This is an optimization exercise on Yosys and OpenROAD, whose aim is small area and a short achievable clock period, not a production implementation.
RTL that was checked went through simulation tests only; none was proved equivalent to the original.
Some runs may be left out. An edit can pass the tests and still lose a function that they never use.
No functional check of the RTL was part of runs 2 to 13.
Power is estimated from default activity; no workload was simulated.

<file path="flow/design.v">
module xspi_top (
    input  wire        clk,       
    input  wire        rst_n,     
    input  wire        start,     
    input  wire [7:0]  command,   
    input  wire [47:0] address,   
    input  wire [63:0] wr_data,   
    output wire [63:0] rd_data,   
    output wire        done,      
    output wire        ready,     
    output wire        xspi_cs_n,  
    output wire [7:0]  xspi_io     
);
    wire        cs_n;            
    wire        sck;             
    wire [7:0]  master_io_out;   
    wire [7:0]  slave_io_out;    
    wire        master_io_oe;    
    wire        slave_io_oe;     
    wire [7:0]  io_bus;          
    assign io_bus = master_io_oe ? master_io_out : 
                    slave_io_oe  ? slave_io_out  : 8'h00;
    assign xspi_cs_n = cs_n;
    assign xspi_io   = io_bus;
    xspi_sopi_controller master (
        .clk(clk),
        .rst_n(rst_n),
        .cs_n(cs_n),
        .sck(sck),
        .io_out(master_io_out),
        .io_in(io_bus),
        .io_oe(master_io_oe),
        .start(start),
        .command(command),
        .address(address),
        .wr_data(wr_data),
        .rd_data(rd_data),
        .done(done)
    );
    xspi_sopi_slave slave (
        .clk(clk),
        .rst_n(rst_n),
        .cs_n(cs_n),
        .sck(sck),
        .io_out(slave_io_out),
        .io_in(io_bus),
        .io_oe(slave_io_oe),
        .ready(ready)
    );
endmodule
module xspi_sopi_controller (
    input  wire        clk,       
    input  wire        rst_n,     
    output reg         cs_n,      
    output reg         sck,       
    output reg [7:0]   io_out,    
    input  wire [7:0]  io_in,     
    output reg         io_oe,     
    input  wire        start,     
    input  wire [7:0]  command,   
    input  wire [47:0] address,   
    input  wire [63:0] wr_data,   
    output reg [63:0]  rd_data,   
    output reg         done       
);
    reg [2:0] state;          
    reg [2:0] next_state;     
    localparam STATE_IDLE      = 3'd0;  
    localparam STATE_CMD       = 3'd1;  
    localparam STATE_ADDR      = 3'd2;  
    localparam STATE_WR_DATA   = 3'd3;  
    localparam STATE_RD_DATA   = 3'd4;  
    localparam STATE_FINISH    = 3'd5;  
    reg [3:0] byte_cnt;       
    reg [63:0] rdata_buf;     
    always @(posedge clk or negedge rst_n) begin
        if (!rst_n)
            state <= STATE_IDLE;
        else
            state <= next_state;
    end
    always @(*) begin
        next_state = state;
        case (state)
            STATE_IDLE:
                if (start)
                    next_state = STATE_CMD;
            STATE_CMD:
                    next_state = STATE_ADDR;
            STATE_ADDR:
              if (byte_cnt == 6) 
                next_state = (command == 8'hFF) ? STATE_RD_DATA : (command == 8'hA5) ? STATE_WR_DATA : STATE_FINISH; 
            STATE_WR_DATA:
              if (byte_cnt == 14)
                    next_state = STATE_FINISH;
            STATE_RD_DATA:
              if (byte_cnt == 15)
                    next_state = STATE_FINISH;
            STATE_FINISH:
                next_state = STATE_IDLE;
            default:
                next_state = STATE_IDLE;
        endcase
    end
    always @(posedge clk or negedge rst_n) begin
        if (!rst_n) begin
            cs_n     <= 1'b1;
            sck      <= 1'b0;
            io_out   <= 8'h00;
            io_oe    <= 1'b0;
            done     <= 1'b0;
            rd_data  <= 64'h0;
            rdata_buf <= 64'h0;
            byte_cnt <= 4'd0;
        end else begin
            case (state)
                STATE_IDLE: begin
                    cs_n     <= 1'b1;
                    sck      <= 1'b0;
                    io_oe    <= 1'b0;
                    done     <= 1'b0;
                    byte_cnt <= 4'd0;
                end
                STATE_CMD: begin
                    cs_n     <= 1'b0;
                    io_oe    <= 1'b1;
                    io_out   <= command;
                    byte_cnt <= byte_cnt + 1;
                end
                STATE_ADDR: begin
                  io_oe    <= 1'b1;
                  case (byte_cnt)
                        1: io_out <= address[47:40];
                        2: io_out <= address[39:32];
                        3: io_out <= address[31:24];
                        4: io_out <= address[23:16];
                        5: io_out <= address[15:8];
                        6: io_out <= address[7:0];
                  endcase
                    byte_cnt <= byte_cnt + 1;
                end
                STATE_WR_DATA: begin
                  io_oe    <= 1'b1;
                  case (byte_cnt)
                    7: io_out <= wr_data[63:56];
                        8: io_out <= wr_data[55:48];
                        9: io_out <= wr_data[47:40];
                        10: io_out <= wr_data[39:32];
                       11: io_out <= wr_data[31:24];
                       12: io_out <= wr_data[23:16];
                       13: io_out <= wr_data[15:8];
                       14: io_out <= wr_data[7:0];
                  endcase
                    byte_cnt <= byte_cnt + 1;
                end
                STATE_RD_DATA: begin
                    io_oe <= 1'b0;
                  case (byte_cnt)
                        8: rdata_buf[63:56] <= io_in;
                        9: rdata_buf[55:48] <= io_in;
                        10: rdata_buf[47:40] <= io_in;
                        11: rdata_buf[39:32] <= io_in;
                        12: rdata_buf[31:24] <= io_in;
                        13: rdata_buf[23:16] <= io_in;
                        14: rdata_buf[15:8]  <= io_in;
                        15: rdata_buf[7:0]   <= io_in;
                  endcase
                    byte_cnt <= byte_cnt + 1;
                end
                STATE_FINISH: begin
                    cs_n    <= 1'b1;
                    io_oe   <= 1'b0;
                    done    <= 1'b1;
                    rd_data <= rdata_buf;
                end
            endcase
        end
    end
endmodule
module xspi_sopi_slave (
    input  wire        clk,       
    input  wire        rst_n,     
    input  wire        cs_n,      
    input  wire        sck,       
    output reg [7:0]   io_out,    
    input  wire [7:0]  io_in,     
    output reg         io_oe,     
    output reg         ready      
);
    reg [2:0] state;          
    localparam STATE_IDLE      = 3'd0;  
    localparam STATE_CMD       = 3'd1;  
    localparam STATE_ADDR      = 3'd2;  
    localparam STATE_WR_DATA   = 3'd3;  
    localparam STATE_RD_DATA   = 3'd4;  
    localparam STATE_DONE      = 3'd5;  
    reg [3:0] byte_cnt;       
    reg [7:0]  command_reg;   
    reg [47:0] addr_reg;      
    reg [63:0] data_reg;      
    reg [63:0] mem ;    
  always @(negedge clk or negedge rst_n) begin
        if (!rst_n) begin
            state      <= STATE_IDLE;
            io_out     <= 8'h00;
            io_oe      <= 1'b0;
            byte_cnt   <= 4'd0;
            ready      <= 1'b0;
            command_reg <= 8'h00;
            addr_reg   <= 48'h0;
            data_reg   <= 64'h0;
        end else begin
            if (cs_n) begin
                state    <= STATE_CMD;
                io_oe    <= 1'b0;
                byte_cnt <= 0;
                ready    <= 1'b0;
            end else begin
                case (state)
                    STATE_IDLE: begin
                        byte_cnt <= 0;
                        state    <= STATE_CMD;
                    end
                    STATE_CMD: begin
                        command_reg <= io_in;
                        byte_cnt    <= 1;
                        state       <= STATE_ADDR;
                    end
                    STATE_ADDR: begin
                        case (byte_cnt)
                            1: addr_reg[47:40] <= io_in;
                            2: addr_reg[39:32] <= io_in;
                            3: addr_reg[31:24] <= io_in;
                            4: addr_reg[23:16] <= io_in;
                            5: addr_reg[15:8]  <= io_in;
                            6: addr_reg[7:0]   <= io_in;
                        endcase
                        byte_cnt <= byte_cnt + 1;
                        if (byte_cnt == 6)
                            state <= (command_reg == 8'hFF) ? STATE_RD_DATA :
                                     (command_reg == 8'hA5) ? STATE_WR_DATA : STATE_DONE;
                    end
                    STATE_WR_DATA: begin
                        case (byte_cnt)
                            7: data_reg[63:56] <= io_in;
                            8: data_reg[55:48] <= io_in;
                            9: data_reg[47:40] <= io_in;
                           10: data_reg[39:32] <= io_in;
                           11: data_reg[31:24] <= io_in;
                           12: data_reg[23:16] <= io_in;
                           13: data_reg[15:8]  <= io_in;
                           14: data_reg[7:0]   <= io_in;
                        endcase
                        byte_cnt <= byte_cnt + 1;
                      if (byte_cnt == 14) begin
                            mem <= {io_in, data_reg[55:0]};  
                            state <= STATE_DONE;
                        end
                    end
                    STATE_RD_DATA: begin
                      if (byte_cnt == 6)
                        data_reg <= mem;
                        io_oe  <= 1'b1;
                        case (byte_cnt)
                            7: io_out <= data_reg[63:56];
                            8: io_out <= data_reg[55:48];
                            9: io_out <= data_reg[47:40];
                           10: io_out <= data_reg[39:32];
                           11: io_out <= data_reg[31:24];
                           12: io_out <= data_reg[23:16];
                           13: io_out <= data_reg[15:8];
                           14: io_out <= data_reg[7:0];
                        endcase
                        byte_cnt <= byte_cnt + 1;
                      if (byte_cnt == 14)
                            state <= STATE_DONE;
                    end
                    STATE_DONE: begin
                        io_oe <= 1'b0;
                        ready <= 1'b1;
                    end
                    default: state <= STATE_IDLE;
                endcase
            end
        end
    end
endmodule
</file>
<file path="flow/run.sh">
#!/bin/bash
# synth_recipe.tcl (not shown) runs the flow's synth.tcl, then flattens the netlist and writes it again
# the make line also repeats each setting of config.mk as NAME=value (left out here)
make -C /OpenROAD-flow-scripts/flow DESIGN_CONFIG=/design/flow/config.mk WORK_HOME=/design/flow/orfs CLKGATE_MAP_FILE= SYNTH_SCRIPT=/design/flow/synth_recipe.tcl finish
</file>
<file path="flow/config.mk">
export PLATFORM = sky130hd
export DESIGN_NAME = xspi_top
export DESIGN_NICKNAME = xspi_top
export VERILOG_FILES = /design/flow/design.v
export SDC_FILE = /design/flow/constraint.sdc
export NUM_CORES = 4
export LEC_CHECK = 0
export CAP_MARGIN = 20
export CORE_MARGIN = 2
export CORE_UTILIZATION = 40
export SLEW_MARGIN = 20
</file>
<file path="flow/constraint.sdc">
create_clock -name core_clock -period 7.0 [get_ports {clk}]
set_input_delay 1.4000 -clock core_clock [delete_from_list [all_inputs] [get_ports {clk}]]
set_output_delay 1.4000 -clock core_clock [all_outputs]
set_load 0.01 [all_outputs]
</file>
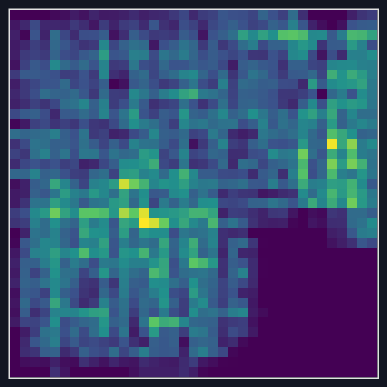
(run_1/wire_density.png)
Drawn at 2 px/µm. The die is cut into 37 by 37 equal tiles; dark purple is low, yellow is high, scaled to the fullest tile. Values are wire area over tile area, all layers added.
nearly empty tiles: 16%
mean over tiles: 0.18
emptiest ninth of the die: bottom right

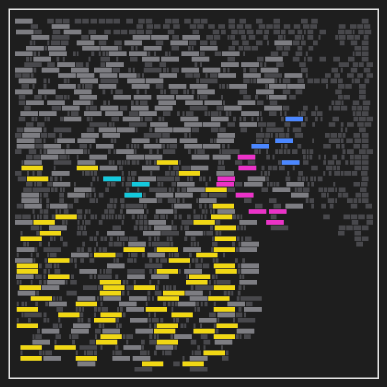
(run_1/registers.png)
Drawn at 2 px/µm.
| signal | color | sequential cells |
|---|---|---|
| slave.mem | yellow | 64 |
| master.io_out | magenta | 8 |
| master.byte_cnt | blue | 4 |
| slave.state | cyan | 3 |
not colored: 220

==> metrics.cfg, run 1 <==
[clock_tree]
tritoncts_buffers=30
htree_levels=1
clk_pin_slew_worst_setup_hold_paths_ns=0.05
tritoncts=done
clock_tree.buffer_depth=3
clkSinkCount=299
postCtsSetupRepairBufs=0

[finish]
synthToLayoutAreaGrowth_pct=28.0
clock_buffer_count=38
sh_seq_area_pct=47.2
finalInstanceArea_um2=16500
drive_gt1_share_pct=9.31
final_util_pct=52.1
multi_input_area_share_pct=28.2
inv_count=40
multi_input_logic_area_um2=4660
final.signal_buffer_count=221
antennaDiodeCount=0
post_layout_nonfiller_instances=1831

[outcome]
status=timing/DRC/antenna clean

[place]
placed_cells_incl_taps=1714
globalplace.congestion=0.808
detailed_place_hpwl_mm=24.3
placement.io_buffers=197
placement.cell_area_um2=15300

[yosys]
yosys.cell_count.top_type=nand2_1
sequential_to_total_area_share_from_yosys_stat_pct=60.4
synth-main-ff-cell=dfrtp_1
synth.ff_latch_count=299
post_synth_mux_area_share_pct=8.85
synthesized_nets=1300
syn-cell-area_um2=12900
ys_types=58
synth_top_family_by_area=compound AO/OA/AOI/OAI gates
synth_compound_gate_area_share_pct=16.9
yosysWarnings=2

[power]
vdd_drop_max_mv=0.237
power.clock.fraction_pct=29.6
p_int_mw=3.69
share_seq_of_total_power_pct=40.5
total_leakage_power_nw=7.27
netSwitchingPower_mw=2.10
share_comb_of_total_power_pct=29.9
pwr.group.sequential_mw=2.35
clockNetworkPower_mw=1.71

[detailed_routing]
detailroute.via_count=10000
antenna_left=0
drt_pass1_iterations=5
routedWlPerCell_um=20.4
wl_met3_mm=2.16
met1Wirelength_mm=17.1
met2RoutedLength_mm=17.0
drt_drc_violations_left=0
post_drt_via_cell_ratio=5.48

[worst_setup_path]
worst-endpoint-arrival_ns=5.51
r2r-start=master.io_oe$_DFFE_PN0P_
cp_top_family=buffers and inverters
max_stage_delay_ns=0.53
criticalPathCategory=register to primary output
critPathLaunchType=register
path_cells=nor2b_2 > buf_4 > a22oi_2 > inv_2 > clkdlybuf4s50_1
number_of_cells_on_the_worst_reg_to_reg_path=7
r2r_end=slave.data_reg[9]$_DFFE_NN0P_
cp-startpoint=slave.io_oe$_DFFE_NN0P_

[floorplanning]
rows=65
floorplan.core_area_um2=31700
die_w_um=184
tap_cells=402
die_h_um=184
initial_core_util_pct=40.7
design.die.area_um2=33700

[global_routing]
wire_length_of_the_first_global_routing_pass_mm=57.3
grt_util_met3_pct=3.03
grt_pass1_vias=9815
grt.met2_usage_pct=34.6
grt_start_max_net_pins=168
grt_antenna_before_repair=0
grt_util_all_layers_pct=22.0

[run]
maxCapViolations=0

[min_path]
worst_hold_path.num_cells=2
holdPathEnd=slave.io_out[7]$_DFFE_NN0P_
min_path_type=register to register
timing.hold.worst.start=slave.io_out[7]$_DFFE_NN0P_

[timing]
timing.max_slew.rel_slack_pct=36.4
timing.final.hold_violations=0
fin_setup_tns_ns=0
fin_worst_skew_ns=0.0705
worst-slew-pin-transition_ns=0.954
fin_hold_ws_ns=0.441
rsz0062_at_grt=false
setup_violations=0

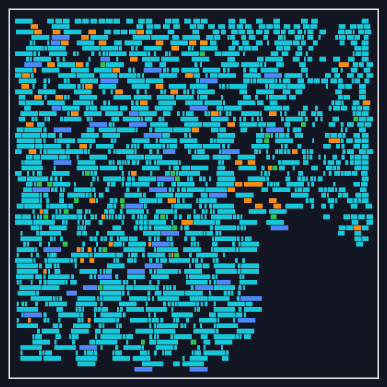
(run_1/drive_strength.png)
Drawn at 2 px/µm.
| size | color | cells | share |
|---|---|---|---|
| drive 1 or less | cyan | 1296 | 91% |
| drive 2 | orange | 66 | 4.6% |
| drive 3 to 4 | green | 26 | 1.8% |
| drive 6 and up | blue | 41 | 2.9% |

==> run_1/cts_layout.png <==
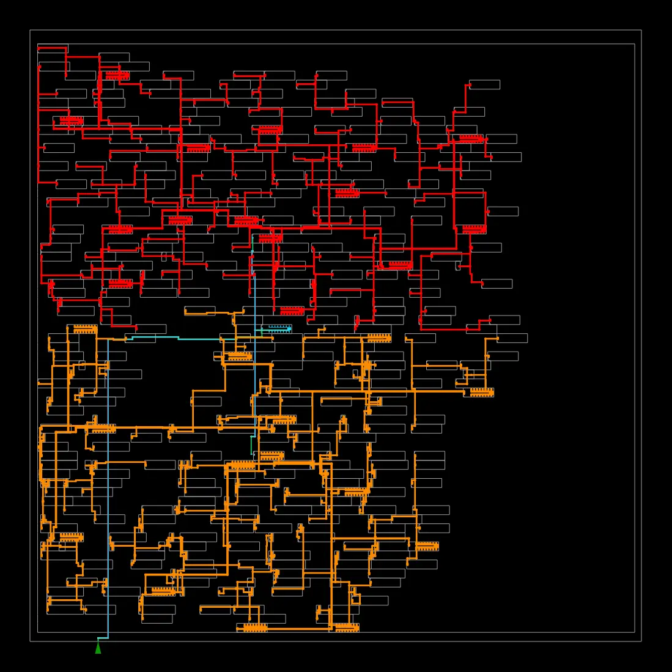

--- run 2 (diff from run 1) ---
==> flow/design.v (replaced) <==
module xspi_top (
    input  wire        clk,
    input  wire        rst_n,
    input  wire        start,
    input  wire [7:0]  command,
    input  wire [47:0] address,
    input  wire [63:0] wr_data,
    output reg  [63:0] rd_data,
    output reg         done,
    output reg         ready,
    output reg         xspi_cs_n,
    output reg  [7:0]  xspi_io
);
    reg  [4:0]  cyc;
    reg         is_wr;       
    reg         is_rd;       
    reg         clr_pend;    
    reg  [63:0] mem;         
    wire is_oth = ~is_wr & ~is_rd;
    wire c0  = (cyc == 5'd0);
    wire c1  = (cyc == 5'd1);
    wire c8  = (cyc == 5'd8);
    wire c16 = (cyc == 5'd16);
    wire c17 = (cyc == 5'd17);
    wire c1_7  = (cyc >= 5'd1) & (cyc <= 5'd7);
    wire c9_15 = (cyc >= 5'd9) & (cyc <= 5'd15);
    reg [4:0] cyc_nx;
    always @(*) begin
        if (c0)
            cyc_nx = start ? 5'd1 : 5'd0;
        else if ((c8 & is_oth) | (c16 & is_wr) | c17)
            cyc_nx = 5'd0;
        else
            cyc_nx = cyc + 5'd1;
    end
    always @(posedge clk or negedge rst_n) begin
        if (!rst_n)
            cyc <= 5'd0;
        else
            cyc <= cyc_nx;
    end
    always @(posedge clk or negedge rst_n) begin
        if (!rst_n)
            clr_pend <= 1'b1;
        else if (c8)
            clr_pend <= 1'b0;
    end
    always @(posedge clk) begin
        if (c1) begin
            is_wr <= (command == 8'hA5);
            is_rd <= (command == 8'hFF);
        end
    end
    wire data_nx = (c8 & ~is_oth) | c9_15;
    wire [7:0] data_byte =
          ({8{is_wr & (cyc == 5'd8)}}  & wr_data[63:56])
        | ({8{is_wr & (cyc == 5'd9)}}  & wr_data[55:48])
        | ({8{is_wr & (cyc == 5'd10)}} & wr_data[47:40])
        | ({8{is_wr & (cyc == 5'd11)}} & wr_data[39:32])
        | ({8{is_wr & (cyc == 5'd12)}} & wr_data[31:24])
        | ({8{is_wr & (cyc == 5'd13)}} & wr_data[23:16])
        | ({8{is_wr & (cyc == 5'd14)}} & wr_data[15:8])
        | ({8{is_wr & (cyc == 5'd15)}} & wr_data[7:0])
        | ({8{is_rd & data_nx}}        & mem[63:56]);
    wire [7:0] io_nx =
          ({8{c1}}              & command)
        | ({8{cyc == 5'd2}}     & address[47:40])
        | ({8{cyc == 5'd3}}     & address[39:32])
        | ({8{cyc == 5'd4}}     & address[31:24])
        | ({8{cyc == 5'd5}}     & address[23:16])
        | ({8{cyc == 5'd6}}     & address[15:8])
        | ({8{cyc == 5'd7}}     & address[7:0])
        | data_byte;
    always @(posedge clk) begin
        xspi_io   <= io_nx;
        xspi_cs_n <= ~(c1_7 | (c8 & ~is_oth) | c9_15 | (c16 & is_rd));
        done      <= (c8 & is_oth) | (c16 & is_wr) | c17;
        ready     <= c16 & is_rd;
    end
    reg mem_wr;      
    reg mem_rot;     
    reg rd_sh;       
    always @(posedge clk) begin
        mem_wr  <= is_wr & (cyc >= 5'd8) & (cyc <= 5'd15);
        mem_rot <= is_rd & (cyc >= 5'd7) & (cyc <= 5'd14);
        rd_sh   <= is_rd & (cyc >= 5'd8) & (cyc <= 5'd15);
    end
    wire [7:0] mem_in = (is_wr ? xspi_io : mem[63:56]) & {8{~clr_pend}};
    always @(posedge clk) begin
        if (clr_pend | mem_wr | mem_rot)
            mem <= {mem[55:0], mem_in};
    end
    always @(posedge clk) begin
        if (clr_pend | rd_sh)
            rd_data <= {rd_data[55:0], xspi_io & {8{~clr_pend}}};
    end
endmodule
--- a/flow/config.mk
+++ b/flow/config.mk
@@ -5,7 +5,9 @@
 export SDC_FILE = /design/flow/constraint.sdc
 export NUM_CORES = 4
 export LEC_CHECK = 0
+export ABC_CLOCK_PERIOD_IN_PS = 2300
 export CAP_MARGIN = 20
 export CORE_MARGIN = 2
 export CORE_UTILIZATION = 40
+export SETUP_SLACK_MARGIN = 4.6
 export SLEW_MARGIN = 20
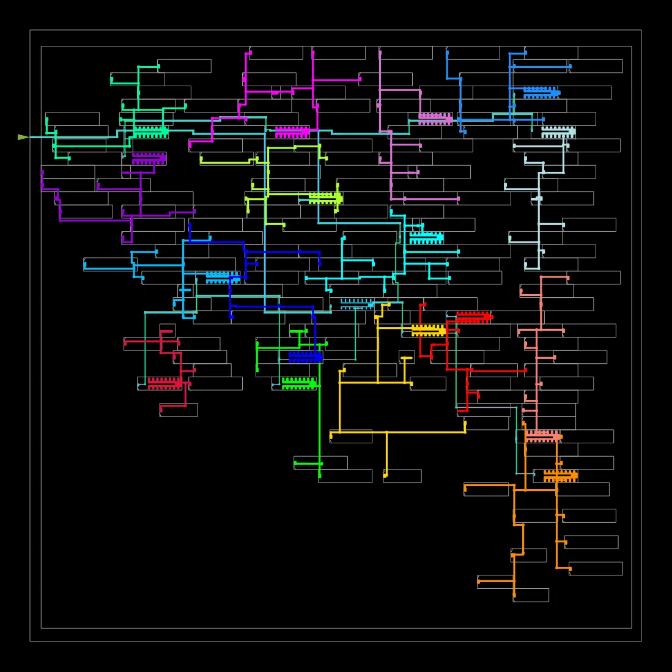
(run_2/cts_layout.png)
total clock sinks: 150
H-tree lvl count: 4
buffer cell driving the clock tree root: clkbuf_16
TritonCTS Buffers: 17

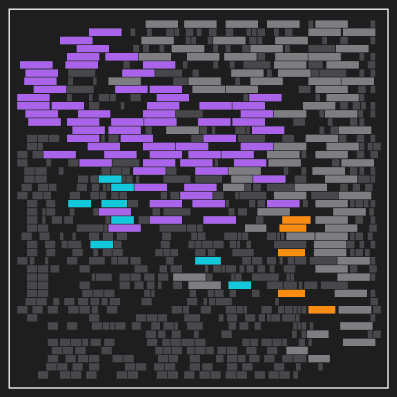
(run_2/registers.png)
Drawn at 3 px/µm.
| signal | color | sequential cells |
|---|---|---|
| xspi_io | cyan | 8 |
| mem | purple | 64 |
| cyc | orange | 5 |

==> run 2 against run 1 <==
Compared with the run above: still clean; clock power fell by 48%; synthesized cell count fell by 67%; total power down 44%; cell area down 47%; sequential share of layout area up 2.6 points; first-iteration DRC count shrank 63%; setup slack improved by 4.5 ns; combinational power shrank 47%; synthesized area fell by 54%; critical path depth is the same; clock skew fell by 0.063 ns; critical path type is now primary input to register; critical endpoint is now xspi_io[2]$_DFF_P_; largest cell class unchanged; highest routed layer is now met5.
==> metrics.cfg, run 2 <==
[clock_tree]
post_cts_resized=311
clock_tree.buffer_depth=2
clk_pin_slew_worst_setup_hold_paths_ns=0.06
postCtsSetupRepairBufs=30
clock_insertion_delay_worst_skew_ns=0.41
tritoncts=done

[timing]
fin_setup_tns_ns=0
setup_violations=0
timing.max_slew.rel_slack_pct=46.7
timing.final.hold_violations=0
fin_hold_ws_ns=0.416
fin_worst_skew_ns=0.00763
drv_slew=0
worst-slew-pin-transition_ns=0.800
rsz0062_at_grt=true

[power]
p_int_mw=2.29
vdd_drop_max_mv=0.231
share_seq_of_total_power_pct=44.7
post-layout-total-power_mw=3.27
pwr.group.sequential_mw=1.46
netSwitchingPower_mw=0.979
share_comb_of_total_power_pct=28.0
power.density_nw_per_um2=374
clockNetworkPower_mw=0.893
power.clock.fraction_pct=27.3
total_leakage_power_nw=3.28

[place]
globalplace.congestion=0.871
placement.cell_area_um2=8070
placed_cells_incl_taps=744
detailed_place_hpwl_mm=11.4
placement.io_buffers=197

[min_path]
timing.hold.worst.start=mem[17]$_DFFE_PP_
worst_hold_path.num_cells=0
min_path_type=register to register
holdPathEnd=mem[25]$_DFFE_PP_

[detailed_routing]
wl_met3_mm=1.05
detailroute.via_count=4242
topmost_layer_with_routed_signal_wires=met5
drt_pass1_iterations=4
met2RoutedLength_mm=8.04
routedWlPerCell_um=19.7
drt_drc_violations_left=0
post_drt_via_cell_ratio=5.17
detail_route.wirelength_mm=16.2
met1Wirelength_mm=6.88
antenna_left=0

[yosys]
syn-cell-area_um2=5930
async_s_r_ff_share_synth_pct=4.00
synth_enable_flop_cells=130
synth.ff_latch_count=150
syn_area_per_cell_um2=15.5
synth_compound_gate_area_share_pct=8.86
netlist.top_cell.by_area=edfxtp_1
sequential_to_total_area_share_from_yosys_stat_pct=73.1
yosys.cell_count.top_type=edfxtp_1
ys_types=56
synth-main-ff-cell=edfxtp_1
synth.area.top_cells=edfxtp_1 66%, mux2i_1 5.1%, dfxtp_1 4.7%, dfrtp_1 2.1%, a22oi_1 1.9%
synthesized_nets=510
post_synth_mux_area_share_pct=5.44
synth_top_family_by_area=simple AND/OR/NAND/NOR gates
yosysWarnings=1

[worst_setup_path]
cp-startpoint=wr_data[42]
criticalPathCategory=primary input to register
critPathLaunchType=primary input
number_of_cells_on_the_worst_reg_to_reg_path=7
cp_top_family=simple AND/OR/NAND/NOR gates
r2r-start=cyc[0]$_DFF_PN0_
timing.critical_path.to=xspi_io[2]$_DFF_P_
required_ns=7.27
reg2reg_slack_ns=4.74
max_stage_delay_ns=0.41
r2r_end=xspi_io[7]$_DFF_P_
path_cells=clkdlybuf4s50_1 > a221oi_1 > a211oi_1 > nor3_1 > nand3_1
worst-endpoint-arrival_ns=2.66

[finish]
multi_input_area_share_pct=17.7
synthToLayoutAreaGrowth_pct=47.5
final.signal_buffer_count=245
final_net_count=751
inv_count=7
sh_seq_area_pct=49.8
post_layout_nonfiller_instances=820
biggest_registers_after_layout=mem x64, rd_data x64, xspi_io x8
biggest_area_class=registers
final_util_pct=60.2
comb.multi_input.count=202
filler_cell_count=1203
antennaDiodeCount=0
layout.buffer.nonclock.area_share_pct=22.8
clock_buffer_count=22
drive_gt1_share_pct=29.9
multi_input_logic_area_um2=1550

[global_routing]
wire_length_of_the_first_global_routing_pass_mm=24.7
grt_antenna_before_repair=1
grt_util_all_layers_pct=20.7
grt_use_met1_pct=26.7
grt_pass1_vias=4301
grt_util_met3_pct=7.05
global_route.overflow_total=0
grt_most_used_layer=met2
grt_start_max_net_pins=65
grt.met2_usage_pct=33.9

[floorplanning]
die_w_um=126
rows=44
floorplan.core_area_um2=14500
tap_cells=184
initial_core_util_pct=40.8

[outcome]
status=timing/DRC/antenna clean

[run]
maxCapViolations=0

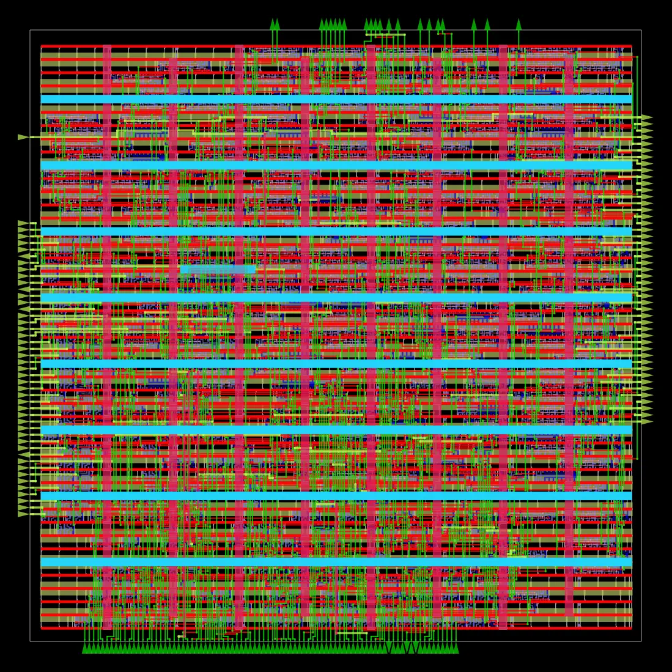
(run_2/layout.png)
Design Area, Final: 8740 µm²
Total Die Area: 15800 µm²
Die Ht: 126 µm

==> run_2/pins.png <==
Drawn at 4 px/µm. Pins as bars across the die edge, other pins in gray.
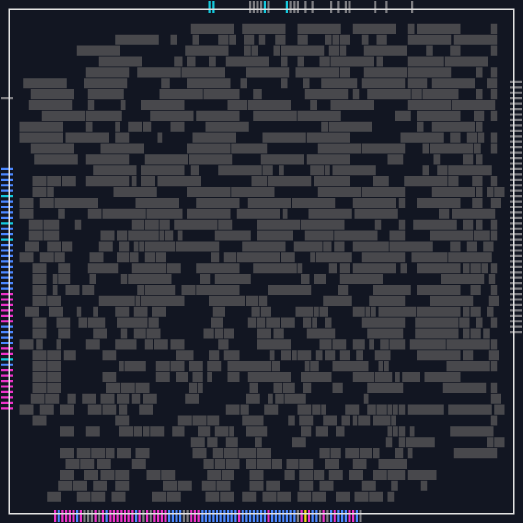

--- run 3 (diff from run 2) ---
==> flow/config.mk (replaced) <==
export PLATFORM = sky130hd
export DESIGN_NAME = xspi_top
export DESIGN_NICKNAME = xspi_top
export VERILOG_FILES = /design/flow/design.v
export SDC_FILE = /design/flow/constraint.sdc
export NUM_CORES = 4
export LEC_CHECK = 0
export CAP_MARGIN = 20
export CORE_MARGIN = 2
export CORE_UTILIZATION = 40
export SLEW_MARGIN = 20
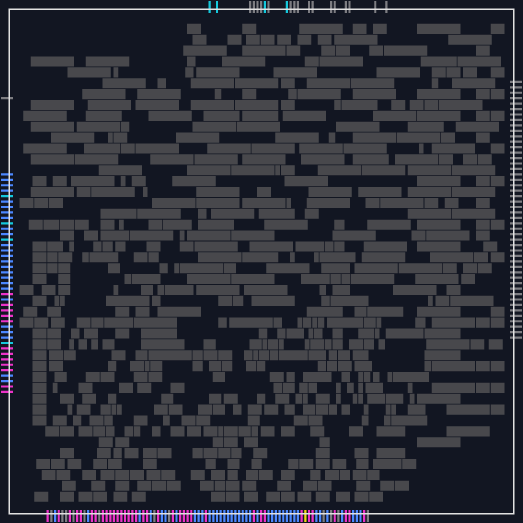
(run_3/pins.png)
Drawn at 4 px/µm. Pins as bars across the die edge, other pins in gray.
| port | color | pins | direction | edge |
|---|---|---|---|---|
| address | magenta | 48 | input | 36 bottom, 12 left |
| wr_data | blue | 64 | input | 39 bottom, 25 left |
| xspi_io | cyan | 8 | output | 4 left, 4 top |
| ready | yellow | 1 | output | bottom |

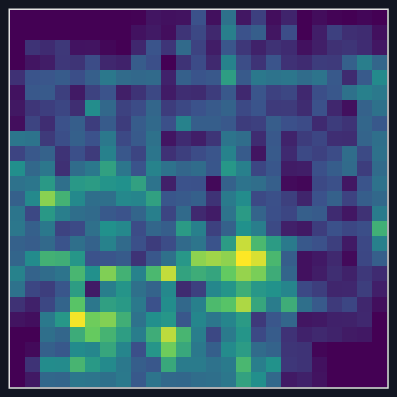
(run_3/wire_density.png)
Drawn at 3 px/µm. The die is cut into 25 by 25 equal tiles; dark purple is low, yellow is high, scaled to the fullest tile. Values are wire area over tile area, all layers added.
tiles over half the peak: 13%
densest ninth of the die: bottom middle
fullest tile: 0.55
nearly empty tiles: 7.8%
emptiest ninth of the die: top left

==> run 3 against run 2 <==
Compared with the run above: still clean on timing, DRC and antenna; hold slack worse by 0.0011 ns; setup slack got worse by 0.44 ns; fmax fell by 16%; via count is 3.7% lower; die area stayed put; cell count is 5.4% lower; sequential share of layout area rose by 0.36 points; cell area shrank 1.1%.
==> metrics.cfg, run 3 <==
[finish]
inv_count=7
final_net_count=707
antennaDiodeCount=0
comb.multi_input.count=202
biggest_area_class=registers
final.signal_buffer_count=201
clock_buffer_count=18
finalInstanceArea_um2=8650
multi_input_area_share_pct=17.0

[yosys]
synth.ff_latch_count=150
synthesized_nets=510
synth_enable_flop_cells=130
yosys.cell_count.top_type=edfxtp_1
syn-cell-area_um2=5930
post_synth_mux_area_share_pct=5.44
syn_area_per_cell_um2=15.5
async_s_r_ff_share_synth_pct=4.00
synth_top_family_by_area=simple AND/OR/NAND/NOR gates

[detailed_routing]
post_drt_via_cell_ratio=5.27
routedWlPerCell_um=20.0
detail_route.wirelength_mm=15.5
met1Wirelength_mm=6.62

[power]
pwr.group.sequential_mw=1.47
vdd_drop_max_mv=0.268
power.clock.fraction_pct=27.7
clockNetworkPower_mw=0.899
total_leakage_power_nw=3.02

[worst_setup_path]
timing.critical_path.to=xspi_io[5]
path_cells=clkdlybuf4s50_1
criticalPathCategory=register to primary output
r2r-start=cyc[1]$_DFF_PN0_
worst-endpoint-arrival_ns=1.44
reg2reg_slack_ns=4.31
cp-startpoint=xspi_io[5]$_DFF_P_
r2r_end=xspi_io[7]$_DFF_P_

[clock_tree]
clock_tree.buffer_depth=2
post_cts_resized=0
tritoncts_buffers=17
postCtsSetupRepairBufs=0
clkSinkCount=150

[global_routing]
grt.met2_usage_pct=32.3
grt_util_all_layers_pct=19.8
grt_use_met1_pct=25.6
grt_most_used_layer=met2
grt_util_met3_pct=6.24

[place]
detailed_place_hpwl_mm=11.3
globalplace.congestion=0.869
placement.cell_area_um2=8070
placed_cells_incl_taps=744

[floorplanning]
initial_core_util_pct=40.8
die_h_um=126
rows=44
tap_cells=184

[min_path]
worst_hold_path.num_cells=0
min_path_type=register to register
holdPathEnd=mem[49]$_DFFE_PP_

[timing]
fin_hold_ws_ns=0.415
worst-slew-pin-transition_ns=0.824
rsz0062_at_grt=false

[outcome]
status=timing/DRC/antenna clean

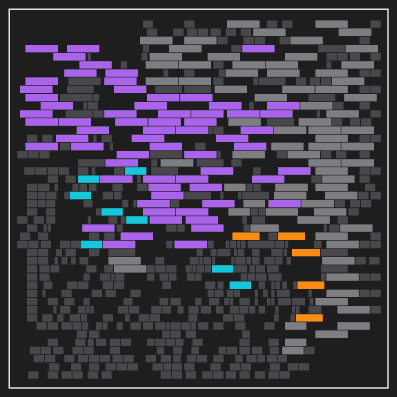
(run_3/registers.png)
Drawn at 3 px/µm.
| signal | color | sequential cells |
|---|---|---|
| xspi_io | cyan | 8 |
| cyc | orange | 5 |
| mem | purple | 64 |
not colored: 73

==> run_3/drive_strength.png <==
Drawn at 4 px/µm.
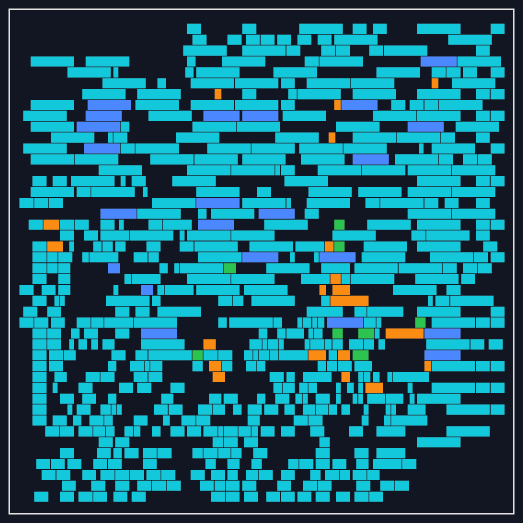

--- run 4 (diff from run 3) ---
==> flow/flow/run.sh (new file) <==
#!/bin/bash
# Standard ORFS layout, with plain buf_1 cells as the port buffers.
set -euo pipefail
export BUFFER_PORTS_ARGS="-buffer_cell sky130_fd_sc_hd__buf_1"
bash standard.sh "BUFFER_PORTS_ARGS=$BUFFER_PORTS_ARGS" finish > standard_flow.log 2>&1
==> flow/standard.sh (new file) <==
#!/bin/bash
# synth_recipe.tcl (not shown) runs the flow's synth.tcl, then flattens the netlist and writes it again
# the make line also repeats each setting of config.mk as NAME=value (left out here)
make -C /OpenROAD-flow-scripts/flow DESIGN_CONFIG=/design/flow/config.mk WORK_HOME=/design/flow/orfs CLKGATE_MAP_FILE= SYNTH_SCRIPT=/design/flow/synth_recipe.tcl "${@:-finish}"
--- a/flow/config.mk
+++ b/flow/config.mk
@@ -5,7 +5,11 @@
 export SDC_FILE = /design/flow/constraint.sdc
 export NUM_CORES = 4
 export LEC_CHECK = 0
+export ABC_CLOCK_PERIOD_IN_PS = 2200
 export CAP_MARGIN = 20
 export CORE_MARGIN = 2
 export CORE_UTILIZATION = 40
+export CTS_BUF_LIST = sky130_fd_sc_hd__clkbuf_8
+export CTS_CLUSTER_SIZE = 30
+export SETUP_SLACK_MARGIN = 4.8
 export SLEW_MARGIN = 20
removed: flow/run.sh
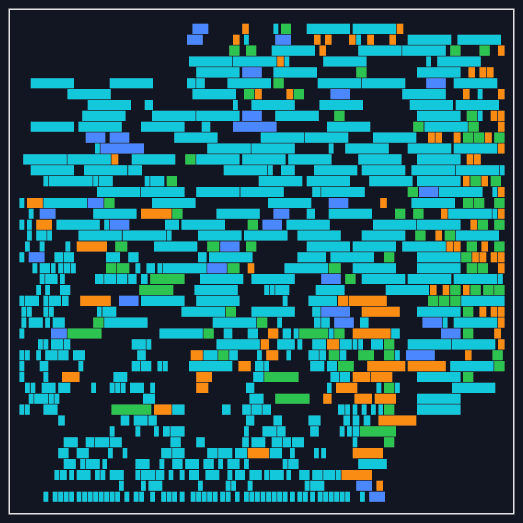
(run_4/drive_strength.png)
Drawn at 4 px/µm.
| size | color | cells | share |
|---|---|---|---|
| drive 2 | orange | 88 | 13% |
| drive 6 and up | blue | 31 | 4.7% |
| drive 1 or less | cyan | 454 | 69% |
| drive 3 to 4 | green | 81 | 12% |

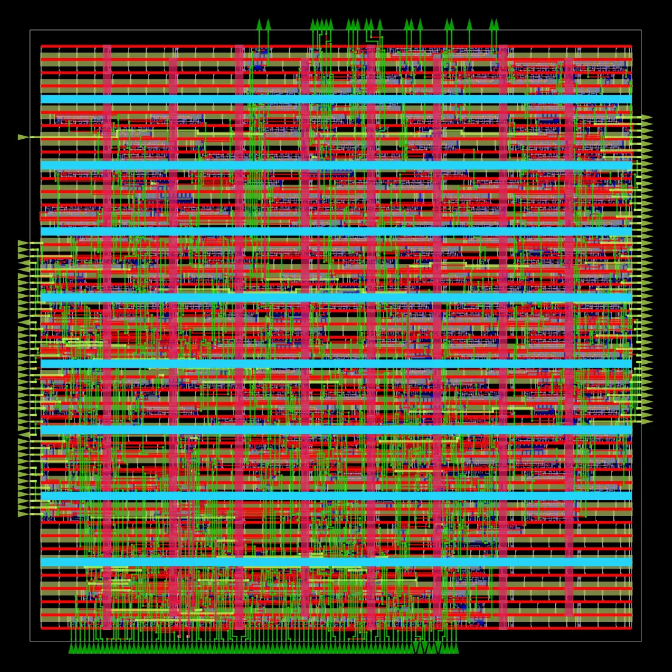
(run_4/layout.png)
Final Instance Count excl. Fillers: 838
Design Area, Final: 7950 µm²

==> run 4 against run 3 <==
Compared with the run above: sequential cell count did not move; critical endpoint is now rd_data[25]; critical path type unchanged; sequential power about the same; synthesized area stayed put; hold slack about the same; setup slack better by 0.43 ns.
==> metrics.cfg, run 4 <==
[timing]
fin_worst_skew_ns=0.00945
fin_setup_tns_ns=0
setup_violations=0
rsz0062_at_grt=true
timing.max_slew.rel_slack_pct=42.4
timing.final.hold_violations=0
worst-slew-pin-transition_ns=0.864
fin_hold_ws_ns=0.416
drv_slew=0

[detailed_routing]
drt_drc_violations_left=0
drt_pass1_iterations=4
met2RoutedLength_mm=7.48
topmost_layer_with_routed_signal_wires=met4
detail_route.wirelength_mm=15.8
wl_met3_um=932
detailroute.via_count=4320
post_drt_via_cell_ratio=5.16
met1Wirelength_mm=7.12
antenna_left=0
routedWlPerCell_um=18.8

[yosys]
ys_types=56
async_s_r_ff_share_synth_pct=4.00
post_synth_mux_area_share_pct=5.44
yosysWarnings=1
synth_compound_gate_area_share_pct=8.86
synth.ff_latch_count=150
synth_top_family_by_area=simple AND/OR/NAND/NOR gates
netlist.top_cell.by_area=edfxtp_1
synth-main-ff-cell=edfxtp_1
yosys.cell_count.top_type=edfxtp_1
syn_area_per_cell_um2=15.5
synth_enable_flop_cells=130
syn-cell-area_um2=5930
synthesized_nets=510

[global_routing]
wire_length_of_the_first_global_routing_pass_mm=23.8
global_route.overflow_total=0
grt_use_met1_pct=27.2
grt_util_met3_pct=5.27
grt_most_used_layer=met2
grt_util_all_layers_pct=19.8
grt_start_max_net_pins=65
grt_pass1_vias=4296
grt.met2_usage_pct=31.2
grt_antenna_before_repair=0

[finish]
biggest_area_class=registers
layout.buffer.nonclock.area_share_pct=17.7
sh_seq_area_pct=55.0
synthToLayoutAreaGrowth_pct=34.0
filler_cell_count=1239
drive_gt1_share_pct=30.6
final_net_count=769
inv_count=7
antennaDiodeCount=0
biggest_registers_after_layout=mem x64, rd_data x64, xspi_io x8
clock_buffer_count=17
multi_input_logic_area_um2=1550
final.signal_buffer_count=263
final_util_pct=54.7
multi_input_area_share_pct=19.4
comb.multi_input.count=202

[worst_setup_path]
r2r_end=xspi_io[1]$_DFF_P_
worst-endpoint-arrival_ns=1.00
number_of_cells_on_the_worst_reg_to_reg_path=6
critPathLaunchType=register
cp_top_family=flip-flops
reg2reg_slack_ns=4.89
path_cells=clkbuf_2
required_ns=5.60
max_stage_delay_ns=0.42
r2r-start=cyc[1]$_DFF_PN0_
cp-startpoint=rd_data[25]$_DFFE_PP_

[power]
share_comb_of_total_power_pct=31.6
share_seq_of_total_power_pct=48.0
p_int_mw=2.08
clockNetworkPower_mw=0.623
vdd_drop_max_mv=0.169
power.density_nw_per_um2=384
total_leakage_power_nw=2.90
post-layout-total-power_mw=3.05
pwr.group.sequential_mw=1.47

[clock_tree]
clock_tree.buffer_depth=2
clk_pin_slew_worst_setup_hold_paths_ns=0.08
post_cts_resized=46
htree_levels=4
clkSinkCount=150
tritoncts_buffers=17
tritoncts=done
postCtsSetupRepairBufs=36
clock_insertion_delay_worst_skew_ns=0.43

[place]
detailed_place_hpwl_mm=11.0
globalplace.congestion=0.984
placed_cells_incl_taps=743
placement.cell_area_um2=6840
placement.io_buffers=197

[floorplanning]
rows=44
design.die.area_um2=15800
floorplan.core_area_um2=14500
die_h_um=126
die_w_um=126
initial_core_util_pct=40.8
tap_cells=184

[min_path]
timing.hold.worst.start=mem[17]$_DFFE_PP_
holdPathEnd=mem[25]$_DFFE_PP_
worst_hold_path.num_cells=0
min_path_type=register to register

[run]
maxCapViolations=0

[outcome]
status=timing/DRC/antenna clean

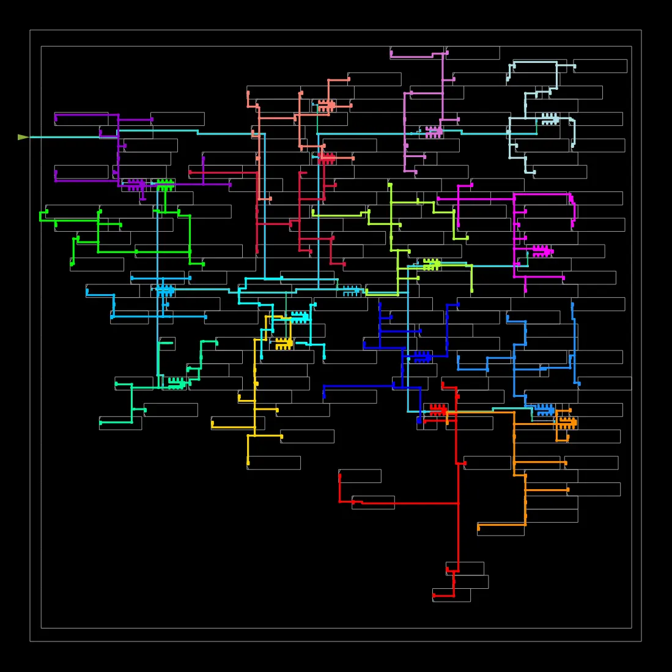
(run_4/cts_layout.png)
sequential cell count of the final layout: 150
buffer cell driving the clock tree root: clkbuf_8

==> run_4/pins.png <==
Drawn at 4 px/µm. Pins as bars across the die edge, other pins in gray.
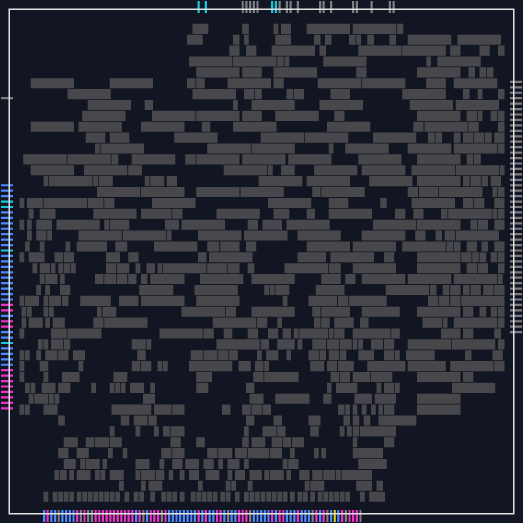

--- run 5 (diff from run 4) ---
--- a/flow/config.mk
+++ b/flow/config.mk
@@ -9,7 +9,5 @@
 export CAP_MARGIN = 20
 export CORE_MARGIN = 2
 export CORE_UTILIZATION = 40
-export CTS_BUF_LIST = sky130_fd_sc_hd__clkbuf_8
-export CTS_CLUSTER_SIZE = 30
 export SETUP_SLACK_MARGIN = 4.8
 export SLEW_MARGIN = 20
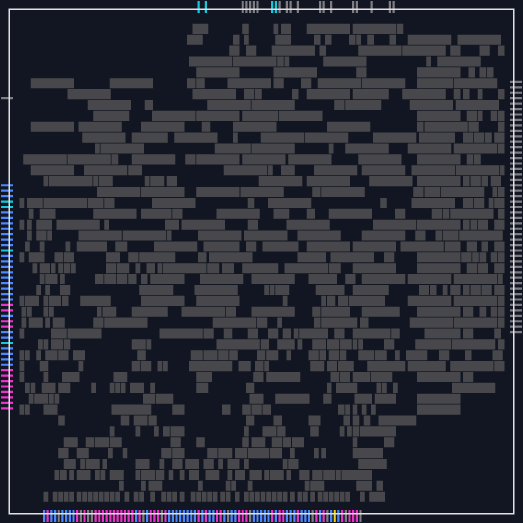
(run_5/pins.png)
Drawn at 4 px/µm. Pins as bars across the die edge, other pins in gray.
| port | color | pins | direction | edge |
|---|---|---|---|---|
| xspi_io | cyan | 8 | output | 4 left, 4 top |
| wr_data | blue | 64 | input | 38 bottom, 26 left |
| address | magenta | 48 | input | 36 bottom, 12 left |
| ready | yellow | 1 | output | bottom |

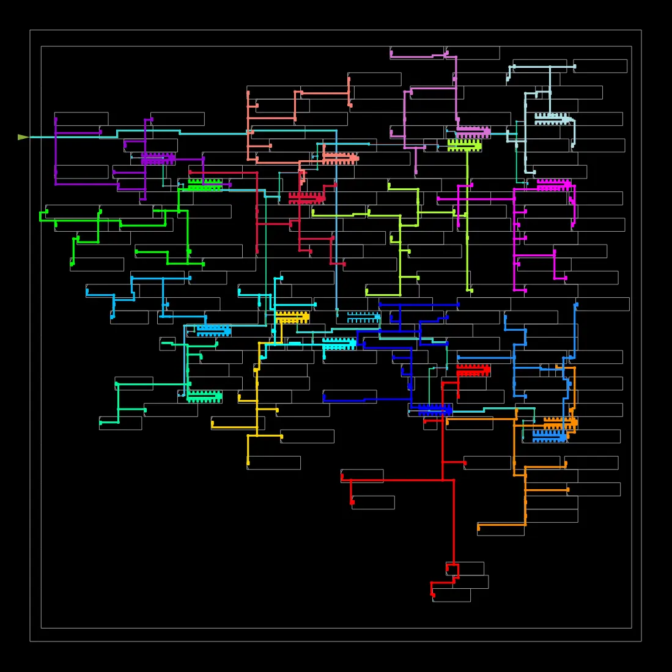
(run_5/cts_layout.png)
buffer cell driving the clock tree root: clkbuf_16

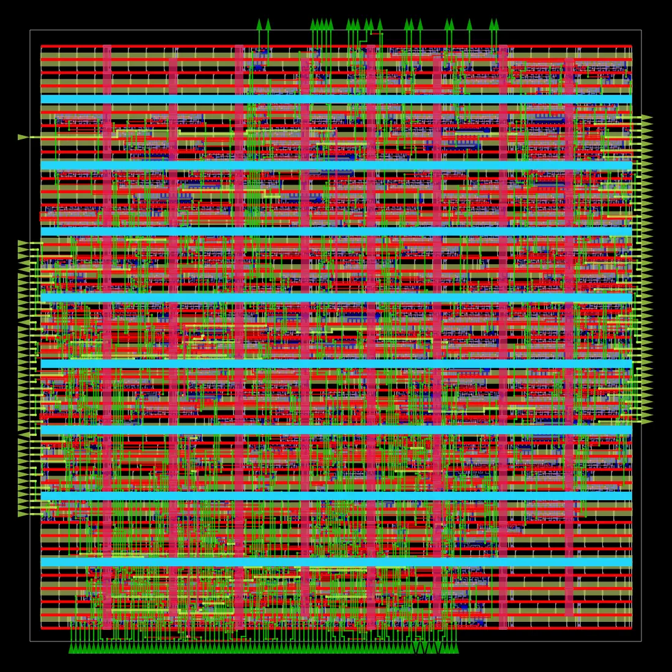
(run_5/layout.png)
final design utilization: 55.8%
cell row count: 44

==> run 5 against run 4 <==
Compared with the run above: hold slack got worse by 0.0071 ns; sequential share of layout area decreased by 1.2 points; fmax increased by 0.59%; still clean; synthesized cell count unchanged; cell count decreased by 0.60%; sequential power about the same; critical endpoint is now rd_data[18]; utilization increased by 1.2 points; first-iteration DRC count decreased by 0.55%; register-to-register slack about the same; clock power increased by 38%.
==> metrics.cfg, run 5 <==
[finish]
filler_cell_count=1220
synthToLayoutAreaGrowth_pct=36.8
drive_gt1_share_pct=30.0
sh_seq_area_pct=53.8
finalInstanceArea_um2=8110
multi_input_logic_area_um2=1550
multi_input_area_share_pct=19.1
final_net_count=764
biggest_area_class=registers
comb.multi_input.count=202
post_layout_nonfiller_instances=833
layout.buffer.nonclock.area_share_pct=17.0
antennaDiodeCount=0
final.signal_buffer_count=258
biggest_registers_after_layout=mem x64, rd_data x64, xspi_io x8
clock_buffer_count=17

[worst_setup_path]
cp-startpoint=rd_data[18]$_DFFE_PP_
number_of_cells_on_the_worst_reg_to_reg_path=6
max_stage_delay_ns=0.43
required_ns=5.60
reg2reg_slack_ns=4.88
worst-endpoint-arrival_ns=0.99
criticalPathCategory=register to primary output
path_cells=buf_6
critPathLaunchType=register
r2r_end=xspi_io[7]$_DFF_P_
timing.critical_path.to=rd_data[18]
cp_top_family=flip-flops
r2r-start=cyc[1]$_DFF_PN0_

[global_routing]
grt_util_all_layers_pct=19.9
grt_use_met1_pct=27.7
grt_start_max_net_pins=65
grt_util_met3_pct=5.48
grt_most_used_layer=met2
wire_length_of_the_first_global_routing_pass_mm=24.0
global_route.overflow_total=0
grt_antenna_before_repair=0
grt_pass1_vias=4241
grt.met2_usage_pct=31.3

[timing]
timing.max_slew.rel_slack_pct=43.3
fmax_mhz=419
fin_hold_ws_ns=0.409
drv_slew=0
fin_crit_period_ns=2.39
fin_worst_skew_ns=0.0123
worst-slew-pin-transition_ns=0.850
rsz0062_at_grt=true
fin_setup_tns_ns=0

[yosys]
synth.area.top_cells=edfxtp_1 66%, mux2i_1 5.1%, dfxtp_1 4.7%, dfrtp_1 2.1%, a22oi_1 1.9%
netlist.top_cell.by_area=edfxtp_1
yosysWarnings=1
async_s_r_ff_share_synth_pct=4.00
synth_compound_gate_area_share_pct=8.86
synth_enable_flop_cells=130
post_synth_mux_area_share_pct=5.44
synth-main-ff-cell=edfxtp_1
ys_types=56
simple_gate_area_share_of_the_yosys_netlist_pct=9.12
syn-cell-area_um2=5930
yosys.cell_count.top_type=edfxtp_1
sequential_to_total_area_share_from_yosys_stat_pct=73.1
synthesized_nets=510
synth.ff_latch_count=150
syn_area_per_cell_um2=15.5

[place]
detailed_place_hpwl_mm=11.0
globalplace.congestion=0.984
placement.cell_area_um2=6840
placed_cells_incl_taps=743
detailedPlace.worstSlack_ns=4.40
placement.io_buffers=197

[floorplanning]
die_w_um=126
initial_core_util_pct=40.8
die_h_um=126
tap_cells=184
floorplan.core_area_um2=14500

[run]
maxCapViolations=0

[clock_tree]
tritoncts_buffers=17
clkSinkCount=150
post_cts_resized=52
postCtsSetupRepairBufs=34
clock_insertion_delay_worst_skew_ns=0.41
htree_levels=4
clock_tree.buffer_depth=2
clk_pin_slew_worst_setup_hold_paths_ns=0.06

[min_path]
holdPathEnd=mem[29]$_DFFE_PP_
min_path_type=register to register

[detailed_routing]
topmost_layer_with_routed_signal_wires=met4
routedWlPerCell_um=19.1
met2RoutedLength_mm=7.64
met1Wirelength_mm=7.28
antenna_left=0
drt_pass1_iterations=4
detailroute.via_count=4338
drt_drc_violations_left=0
post_drt_via_cell_ratio=5.21
detail_route.wirelength_mm=15.9

[power]
vdd_drop_max_mv=0.227
post-layout-total-power_mw=3.28
power.density_nw_per_um2=404
netSwitchingPower_mw=1.00
power.clock.fraction_pct=26.2
pwr.group.sequential_mw=1.48
share_comb_of_total_power_pct=28.7
share_seq_of_total_power_pct=45.0
total_leakage_power_nw=2.97
p_int_mw=2.28

[outcome]
status=timing/DRC/antenna clean

==> run_5/drive_strength.png <==
Drawn at 4 px/µm.
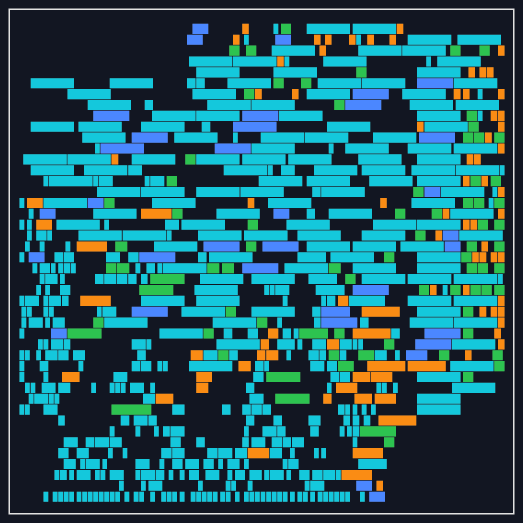

--- run 6 (diff from run 5) ---
==> flow/flow/run.sh (replaced) <==
#!/bin/bash
# Standard ORFS layout, with plain buf_1 cells as the port buffers and a
# shallow clock tree.
set -euo pipefail
export BUFFER_PORTS_ARGS="-buffer_cell sky130_fd_sc_hd__buf_1"
export CTS_ARGS="-sink_clustering_enable -repair_clock_nets -buf_list sky130_fd_sc_hd__clkbuf_8 -root_buf sky130_fd_sc_hd__clkbuf_16 -sink_clustering_size 40 -sink_clustering_max_diameter 150 -dont_use_dummy_load"
bash standard.sh "BUFFER_PORTS_ARGS=$BUFFER_PORTS_ARGS" "CTS_ARGS=$CTS_ARGS" finish > standard_flow.log 2>&1
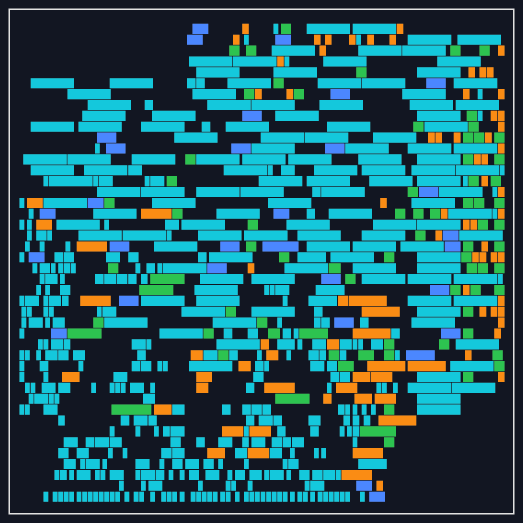
(run_6/drive_strength.png)
Drawn at 4 px/µm.
| size | color | cells | share |
|---|---|---|---|
| drive 6 and up | blue | 30 | 4.7% |
| drive 1 or less | cyan | 447 | 70% |
| drive 2 | orange | 86 | 13% |
| drive 3 to 4 | green | 75 | 12% |

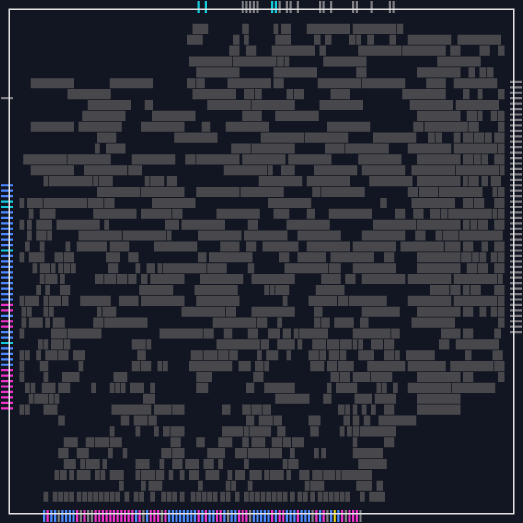
(run_6/pins.png)
Drawn at 4 px/µm. Pins as bars across the die edge, other pins in gray.
| port | color | pins | direction | edge |
|---|---|---|---|---|
| xspi_io | cyan | 8 | output | 4 left, 4 top |
| address | magenta | 48 | input | 36 bottom, 12 left |
| wr_data | blue | 64 | input | 38 bottom, 26 left |
| ready | yellow | 1 | output | bottom |
all pins by edge: 87 bottom, 47 right, 43 left, 21 top

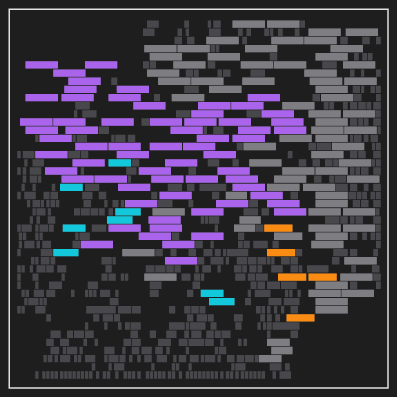
(run_6/registers.png)
Drawn at 3 px/µm.
| signal | color | sequential cells |
|---|---|---|
| mem | purple | 64 |
| cyc | orange | 5 |
| xspi_io | cyan | 8 |

==> run 6 against run 5 <==
Compared with the run above: critical path depth did not move; utilization fell by 2.0 points; non-clock buffer count rose by 4; die area did not move; sequential share of layout area rose by 2.0 points; sequential cell count did not move; setup slack improved by 0.064 ns; synthesized cell count did not move; register-to-register slack improved by 0.03 ns; sequential power barely moved; first-iteration DRC count fell by 1.4%; cell area fell by 3.6%; highest routed layer unchanged.
==> metrics.cfg, run 6 <==
[worst_setup_path]
number_of_cells_on_the_worst_reg_to_reg_path=6
cp_top_family=flip-flops
criticalPathCategory=register to primary output
critPathMaxFanout=2
r2r-start=cyc[1]$_DFF_PN0_
r2r_end=xspi_io[7]$_DFF_P_
max_stage_delay_ns=0.42
reg2reg_slack_ns=4.91
path_cells=clkbuf_2
critPathLaunchType=register

[power]
share_comb_of_total_power_pct=33.0
vdd_drop_max_mv=0.181
power.density_nw_per_um2=373
netSwitchingFraction_pct=31.5
p_int_mw=2.00
total_leakage_power_nw=2.84
post-layout-total-power_mw=2.92
clockNetworkPower_mw=0.486
power.clock.fraction_pct=16.7
netSwitchingPower_mw=0.920
share_seq_of_total_power_pct=50.3

[detailed_routing]
met1Wirelength_mm=7.10
routedWlPerCell_um=19.3
drt_drc_violations_left=0
detail_route.wirelength_mm=15.8
met2RoutedLength_mm=7.64
wl_met3_um=903
drt_pass1_iterations=4
antenna_left=0
detailroute.via_count=4302

[global_routing]
grt_start_max_net_pins=65
grt_antenna_before_repair=0
grt_most_used_layer=met2
wire_length_of_the_first_global_routing_pass_mm=23.6
grt_util_all_layers_pct=19.7
grt_pass1_vias=4273
grt.met2_usage_pct=31.2
global_route.overflow_total=0
grt_util_met3_pct=5.14

[yosys]
netlist.top_cell.by_area=edfxtp_1
synth_enable_flop_cells=130
synth.ff_latch_count=150
ys_types=56
sequential_to_total_area_share_from_yosys_stat_pct=73.1
syn-cell-area_um2=5930
synth.area.top_cells=edfxtp_1 66%, mux2i_1 5.1%, dfxtp_1 4.7%, dfrtp_1 2.1%, a22oi_1 1.9%
synthesized_nets=510
simple_gate_area_share_of_the_yosys_netlist_pct=9.12
yosys.cell_count.top_type=edfxtp_1
yosysWarnings=1
synth_top_family_by_area=simple AND/OR/NAND/NOR gates
synth_compound_gate_area_share_pct=8.86
syn_area_per_cell_um2=15.5
post_synth_mux_area_share_pct=5.44
synth-main-ff-cell=edfxtp_1
async_s_r_ff_share_synth_pct=4.00

[timing]
rsz0062_at_grt=true
timing.max_slew.rel_slack_pct=42.9
worst-slew-pin-transition_ns=0.856
fin_worst_skew_ns=0.0218
setup_violations=0
drv_slew=0
timing.final.hold_violations=0
fin_crit_period_ns=2.32
fmax_mhz=430
fin_hold_ws_ns=0.406

[floorplanning]
floorplan.core_area_um2=14500
rows=44
die_h_um=126
initial_core_util_pct=40.8
design.die.area_um2=15800
tap_cells=184
die_w_um=126

[finish]
drive_gt1_share_pct=29.9
finalInstanceArea_um2=7820
multi_input_logic_area_um2=1560
seq_cells=150
clock_buffer_count=17
post_layout_nonfiller_instances=822
layout.buffer.nonclock.area_share_pct=17.8
final_net_count=768
sh_seq_area_pct=55.8
inv_count=7
biggest_registers_after_layout=mem x64, rd_data x64, xspi_io x8
multi_input_area_share_pct=20.0
layout_common_cells=133 x buf_1, 130 x edfxtp_1, 64 x buf_4
final.signal_buffer_count=262
synthToLayoutAreaGrowth_pct=31.9
biggest_area_class=registers
final_util_pct=53.8
comb.multi_input.count=202

[clock_tree]
tritoncts_buffers=17
clock_tree.buffer_depth=2
clk_pin_slew_worst_setup_hold_paths_ns=0.08
clkSinkCount=150
post_cts_resized=53
tritoncts=done
htree_levels=4
clock_insertion_delay_worst_skew_ns=0.36
postCtsSetupRepairBufs=37

[place]
placement.io_buffers=197
globalplace.congestion=0.984
placed_cells_incl_taps=743
detailed_place_hpwl_mm=11.0
detailedPlace.worstSlack_ns=4.40

[min_path]
timing.hold.worst.start=mem[21]$_DFFE_PP_
worst_hold_path.num_cells=0
min_path_type=register to register

[outcome]
status=timing/DRC/antenna clean

[run]
maxCapViolations=0

==> run_6/wire_density.png <==
Drawn at 3 px/µm. The die is cut into 25 by 25 equal tiles; dark purple is low, yellow is high, scaled to the fullest tile. Values are wire area over tile area, all layers added.
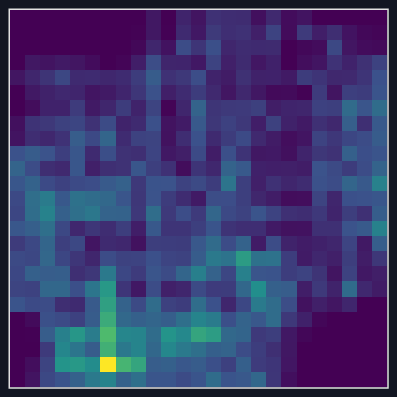

--- run 7 (diff from run 6) ---
==> flow/flow/run.sh (replaced) <==
#!/bin/bash
# Standard ORFS layout, with plain buf_1 cells as the port buffers and a
# shallow clock tree.
set -euo pipefail
export BUFFER_PORTS_ARGS="-buffer_cell sky130_fd_sc_hd__buf_1"
export CTS_ARGS="-sink_clustering_enable -repair_clock_nets -buf_list sky130_fd_sc_hd__clkbuf_16 -root_buf sky130_fd_sc_hd__clkbuf_16 -sink_clustering_size 80 -sink_clustering_max_diameter 200 -dont_use_dummy_load"
bash standard.sh "BUFFER_PORTS_ARGS=$BUFFER_PORTS_ARGS" "CTS_ARGS=$CTS_ARGS" finish > standard_flow.log 2>&1
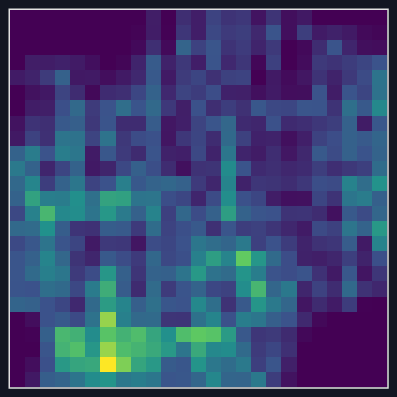
(run_7/wire_density.png)
Drawn at 3 px/µm. The die is cut into 25 by 25 equal tiles; dark purple is low, yellow is high, scaled to the fullest tile. Values are wire area over tile area, all layers added.
emptiest ninth of the die: top left
fullest tile: 0.69
mean over tiles: 0.16
tiles over half the peak: 7.7%
nearly empty tiles: 13%

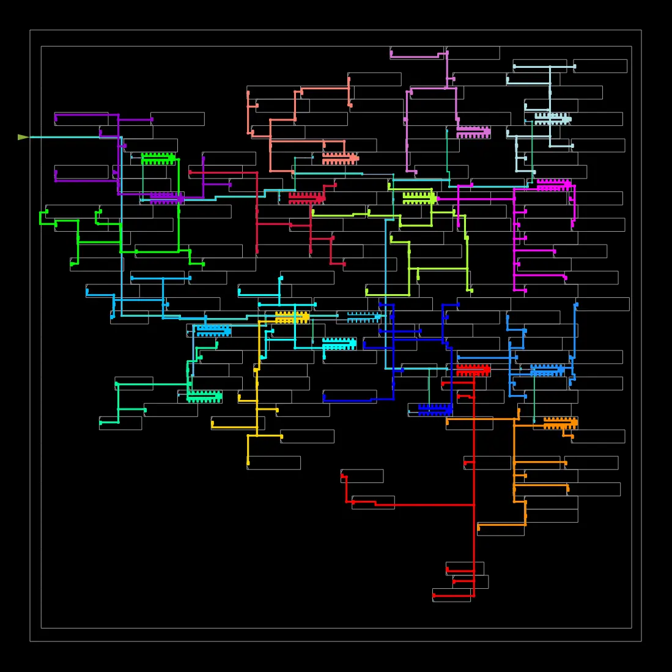
(run_7/cts_layout.png)

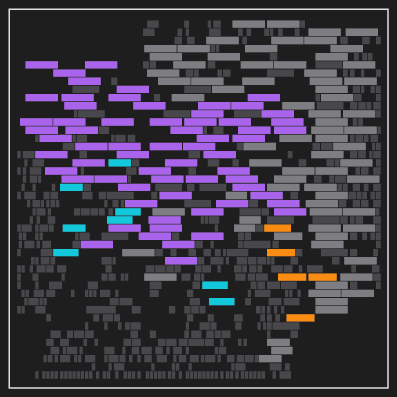
(run_7/registers.png)
Drawn at 3 px/µm.
| signal | color | sequential cells |
|---|---|---|
| mem | purple | 64 |
| xspi_io | cyan | 8 |
| cyc | orange | 5 |

==> run 7 against run 6 <==
Compared with the run above: hold slack better by 0.00084 ns; sequential cell count did not move; clock skew is 0.0064 ns lower; clock-buffer cell count did not move; combinational power shrank 2.9%; synthesized area unchanged; first-iteration DRC count down 2.0%; register-to-register slack worse by 0.02 ns; setup slack got worse by 0.045 ns; critical path type unchanged; die area is the same; still clean on timing, DRC and antenna; largest power group unchanged; sequential share of layout area down 0.94 points; clock power up 46%.
==> metrics.cfg, run 7 <==
[finish]
multi_input_logic_area_um2=1550
finalInstanceArea_um2=7960
biggest_registers_after_layout=mem x64, rd_data x64, xspi_io x8
final.signal_buffer_count=256
filler_cell_count=1232
antennaDiodeCount=0
drive_gt1_share_pct=29.0
final_util_pct=54.8
clock_buffer_count=17
inv_count=7
final_net_count=762
layout.buffer.nonclock.area_share_pct=17.1
sh_seq_area_pct=54.8
biggest_area_class=registers
synthToLayoutAreaGrowth_pct=34.2
comb.multi_input.count=202
post_layout_nonfiller_instances=816

[timing]
drv_slew=0
fin_worst_skew_ns=0.0154
fin_hold_ws_ns=0.407
setup_violations=0
rsz0062_at_grt=true
fin_setup_tns_ns=0
fin_crit_period_ns=2.37
fmax_mhz=422
timing.max_slew.rel_slack_pct=43.3
worst-slew-pin-transition_ns=0.850

[detailed_routing]
routedWlPerCell_um=19.3
detailroute.via_count=4311
met2RoutedLength_mm=7.58
topmost_layer_with_routed_signal_wires=met4
antenna_left=0
wl_met3_mm=1.01
detail_route.wirelength_mm=15.8
drt_drc_violations_left=0

[yosys]
synth_top_family_by_area=simple AND/OR/NAND/NOR gates
synth-main-ff-cell=edfxtp_1
syn-cell-area_um2=5930
netlist.top_cell.by_area=edfxtp_1
yosysWarnings=1
synth_enable_flop_cells=130
synth_compound_gate_area_share_pct=8.86
syn_area_per_cell_um2=15.5
post_synth_mux_area_share_pct=5.44
synthesized_nets=510
synth.ff_latch_count=150
simple_gate_area_share_of_the_yosys_netlist_pct=9.12
sequential_to_total_area_share_from_yosys_stat_pct=73.1
async_s_r_ff_share_synth_pct=4.00

[floorplanning]
design.die.area_um2=15800
tap_cells=184
die_h_um=126
floorplan.core_area_um2=14500
initial_core_util_pct=40.8
die_w_um=126

[worst_setup_path]
critPathLaunchType=register
worst-endpoint-arrival_ns=0.97
cp_top_family=flip-flops
path_cells=clkbuf_2
number_of_cells_on_the_worst_reg_to_reg_path=6
required_ns=5.60
cp-startpoint=rd_data[43]$_DFFE_PP_
r2r_end=xspi_io[1]$_DFF_P_
r2r-start=cyc[0]$_DFF_PN0_
reg2reg_slack_ns=4.89

[global_routing]
grt_antenna_before_repair=0
grt_util_met3_pct=5.73
grt.met2_usage_pct=31.4
grt_use_met1_pct=27.1
wire_length_of_the_first_global_routing_pass_mm=23.7
grt_util_all_layers_pct=19.8
grt_start_max_net_pins=65
grt_most_used_layer=met2

[place]
placement.cell_area_um2=6840
placement.io_buffers=197
detailedPlace.worstSlack_ns=4.40
detailed_place_hpwl_mm=11.0
placed_cells_incl_taps=743
globalplace.congestion=0.984

[clock_tree]
clock_insertion_delay_worst_skew_ns=0.40
clock_tree.buffer_depth=2
postCtsSetupRepairBufs=34
clk_pin_slew_worst_setup_hold_paths_ns=0.06
cts-root-buf=clkbuf_16
clkSinkCount=150
htree_levels=4

[min_path]
holdPathEnd=mem[25]$_DFFE_PP_
worst_hold_path.num_cells=0

[outcome]
status=timing/DRC/antenna clean

[power]
share_seq_of_total_power_pct=47.3
netSwitchingPower_mw=0.945
p_int_mw=2.18
total_leakage_power_nw=2.90
share_comb_of_total_power_pct=30.0
vdd_drop_max_mv=0.224
power.density_nw_per_um2=392
clockNetworkPower_mw=0.709
power.clock.fraction_pct=22.7

==> run_7/layout.png <==
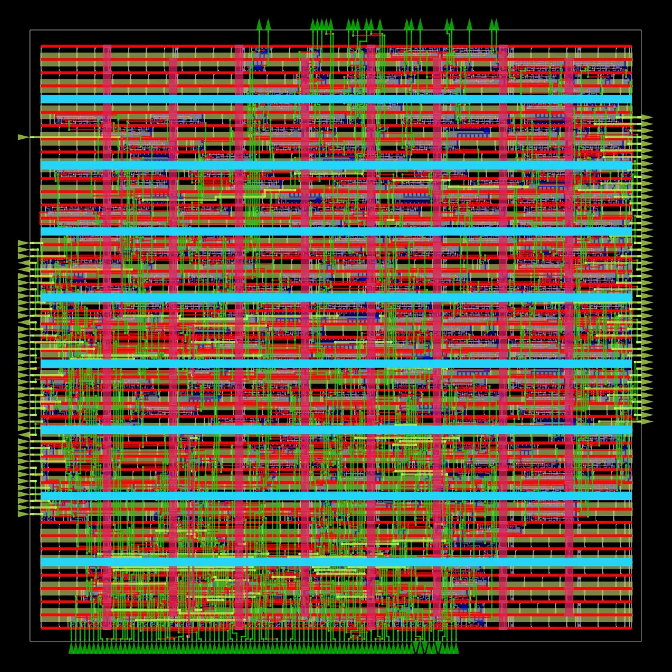

--- run 8 (diff from run 7) ---
--- a/flow/design.v
+++ b/flow/design.v
@@ -77,21 +77,20 @@
         done      <= (c8 & is_oth) | (c16 & is_wr) | c17;
         ready     <= c16 & is_rd;
     end
-    reg mem_wr;      
-    reg mem_rot;     
-    reg rd_sh;       
+    reg mem_sh;      
+    reg rd_ld;       
     always @(posedge clk) begin
-        mem_wr  <= is_wr & (cyc >= 5'd8) & (cyc <= 5'd15);
-        mem_rot <= is_rd & (cyc >= 5'd7) & (cyc <= 5'd14);
-        rd_sh   <= is_rd & (cyc >= 5'd8) & (cyc <= 5'd15);
+        mem_sh <= (is_wr & (cyc >= 5'd8) & (cyc <= 5'd15))
+                | (is_rd & (cyc >= 5'd7) & (cyc <= 5'd14));
+        rd_ld  <= is_rd & (cyc == 5'd15);
     end
     wire [7:0] mem_in = (is_wr ? xspi_io : mem[63:56]) & {8{~clr_pend}};
     always @(posedge clk) begin
-        if (clr_pend | mem_wr | mem_rot)
+        if (clr_pend | mem_sh)
             mem <= {mem[55:0], mem_in};
     end
     always @(posedge clk) begin
-        if (clr_pend | rd_sh)
-            rd_data <= {rd_data[55:0], xspi_io & {8{~clr_pend}}};
+        if (clr_pend | rd_ld)
+            rd_data <= mem;
     end
 endmodule
==> flow/flow/run.sh (replaced) <==
#!/bin/bash
# Standard ORFS layout, with plain buf_1 cells as the port buffers and a
# shallow clock tree.
set -euo pipefail
export BUFFER_PORTS_ARGS="-buffer_cell sky130_fd_sc_hd__buf_1"
export CTS_ARGS="-sink_clustering_enable -repair_clock_nets -buf_list sky130_fd_sc_hd__clkbuf_8 -root_buf sky130_fd_sc_hd__clkbuf_16 -sink_clustering_size 40 -sink_clustering_max_diameter 150 -dont_use_dummy_load"
export RECOVER_POWER=100
bash standard.sh "BUFFER_PORTS_ARGS=$BUFFER_PORTS_ARGS" "CTS_ARGS=$CTS_ARGS" finish > standard_flow.log 2>&1
--- a/flow/config.mk
+++ b/flow/config.mk
@@ -9,5 +9,5 @@
 export CAP_MARGIN = 20
 export CORE_MARGIN = 2
 export CORE_UTILIZATION = 40
-export SETUP_SLACK_MARGIN = 4.8
+export SETUP_SLACK_MARGIN = 4.6
 export SLEW_MARGIN = 20
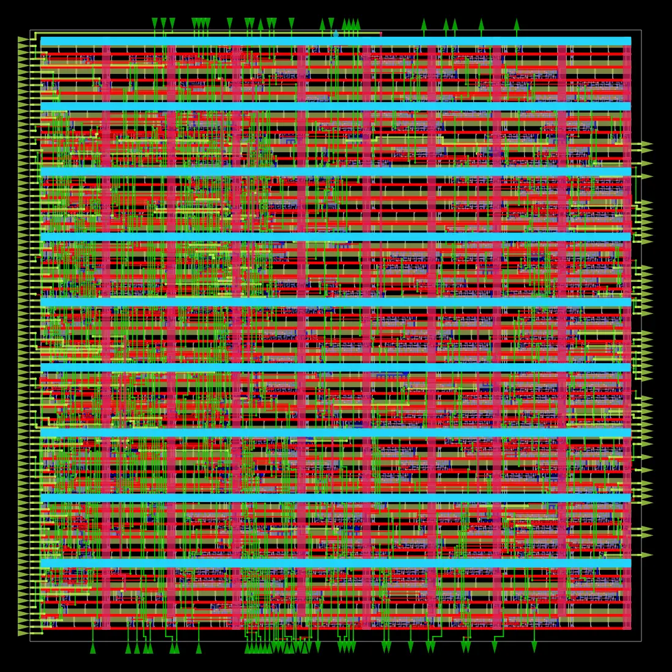
(run_8/layout.png)
final design utilization: 47.5%
Final Instance Count excl. Fillers: 780
IO Count: 198
wire length after detailed routing: 15.7 mm
Total Die Area: 16200 µm²

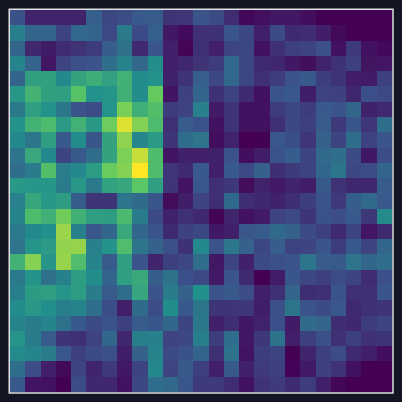
(run_8/wire_density.png)
Drawn at 3 px/µm. The die is cut into 25 by 25 equal tiles; dark purple is low, yellow is high, scaled to the fullest tile. Values are wire area over tile area, all layers added.
fullest tile: 0.57
densest ninth of the die: left middle
emptiest ninth of the die: top right

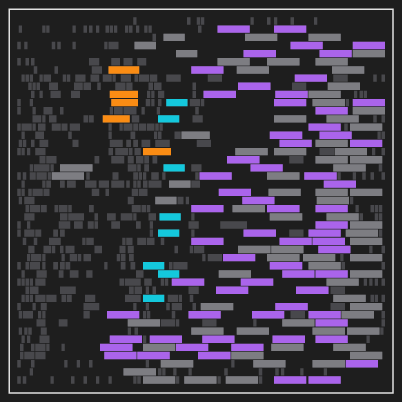
(run_8/registers.png)
Drawn at 3 px/µm.
| signal | color | sequential cells |
|---|---|---|
| mem | purple | 64 |
| xspi_io | cyan | 8 |
| cyc | orange | 5 |

==> run 8 against run 7 <==
Compared with the run above: the layout now fails its checks (capacitance limit, slew limit); fmax down 39%; sequential share of layout area up 5.7 points; clock-buffer cell count unchanged; setup slack worse by 1.5 ns; die area up 2.7%; global-route usage down 0.40 points; sequential power about the same; combinational power down 22%; synthesized area up 2.8%; cell count down 4.4%; via count down 4.6%; non-clock buffer count down 56; critical endpoint is now rd_data[4]$_DFFE_PP_; highest routed layer unchanged.
==> metrics.cfg, run 8 <==
[run]
maxCapViolations=1

[clock_tree]
cts-root-buf=clkbuf_16
tritoncts=done
postCtsSetupRepairBufs=0
post_cts_resized=2
clock_insertion_delay_worst_skew_ns=0.36
tritoncts_buffers=17
clkSinkCount=149
htree_levels=4
clk_pin_slew_worst_setup_hold_paths_ns=0.06

[global_routing]
grt_util_met3_pct=5.32
grt_use_met1_pct=23.4
global_route.overflow_total=0
wire_length_of_the_first_global_routing_pass_mm=23.1
grt_util_all_layers_pct=19.4
grt_antenna_before_repair=0
grt_pass1_vias=4164
grt.met2_usage_pct=33.4
grt_most_used_layer=met2

[power]
p_int_mw=1.82
total_leakage_power_nw=2.33
power.clock.fraction_pct=17.8
share_seq_of_total_power_pct=55.3
netSwitchingFraction_pct=33.0
clockNetworkPower_mw=0.483
netSwitchingPower_mw=0.898
power.density_nw_per_um2=381
vdd_drop_max_mv=0.133
post-layout-total-power_mw=2.72

[yosys]
synth_compound_gate_area_share_pct=9.84
syn-cell-area_um2=6090
synth.area.top_cells=edfxtp_1 64%, mux2i_1 5.4%, dfxtp_1 4.3%, a2111oi_2 2.2%, dfrtp_1 2.1%
netlist.top_cell.by_area=edfxtp_1
synth-main-ff-cell=edfxtp_1
synth_top_family_by_area=compound AO/OA/AOI/OAI gates
yosys.cell_count.top_type=edfxtp_1
ys_types=58
synth.ff_latch_count=149
yosysWarnings=1
synth_enable_flop_cells=130
syn_area_per_cell_um2=15.3
simple_gate_area_share_of_the_yosys_netlist_pct=8.89
synthesized_nets=526

[timing]
fin_worst_skew_ns=0.0217
finalCritPeriodShare_pct=55.3
fin_crit_period_ns=3.87
drv_slew=65
worst-slew-pin-transition_ns=3.52
fin_hold_ws_ns=0.429
fmax_mhz=258
timing.max_slew.rel_slack_pct=-135
timing.final.hold_violations=0
setup_violations=0
fin_setup_tns_ns=0

[floorplanning]
die_h_um=127
initial_core_util_pct=40.5
tap_cells=188
die_w_um=127
rows=45

[worst_setup_path]
r2r-start=clr_pend$_DFFE_PN1N_
critPathLaunchType=register
path_cells=or2_2 > clkbuf_1
criticalPathCategory=register to register
critPathMaxFanout=64
required_ns=6.88
reg2reg_slack_ns=3.13
cp_top_family=buffers and inverters
worst-endpoint-arrival_ns=3.75
max_stage_delay_ns=2.46
timing.critical_path.to=rd_data[4]$_DFFE_PP_
cp-startpoint=clr_pend$_DFFE_PN1N_

[detailed_routing]
topmost_layer_with_routed_signal_wires=met4
met2RoutedLength_mm=7.85
met1Wirelength_mm=6.27
wl_met3_mm=1.24
drt_drc_violations_left=0
detailroute.via_count=4112
post_drt_via_cell_ratio=5.27
antenna_left=0
drt_pass1_iterations=4
routedWlPerCell_um=20.2

[finish]
layout_common_cells=196 x buf_1, 130 x edfxtp_1, 33 x mux2i_1
biggest_area_class=registers
filler_cell_count=1414
synthToLayoutAreaGrowth_pct=17.2
multi_input_area_share_pct=21.4
final.signal_buffer_count=200
finalInstanceArea_um2=7140
comb.multi_input.count=210
multi_input_logic_area_um2=1530
sh_seq_area_pct=60.5
antennaDiodeCount=0
drive_gt1_share_pct=6.08
layout.buffer.nonclock.area_share_pct=10.6
final_net_count=722

[place]
placement.cell_area_um2=6940
detailedPlace.worstSlack_ns=4.46
detailed_place_hpwl_mm=11.7
placement.io_buffers=197

[min_path]
min_path_type=register to register
holdPathEnd=rd_data[18]$_DFFE_PP_

[outcome]
status=finished with violations
check.faults=capacitance limit, slew limit

==> run_8/cts_layout.png <==
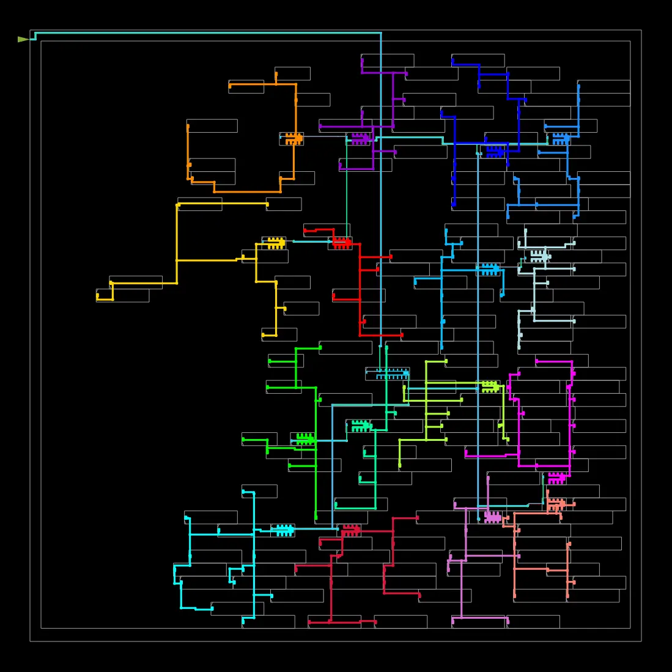

--- run 9 (diff from run 8) ---
--- a/flow/flow/run.sh
+++ b/flow/flow/run.sh
@@ -4,5 +4,5 @@
 set -euo pipefail
 export BUFFER_PORTS_ARGS="-buffer_cell sky130_fd_sc_hd__buf_1"
 export CTS_ARGS="-sink_clustering_enable -repair_clock_nets -buf_list sky130_fd_sc_hd__clkbuf_8 -root_buf sky130_fd_sc_hd__clkbuf_16 -sink_clustering_size 40 -sink_clustering_max_diameter 150 -dont_use_dummy_load"
-export RECOVER_POWER=100
+
 bash standard.sh "BUFFER_PORTS_ARGS=$BUFFER_PORTS_ARGS" "CTS_ARGS=$CTS_ARGS" finish > standard_flow.log 2>&1
--- a/flow/config.mk
+++ b/flow/config.mk
@@ -9,5 +9,5 @@
 export CAP_MARGIN = 20
 export CORE_MARGIN = 2
 export CORE_UTILIZATION = 40
-export SETUP_SLACK_MARGIN = 4.6
+export SETUP_SLACK_MARGIN = 4.8
 export SLEW_MARGIN = 20
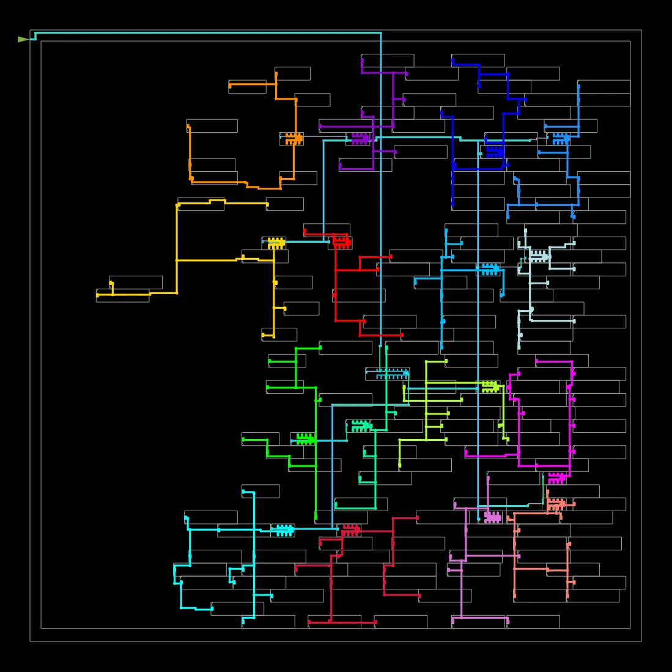
(run_9/cts_layout.png)
total clock sinks: 149
sequential cell count of the final layout: 149

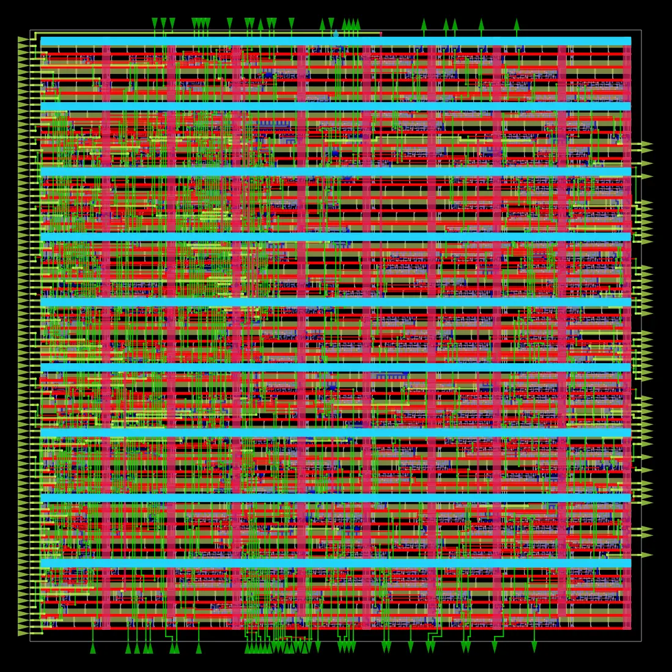
(run_9/layout.png)
wire length after detailed routing: 15.9 mm
cell row count: 45
Die Ht: 127 µm
Chip Width: 127 µm

==> run 9 against run 8 <==
Compared with the run above: now clean on timing, DRC and antenna; wire length is 0.95% higher; clock power hardly changed; first-iteration DRC count is 1.3% higher; critical path depth is 1 lower; sequential power hardly changed; synthesized cell count stayed put; register-to-register slack better by 1.8 ns; sequential cell count stayed put; total power is 4.2% higher; sequential share of layout area is 2.0 points lower; critical endpoint is now rd_data[7]; highest routed layer unchanged.
==> metrics.cfg, run 9 <==
[outcome]
status=timing/DRC/antenna clean

[min_path]
min_path_type=register to register
holdPathEnd=rd_data[18]$_DFFE_PP_

[yosys]
syn_area_per_cell_um2=15.3
sequential_to_total_area_share_from_yosys_stat_pct=70.8
synth.ff_latch_count=149
synth.area.top_cells=edfxtp_1 64%, mux2i_1 5.4%, dfxtp_1 4.3%, a2111oi_2 2.2%, dfrtp_1 2.1%
synth_compound_gate_area_share_pct=9.84
yosysWarnings=1
synth-main-ff-cell=edfxtp_1
simple_gate_area_share_of_the_yosys_netlist_pct=8.89
syn-cell-area_um2=6090

[timing]
finalCritPeriodShare_pct=32.8
fin_setup_tns_ns=0
drv_slew=0
worst-slew-pin-transition_ns=0.903
setup_violations=0
timing.max_slew.rel_slack_pct=39.8
rsz0062_at_grt=true
fmax_mhz=436

[finish]
drive_gt1_share_pct=21.2
layout_common_cells=133 x buf_1, 130 x edfxtp_1, 53 x clkbuf_2
final_util_pct=49.3
synthToLayoutAreaGrowth_pct=21.6
sh_seq_area_pct=58.5
biggest_registers_after_layout=mem x64, rd_data x64, xspi_io x8
final.signal_buffer_count=201
multi_input_logic_area_um2=1610
multi_input_area_share_pct=21.7
biggest_area_class=registers
final_net_count=723
post_layout_nonfiller_instances=781
inv_count=16

[detailed_routing]
detailroute.via_count=4143
wl_met3_mm=1.21
post_drt_via_cell_ratio=5.30
met2RoutedLength_mm=7.90
drt_pass1_iterations=4
topmost_layer_with_routed_signal_wires=met4
met1Wirelength_mm=6.38

[worst_setup_path]
max_stage_delay_ns=0.41
required_ns=5.60
cp-startpoint=rd_data[7]$_DFFE_PP_
critPathLaunchType=register
r2r_end=xspi_io[1]$_DFF_P_
worst-endpoint-arrival_ns=0.90
path_cells=clkbuf_2
criticalPathCategory=register to primary output
critPathMaxFanout=1
cp_top_family=flip-flops

[power]
share_seq_of_total_power_pct=53.0
share_comb_of_total_power_pct=29.9
vdd_drop_max_mv=0.137
power.density_nw_per_um2=382
post-layout-total-power_mw=2.83
total_leakage_power_nw=2.58
pwr.group.sequential_mw=1.50
power.clock.fraction_pct=17.1

[clock_tree]
clk_pin_slew_worst_setup_hold_paths_ns=0.06
cts-root-buf=clkbuf_16
clock_insertion_delay_worst_skew_ns=0.36
tritoncts=done
post_cts_resized=37

[global_routing]
grt_pass1_vias=4172
grt_antenna_before_repair=0
grt_util_all_layers_pct=19.4
global_route.overflow_total=0
grt_most_used_layer=met2

[place]
detailedPlace.worstSlack_ns=4.46
placed_cells_incl_taps=763
globalplace.congestion=0.876
placement.cell_area_um2=6940

[floorplanning]
num_io_pins=198
design.die.area_um2=16200

[run]
maxCapViolations=0

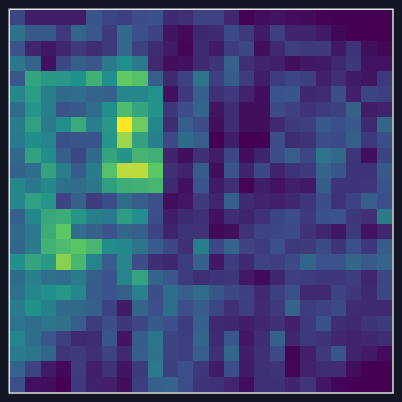
(run_9/wire_density.png)
Drawn at 3 px/µm. The die is cut into 25 by 25 equal tiles; dark purple is low, yellow is high, scaled to the fullest tile. Values are wire area over tile area, all layers added.
densest ninth of the die: left middle
fullest tile: 0.66
mean over tiles: 0.16
tiles over half the peak: 8.6%
emptiest ninth of the die: top right
nearly empty tiles: 3.8%

==> run_9/drive_strength.png <==
Drawn at 4 px/µm.
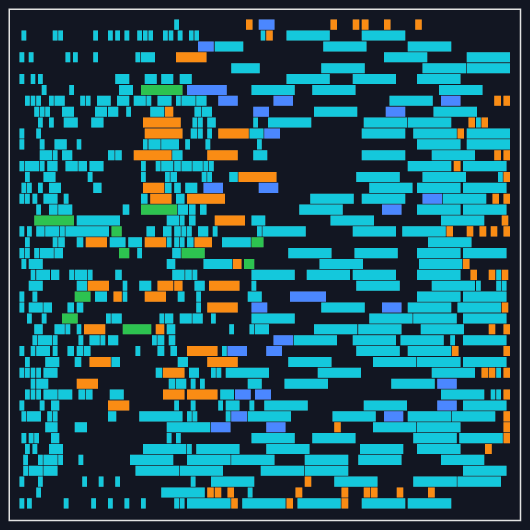

--- run 10 (diff from run 9) ---
--- a/flow/config.mk
+++ b/flow/config.mk
@@ -5,7 +5,7 @@
 export SDC_FILE = /design/flow/constraint.sdc
 export NUM_CORES = 4
 export LEC_CHECK = 0
-export ABC_CLOCK_PERIOD_IN_PS = 2200
+export ABC_AREA = 1
 export CAP_MARGIN = 20
 export CORE_MARGIN = 2
 export CORE_UTILIZATION = 40
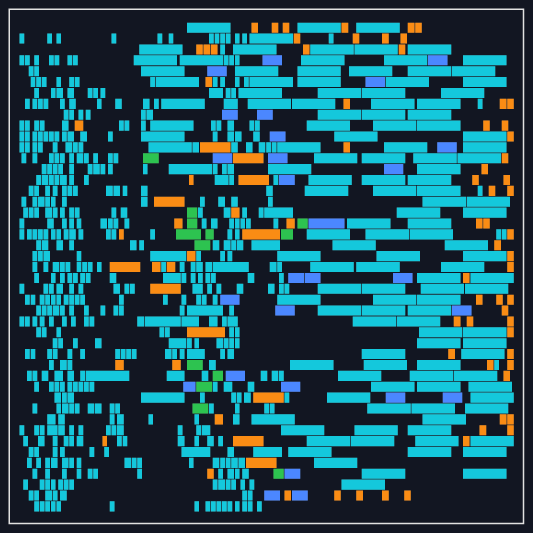
(run_10/drive_strength.png)
Drawn at 4 px/µm.
| size | color | cells | share |
|---|---|---|---|
| drive 6 and up | blue | 27 | 3.5% |
| drive 2 | orange | 84 | 11% |
| drive 3 to 4 | green | 13 | 1.7% |
| drive 1 or less | cyan | 642 | 84% |

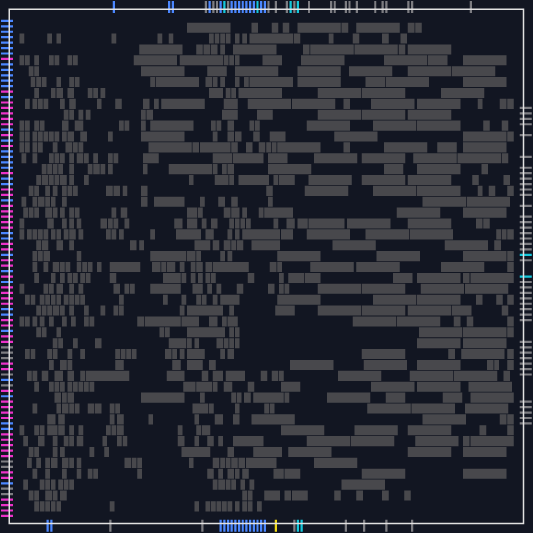
(run_10/pins.png)
Drawn at 4 px/µm. Pins as bars across the die edge, other pins in gray.
| port | color | pins | direction | edge |
|---|---|---|---|---|
| wr_data | blue | 64 | input | 35 left, 15 bottom, 14 top |
| ready | yellow | 1 | output | bottom |
| address | magenta | 48 | input | left |
| xspi_io | cyan | 8 | output | 4 top, 2 right, 2 bottom |

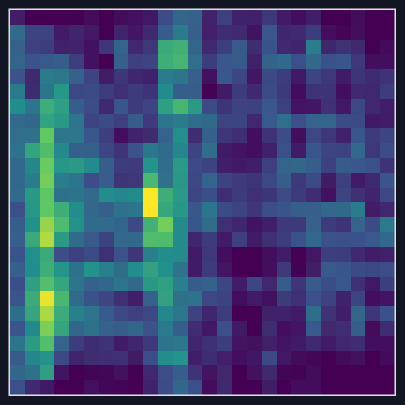
(run_10/wire_density.png)
Drawn at 3 px/µm. The die is cut into 26 by 26 equal tiles; dark purple is low, yellow is high, scaled to the fullest tile. Values are wire area over tile area, all layers added.
mean over tiles: 0.17
fullest tile: 0.71
tiles over half the peak: 10%
nearly empty tiles: 7.8%
emptiest ninth of the die: bottom right

==> run 10 against run 9 <==
Compared with the run above: first-iteration DRC count is 19% higher; clock power hardly changed; cell count up 22%; combinational power is 9.8% lower.
==> metrics.cfg, run 10 <==
[clock_tree]
htree_levels=4
tritoncts=done
cts-root-buf=clkbuf_16
post_cts_resized=30

[detailed_routing]
drt_pass1_iterations=5
topmost_layer_with_routed_signal_wires=met4
met2RoutedLength_mm=7.85
wl_met3_mm=1.34

[run]
maxCapViolations=0

[timing]
finalCritPeriodShare_pct=33.1
fin_hold_ws_ns=0.430
worst-slew-pin-transition_ns=0.889
fin_worst_skew_ns=0.0126
rsz0062_at_grt=true
drv_slew=0

[yosys]
netlist.top_cell.by_area=edfxtp_1
post_synth_mux_area_share_pct=0
ys_types=33
synth.area.top_cells=edfxtp_1 63%, nand2_1 7.7%, nor2_1 5.4%, nand3_1 4.7%, dfxtp_1 4.2%
synthesized_nets=687
yosysWarnings=1

[finish]
comb.multi_input.count=343
final_util_pct=49.6
post_layout_nonfiller_instances=954
synthToLayoutAreaGrowth_pct=21.9

[global_routing]
grt_pass1_vias=4897
grt_most_used_layer=met2
global_route.overflow_total=0
wire_length_of_the_first_global_routing_pass_mm=25.2
grt_util_all_layers_pct=20.8

[outcome]
status=timing/DRC/antenna clean

[min_path]
timing.hold.worst.start=mem[8]$_DFFE_PP_

[worst_setup_path]
worst-endpoint-arrival_ns=0.92
number_of_cells_on_the_worst_reg_to_reg_path=10
r2r_end=xspi_io[5]$_DFF_P_
critPathLaunchType=register

[place]
detailed_place_hpwl_mm=12.5
placement.io_buffers=197
globalplace.congestion=0.898

[power]
pwr.group.sequential_mw=1.46
clockNetworkPower_mw=0.483
p_int_mw=1.77

[floorplanning]
floorplan.core_area_um2=15100

==> run_10/layout.png <==
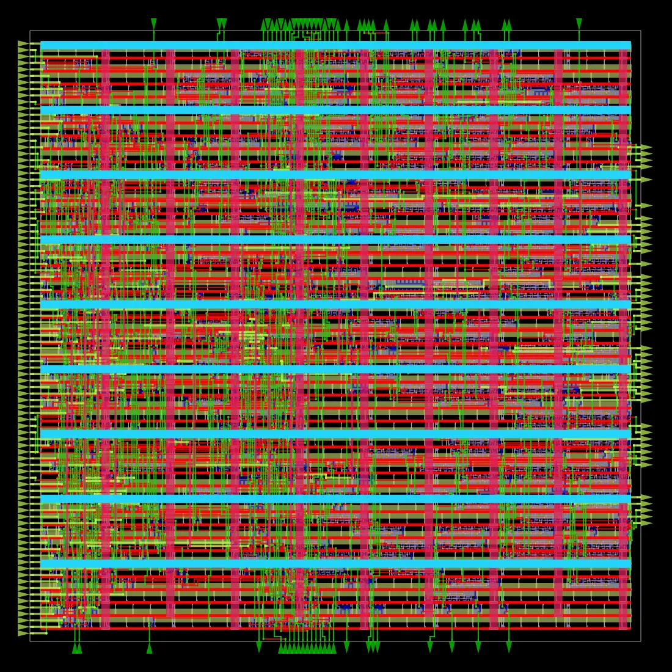

--- run 11 (diff from run 10) ---
--- a/flow/config.mk
+++ b/flow/config.mk
@@ -9,5 +9,5 @@
 export CAP_MARGIN = 20
 export CORE_MARGIN = 2
 export CORE_UTILIZATION = 40
-export SETUP_SLACK_MARGIN = 4.8
+export SETUP_SLACK_MARGIN = 4.7
 export SLEW_MARGIN = 20
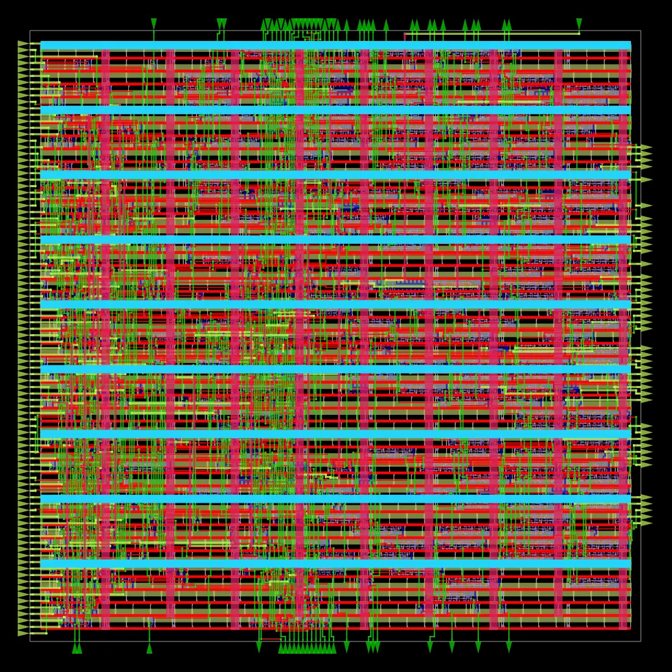
(run_11/layout.png)
wire length after detailed routing: 16.6 mm
Die Ht: 128 µm

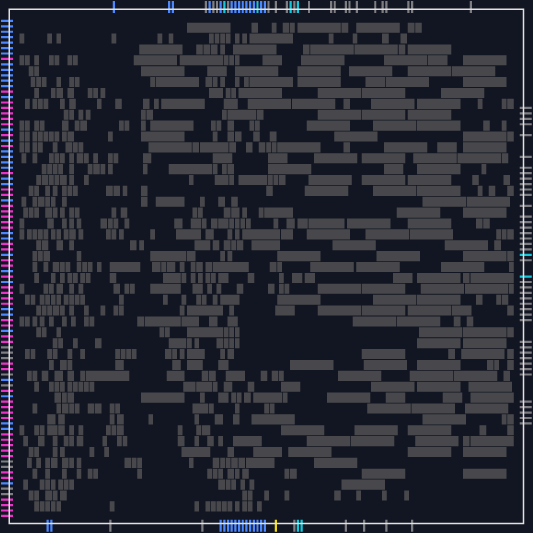
(run_11/pins.png)
Drawn at 4 px/µm. Pins as bars across the die edge, other pins in gray.
| port | color | pins | direction | edge |
|---|---|---|---|---|
| address | magenta | 48 | input | left |
| wr_data | blue | 64 | input | 35 left, 15 bottom, 14 top |
| xspi_io | cyan | 8 | output | 4 top, 2 right, 2 bottom |
| ready | yellow | 1 | output | bottom |
all pins by edge: 92 left, 43 right, 38 top, 25 bottom

==> run 11 against run 10 <==
Compared with the run above: still clean on timing, DRC and antenna; hold slack worse by 0.0028 ns; combinational power decreased by 4.5%; clock-buffer cell count unchanged; total power fell by 1.6%; sequential power about the same; global-route usage is 0.17 points lower; wire length fell by 1.0%; sequential cell count did not move; synthesized area stayed put; critical path type unchanged; critical endpoint unchanged.
==> metrics.cfg, run 11 <==
[outcome]
status=timing/DRC/antenna clean

[place]
detailedPlace.worstSlack_ns=4.71
placement.cell_area_um2=7070
placement.io_buffers=197
detailed_place_hpwl_mm=12.5
placed_cells_incl_taps=933

[yosys]
post_synth_mux_area_share_pct=0
ys_types=33
yosys.cell_count.top_type=edfxtp_1
synthesized_nets=687
syn-cell-area_um2=6170
netlist.top_cell.by_area=edfxtp_1
yosysWarnings=1
synth.area.top_cells=edfxtp_1 63%, nand2_1 7.7%, nor2_1 5.4%, nand3_1 4.7%, dfxtp_1 4.2%
synth.ff_latch_count=149
synth-main-ff-cell=edfxtp_1
syn_area_per_cell_um2=11.0

[timing]
finalCritPeriodShare_pct=33.1
timing.final.hold_violations=0
fin_hold_ws_ns=0.427
worst-slew-pin-transition_ns=0.899
drv_slew=0
fmax_mhz=432
fin_worst_skew_ns=0.0129
fin_crit_period_ns=2.32
rsz0062_at_grt=true
fin_setup_tns_ns=0

[power]
clockNetworkPower_mw=0.481
power.density_nw_per_um2=359
share_seq_of_total_power_pct=54.6
p_int_mw=1.74
vdd_drop_max_mv=0.156
total_leakage_power_nw=3.02
netSwitchingPower_mw=0.923
share_comb_of_total_power_pct=27.4
power.clock.fraction_pct=18.0
netSwitchingFraction_pct=34.6

[finish]
biggest_registers_after_layout=mem x64, rd_data x64, xspi_io x8
layout.buffer.nonclock.area_share_pct=11.5
seq_cells=149
final_util_pct=49.1
filler_cell_count=1441
antennaDiodeCount=0
clock_buffer_count=17
finalInstanceArea_um2=7430
multi_input_logic_area_um2=1570
post_layout_nonfiller_instances=955
inv_count=55
sh_seq_area_pct=58.1
final_net_count=897
biggest_area_class=registers
drive_gt1_share_pct=12.6

[clock_tree]
tritoncts=done
tritoncts_buffers=17
htree_levels=4
clk_pin_slew_worst_setup_hold_paths_ns=0.07
cts-root-buf=clkbuf_16
post_cts_resized=5
clock_tree.buffer_depth=2
clock_insertion_delay_worst_skew_ns=0.36
clkSinkCount=149
postCtsSetupRepairBufs=0

[floorplanning]
design.die.area_um2=16400
die_w_um=128
floorplan.core_area_um2=15100
initial_core_util_pct=40.7

[global_routing]
grt_most_used_layer=met2
global_route.overflow_total=0
grt_pass1_vias=4830
wire_length_of_the_first_global_routing_pass_mm=25.0
grt_util_met3_pct=5.13
grt_start_max_net_pins=65
grt_antenna_before_repair=0
grt_use_met1_pct=24.8

[min_path]
timing.hold.worst.start=mem[8]$_DFFE_PP_
holdPathEnd=rd_data[8]$_DFFE_PP_
min_path_type=register to register
worst_hold_path.num_cells=0

[detailed_routing]
wl_met3_mm=1.21
topmost_layer_with_routed_signal_wires=met4
drt_drc_violations_left=0
routedWlPerCell_um=17.3
drt_pass1_iterations=5
detailroute.via_count=4763
met1Wirelength_mm=6.80
post_drt_via_cell_ratio=4.99

[run]
maxCapViolations=0

[worst_setup_path]
required_ns=5.60
number_of_cells_on_the_worst_reg_to_reg_path=12
critPathLaunchType=register
path_cells=buf_1
cp_top_family=flip-flops
critPathMaxFanout=1
r2r_end=xspi_io[6]$_DFF_P_
cp-startpoint=rd_data[2]$_DFFE_PP_
timing.critical_path.to=rd_data[2]
worst-endpoint-arrival_ns=0.92
criticalPathCategory=register to primary output

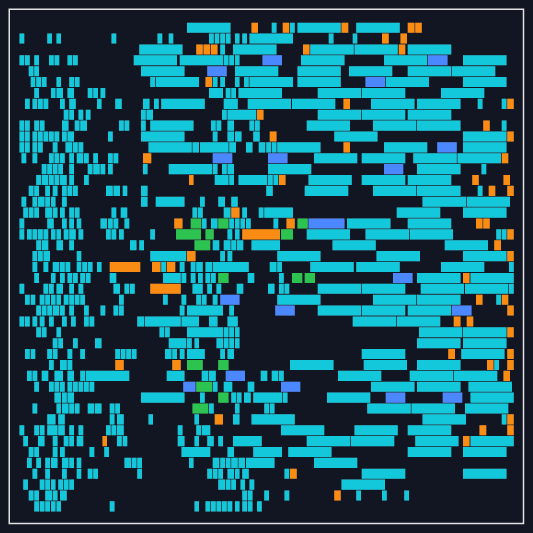
(run_11/drive_strength.png)
Drawn at 4 px/µm.
| size | color | cells | share |
|---|---|---|---|
| drive 2 | orange | 64 | 8.3% |
| drive 3 to 4 | green | 15 | 2.0% |
| drive 1 or less | cyan | 670 | 87% |
| drive 6 and up | blue | 18 | 2.3% |

==> run_11/cts_layout.png <==
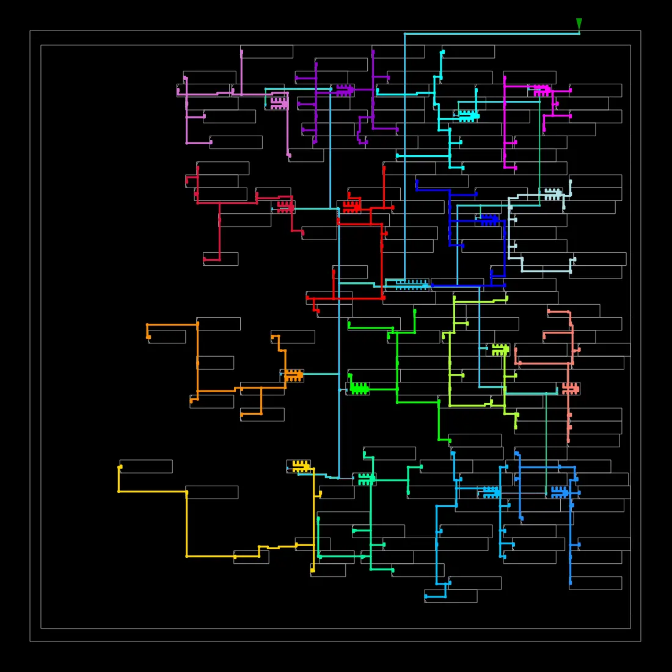

--- run 12 (diff from run 11) ---
==> flow/flow/run.sh (replaced) <==
#!/bin/bash
# Standard ORFS layout, with plain buf_1 cells as the port buffers and a
# shallow clock tree.
set -euo pipefail
export BUFFER_PORTS_ARGS="-buffer_cell sky130_fd_sc_hd__buf_1"
export CTS_ARGS="-sink_clustering_enable -repair_clock_nets -buf_list sky130_fd_sc_hd__clkbuf_16 -root_buf sky130_fd_sc_hd__clkbuf_16 -sink_clustering_size 80 -sink_clustering_max_diameter 500 -sink_clustering_levels 1 -dont_use_dummy_load"

bash standard.sh "BUFFER_PORTS_ARGS=$BUFFER_PORTS_ARGS" "CTS_ARGS=$CTS_ARGS" finish > standard_flow.log 2>&1
--- a/flow/config.mk
+++ b/flow/config.mk
@@ -5,9 +5,9 @@
 export SDC_FILE = /design/flow/constraint.sdc
 export NUM_CORES = 4
 export LEC_CHECK = 0
-export ABC_AREA = 1
+export ABC_CLOCK_PERIOD_IN_PS = 2200
 export CAP_MARGIN = 20
 export CORE_MARGIN = 2
 export CORE_UTILIZATION = 40
-export SETUP_SLACK_MARGIN = 4.7
+export SETUP_SLACK_MARGIN = 4.8
 export SLEW_MARGIN = 20
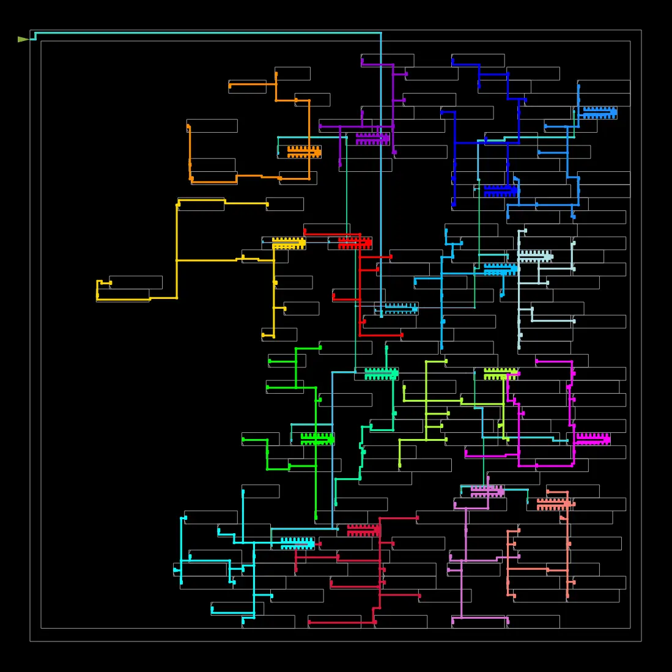
(run_12/cts_layout.png)

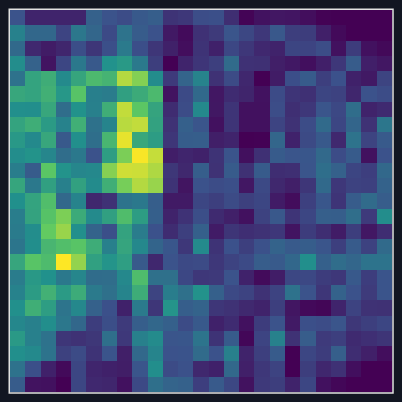
(run_12/wire_density.png)
Drawn at 3 px/µm. The die is cut into 25 by 25 equal tiles; dark purple is low, yellow is high, scaled to the fullest tile. Values are wire area over tile area, all layers added.
tiles over half the peak: 15%
densest ninth of the die: left middle
fullest tile: 0.55
nearly empty tiles: 3.8%
mean over tiles: 0.16

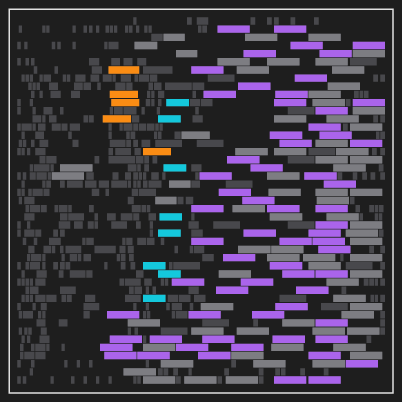
(run_12/registers.png)
Drawn at 3 px/µm.
| signal | color | sequential cells |
|---|---|---|
| mem | purple | 64 |
| xspi_io | cyan | 8 |
| cyc | orange | 5 |

==> run 12 against run 11 <==
Compared with the run above: still clean; wire length shrank 4.0%; via count fell by 13%; synthesized area shrank 1.2%; critical path type unchanged; largest cell class unchanged; highest routed layer unchanged.
==> metrics.cfg, run 12 <==
[outcome]
status=timing/DRC/antenna clean

[yosys]
synth_enable_flop_cells=130
post_synth_mux_area_share_pct=5.42
synthesized_nets=526
synth.ff_latch_count=149
netlist.top_cell.by_area=edfxtp_1
synth.area.top_cells=edfxtp_1 64%, mux2i_1 5.4%, dfxtp_1 4.3%, a2111oi_2 2.2%, dfrtp_1 2.1%
yosysWarnings=1
sequential_to_total_area_share_from_yosys_stat_pct=70.8
async_s_r_ff_share_synth_pct=4.03
yosys.cell_count.top_type=edfxtp_1
ys_types=58
simple_gate_area_share_of_the_yosys_netlist_pct=8.89

[detailed_routing]
wl_met3_mm=1.25
topmost_layer_with_routed_signal_wires=met4
met2RoutedLength_mm=8.04
detail_route.wirelength_mm=15.9
drt_drc_violations_left=0
antenna_left=0
drt_pass1_iterations=5
routedWlPerCell_um=20.4
post_drt_via_cell_ratio=5.32

[global_routing]
grt_use_met1_pct=23.4
grt_start_max_net_pins=65
wire_length_of_the_first_global_routing_pass_mm=23.2
grt_pass1_vias=4201
grt.met2_usage_pct=33.4
grt_most_used_layer=met2
grt_util_met3_pct=5.32
global_route.overflow_total=0
grt_util_all_layers_pct=19.5

[floorplanning]
initial_core_util_pct=40.5
die_w_um=127
num_io_pins=198
die_h_um=127
rows=45
tap_cells=188
floorplan.core_area_um2=15000

[worst_setup_path]
r2r-start=cyc[1]$_DFF_PN0_
path_cells=clkbuf_2
required_ns=5.60
worst-endpoint-arrival_ns=0.94
critPathLaunchType=register
reg2reg_slack_ns=4.90
cp-startpoint=rd_data[7]$_DFFE_PP_
timing.critical_path.to=rd_data[7]
r2r_end=xspi_io[1]$_DFF_P_
criticalPathCategory=register to primary output
max_stage_delay_ns=0.40
number_of_cells_on_the_worst_reg_to_reg_path=6
cp_top_family=flip-flops

[finish]
comb.multi_input.count=210
biggest_registers_after_layout=mem x64, rd_data x64, xspi_io x8
inv_count=16
seq_cells=149
filler_cell_count=1350
final_net_count=723
synthToLayoutAreaGrowth_pct=24.3
biggest_area_class=registers
final.signal_buffer_count=201
antennaDiodeCount=0
layout_common_cells=133 x buf_1, 130 x edfxtp_1, 53 x clkbuf_2
clock_buffer_count=17
finalInstanceArea_um2=7570
final_util_pct=50.4
multi_input_logic_area_um2=1590
layout.buffer.nonclock.area_share_pct=12.2
multi_input_area_share_pct=21.0

[clock_tree]
htree_levels=4
tritoncts_buffers=17
cts-root-buf=clkbuf_16
postCtsSetupRepairBufs=0
post_cts_resized=37
clock_tree.buffer_depth=2
clk_pin_slew_worst_setup_hold_paths_ns=0.05

[power]
power.clock.fraction_pct=23.1
netSwitchingPower_mw=0.957
p_int_mw=2.09
share_seq_of_total_power_pct=49.4
post-layout-total-power_mw=3.05
netSwitchingFraction_pct=31.4
power.density_nw_per_um2=402
clockNetworkPower_mw=0.704
total_leakage_power_nw=2.66
pwr.group.sequential_mw=1.50
share_comb_of_total_power_pct=27.6

[timing]
finalCritPeriodShare_pct=33.5
fin_hold_ws_ns=0.430
drv_slew=0
worst-slew-pin-transition_ns=0.908
fin_setup_tns_ns=0
rsz0062_at_grt=true
timing.final.hold_violations=0
timing.max_slew.rel_slack_pct=39.4
fin_worst_skew_ns=0.0172
setup_violations=0

[place]
detailed_place_hpwl_mm=11.7
globalplace.congestion=0.876
placement.cell_area_um2=6940
detailedPlace.worstSlack_ns=4.46
placed_cells_incl_taps=763

[min_path]
worst_hold_path.num_cells=0
holdPathEnd=rd_data[18]$_DFFE_PP_
timing.hold.worst.start=mem[18]$_DFFE_PP_

[run]
maxCapViolations=0

--- run 13 (diff from run 12) ---
==> flow/flow/run.sh (replaced) <==
#!/bin/bash
# Standard ORFS layout, with plain buf_1 cells as the port buffers and a
# shallow clock tree.
set -euo pipefail
export BUFFER_PORTS_ARGS="-buffer_cell sky130_fd_sc_hd__buf_1"
export CTS_ARGS="-sink_clustering_enable -repair_clock_nets -buf_list sky130_fd_sc_hd__clkbuf_16 -root_buf sky130_fd_sc_hd__clkbuf_16 -sink_clustering_size 50 -sink_clustering_max_diameter 500 -dont_use_dummy_load"

bash standard.sh "BUFFER_PORTS_ARGS=$BUFFER_PORTS_ARGS" "CTS_ARGS=$CTS_ARGS" finish > standard_flow.log 2>&1
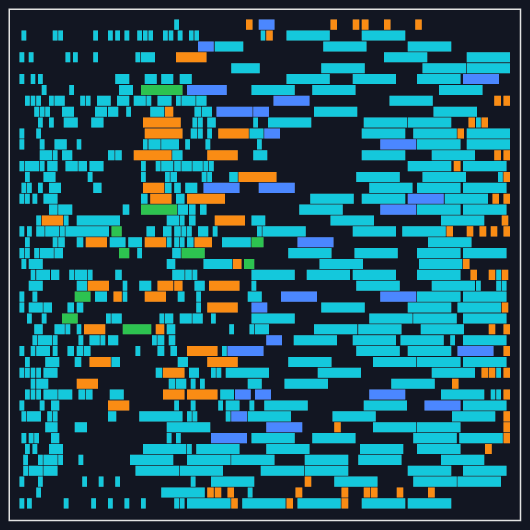
(run_13/drive_strength.png)
Drawn at 4 px/µm.
| size | color | cells | share |
|---|---|---|---|
| drive 2 | orange | 89 | 15% |
| drive 1 or less | cyan | 467 | 79% |
| drive 3 to 4 | green | 10 | 1.7% |
| drive 6 and up | blue | 27 | 4.6% |

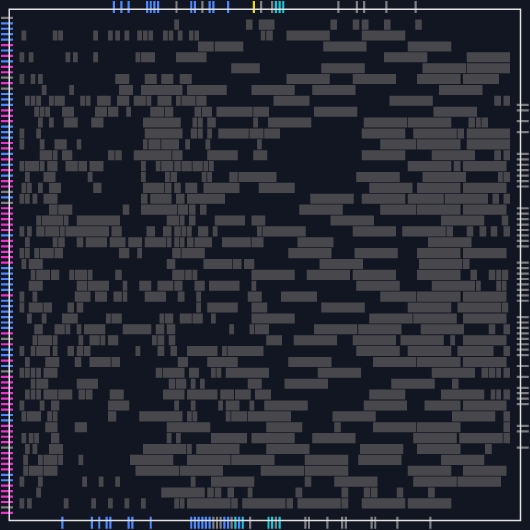
(run_13/pins.png)
Drawn at 4 px/µm. Pins as bars across the die edge, other pins in gray.
| port | color | pins | direction | edge |
|---|---|---|---|---|
| wr_data | blue | 64 | input | 35 left, 17 bottom, 12 top |
| address | magenta | 48 | input | left |
| xspi_io | cyan | 8 | output | 5 bottom, 3 top |
| ready | yellow | 1 | output | top |
all pins by edge: 92 left, 44 right, 37 bottom, 25 top

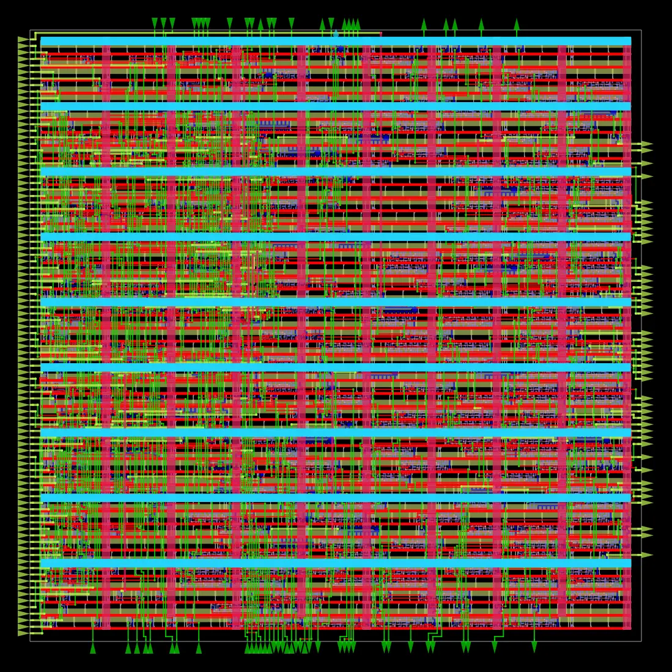
(run_13/layout.png)
Design Area, Final: 7570 µm²
Final Instance Count excl. Fillers: 781
wire length after detailed routing: 15.9 mm
final design utilization: 50.4%
Die Ht: 127 µm

==> run 13 against run 12 <==
Compared with the run above: wire length unchanged; synthesized cell count unchanged; non-clock buffer count unchanged; cell count unchanged; critical endpoint unchanged; critical path depth unchanged; sequential share of layout area unchanged; sequential cell count unchanged; still clean; clock skew unchanged; highest routed layer unchanged; largest power group unchanged; clock power about the same; via count unchanged; global-route usage unchanged.
==> metrics.cfg, run 13 <==
[outcome]
status=timing/DRC/antenna clean

[detailed_routing]
wl_met3_mm=1.25
met1Wirelength_mm=6.33
met2RoutedLength_mm=8.04
drt_drc_violations_left=0

[yosys]
async_s_r_ff_share_synth_pct=4.03
synth_compound_gate_area_share_pct=9.84
synth_top_family_by_area=compound AO/OA/AOI/OAI gates
simple_gate_area_share_of_the_yosys_netlist_pct=8.89
synth.ff_latch_count=149
ys_types=58
post_synth_mux_area_share_pct=5.42

[finish]
sh_seq_area_pct=57.2
clock_buffer_count=17
biggest_area_class=registers
inv_count=16
final_net_count=723
multi_input_logic_area_um2=1590
seq_cells=149
antennaDiodeCount=0
multi_input_area_share_pct=21.0

[power]
netSwitchingPower_mw=0.957
vdd_drop_max_mv=0.208
clockNetworkPower_mw=0.704
power.clock.fraction_pct=23.1
share_comb_of_total_power_pct=27.6
p_int_mw=2.09
post-layout-total-power_mw=3.05
power.density_nw_per_um2=402
netSwitchingFraction_pct=31.4

[timing]
fin_setup_tns_ns=0
timing.max_slew.rel_slack_pct=39.4
drv_slew=0
finalCritPeriodShare_pct=33.5
fin_crit_period_ns=2.34
fmax_mhz=427
fin_worst_skew_ns=0.0172

[global_routing]
grt.met2_usage_pct=33.4
grt_antenna_before_repair=0
grt_use_met1_pct=23.4

[clock_tree]
clkSinkCount=149
tritoncts=done
clock_insertion_delay_worst_skew_ns=0.41

[floorplanning]
design.die.area_um2=16200
floorplan.core_area_um2=15000
tap_cells=188
rows=45

[worst_setup_path]
criticalPathCategory=register to primary output
critPathLaunchType=register
max_stage_delay_ns=0.40
worst-endpoint-arrival_ns=0.94
cp_top_family=flip-flops
cp-startpoint=rd_data[7]$_DFFE_PP_

[place]
globalplace.congestion=0.876
placement.io_buffers=197

[min_path]
worst_hold_path.num_cells=0

[run]
maxCapViolations=0


==> notes/layouts.md <==
Pictures saved along the way, in no particular order.

Sequential cells grouped by signal name.
Drawn at 3 px/µm.
image #1
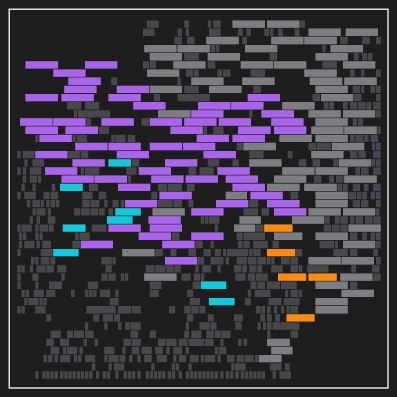
image #2
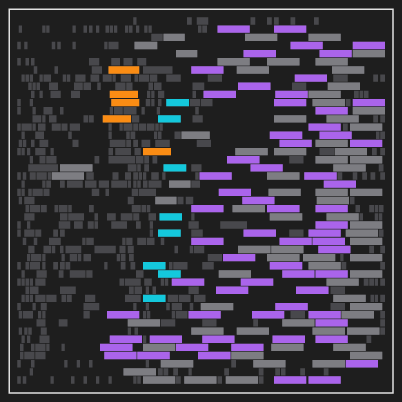
image #3
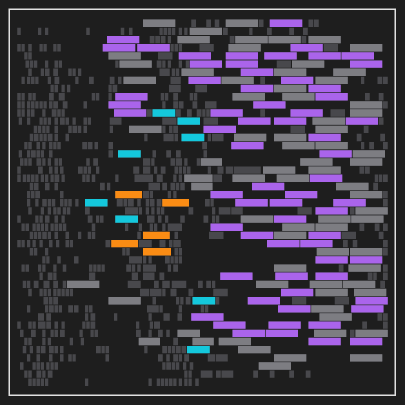
For run 10, see image #3.
For run 9, see image #2.
For run 4, see image #1.

Key to image #3:
| signal | color | sequential cells |
|---|---|---|
| mem | purple | 64 |
| cyc | orange | 5 |
| xspi_io | cyan | 8 |
not colored: 72

## static timing again, ports no longer ideal
The results above use ideal ports. As a check the final layouts listed here were re-extracted and re-timed, cells and wires unchanged. Step 1 sets driving cells, clkbuf_16 on the clock port and buf_2 on the other inputs (assumed; they add their load-dependent delay and slew). Step 2 also shifts input and output timing later by t, the mid clock arrival at the registers, as if the neighbouring blocks saw the same clock. a / b / c = ideal ports / drivers / drivers and shift; a / b = the first two.
| run | shift t [ns] | setup WS [ns] | hold slack, ns | latest minus earliest clock arrival (ns) | cell pins on the clock port's net |
|---|---|---|---|---|---|
| run 2 | 0.446 | 4.606 / 4.587 / 4.178 | 0.416 / 0.416 / 0.416 | 0.008 / 0.008 | 1 |
| run 3 | 0.443 | 4.164 / 4.126 / 4.067 | 0.415 / 0.415 / 0.415 | 0.008 / 0.008 | 1 |
| run 4 | 0.460 | 4.598 / 4.565 / 4.478 | 0.416 / 0.416 / 0.416 | 0.010 / 0.010 | 1 |
| run 5 | 0.442 | 4.612 / 4.574 / 4.478 | 0.409 / 0.409 / 0.409 | 0.015 / 0.015 | 1 |
| run 6 | 0.385 | 4.676 / 4.638 / 4.478 | 0.406 / 0.406 / 0.406 | 0.024 / 0.024 | 1 |
| run 7 | 0.436 | 4.631 / 4.591 / 4.441 | 0.407 / 0.407 / 0.407 | 0.017 / 0.017 | 1 |
| run 8 | 0.392 | 3.129 / 3.129 / 3.129 | 0.429 / 0.429 / 0.429 | 0.022 / 0.022 | 1 |
| run 9 | 0.393 | 4.704 / 4.661 / 4.446 | 0.434 / 0.434 / 0.434 | 0.022 / 0.022 | 1 |
| run 10 | 0.395 | 4.682 / 4.646 / 4.714 | 0.430 / 0.430 / 0.430 | 0.015 / 0.015 | 1 |
| run 11 | 0.391 | 4.684 / 4.649 / 4.705 | 0.427 / 0.427 / 0.427 | 0.015 / 0.015 | 1 |
| run 12 | 0.441 | 4.656 / 4.614 / 4.475 | 0.430 / 0.430 / 0.430 | 0.020 / 0.020 | 1 |
| run 13 | 0.441 | 4.656 / 4.614 / 4.475 | 0.430 / 0.430 / 0.430 | 0.020 / 0.020 | 1 |
For run 2, which loses most, drivers alone change the setup slack by -0.019 ns; drivers and shift together by -0.428 ns.
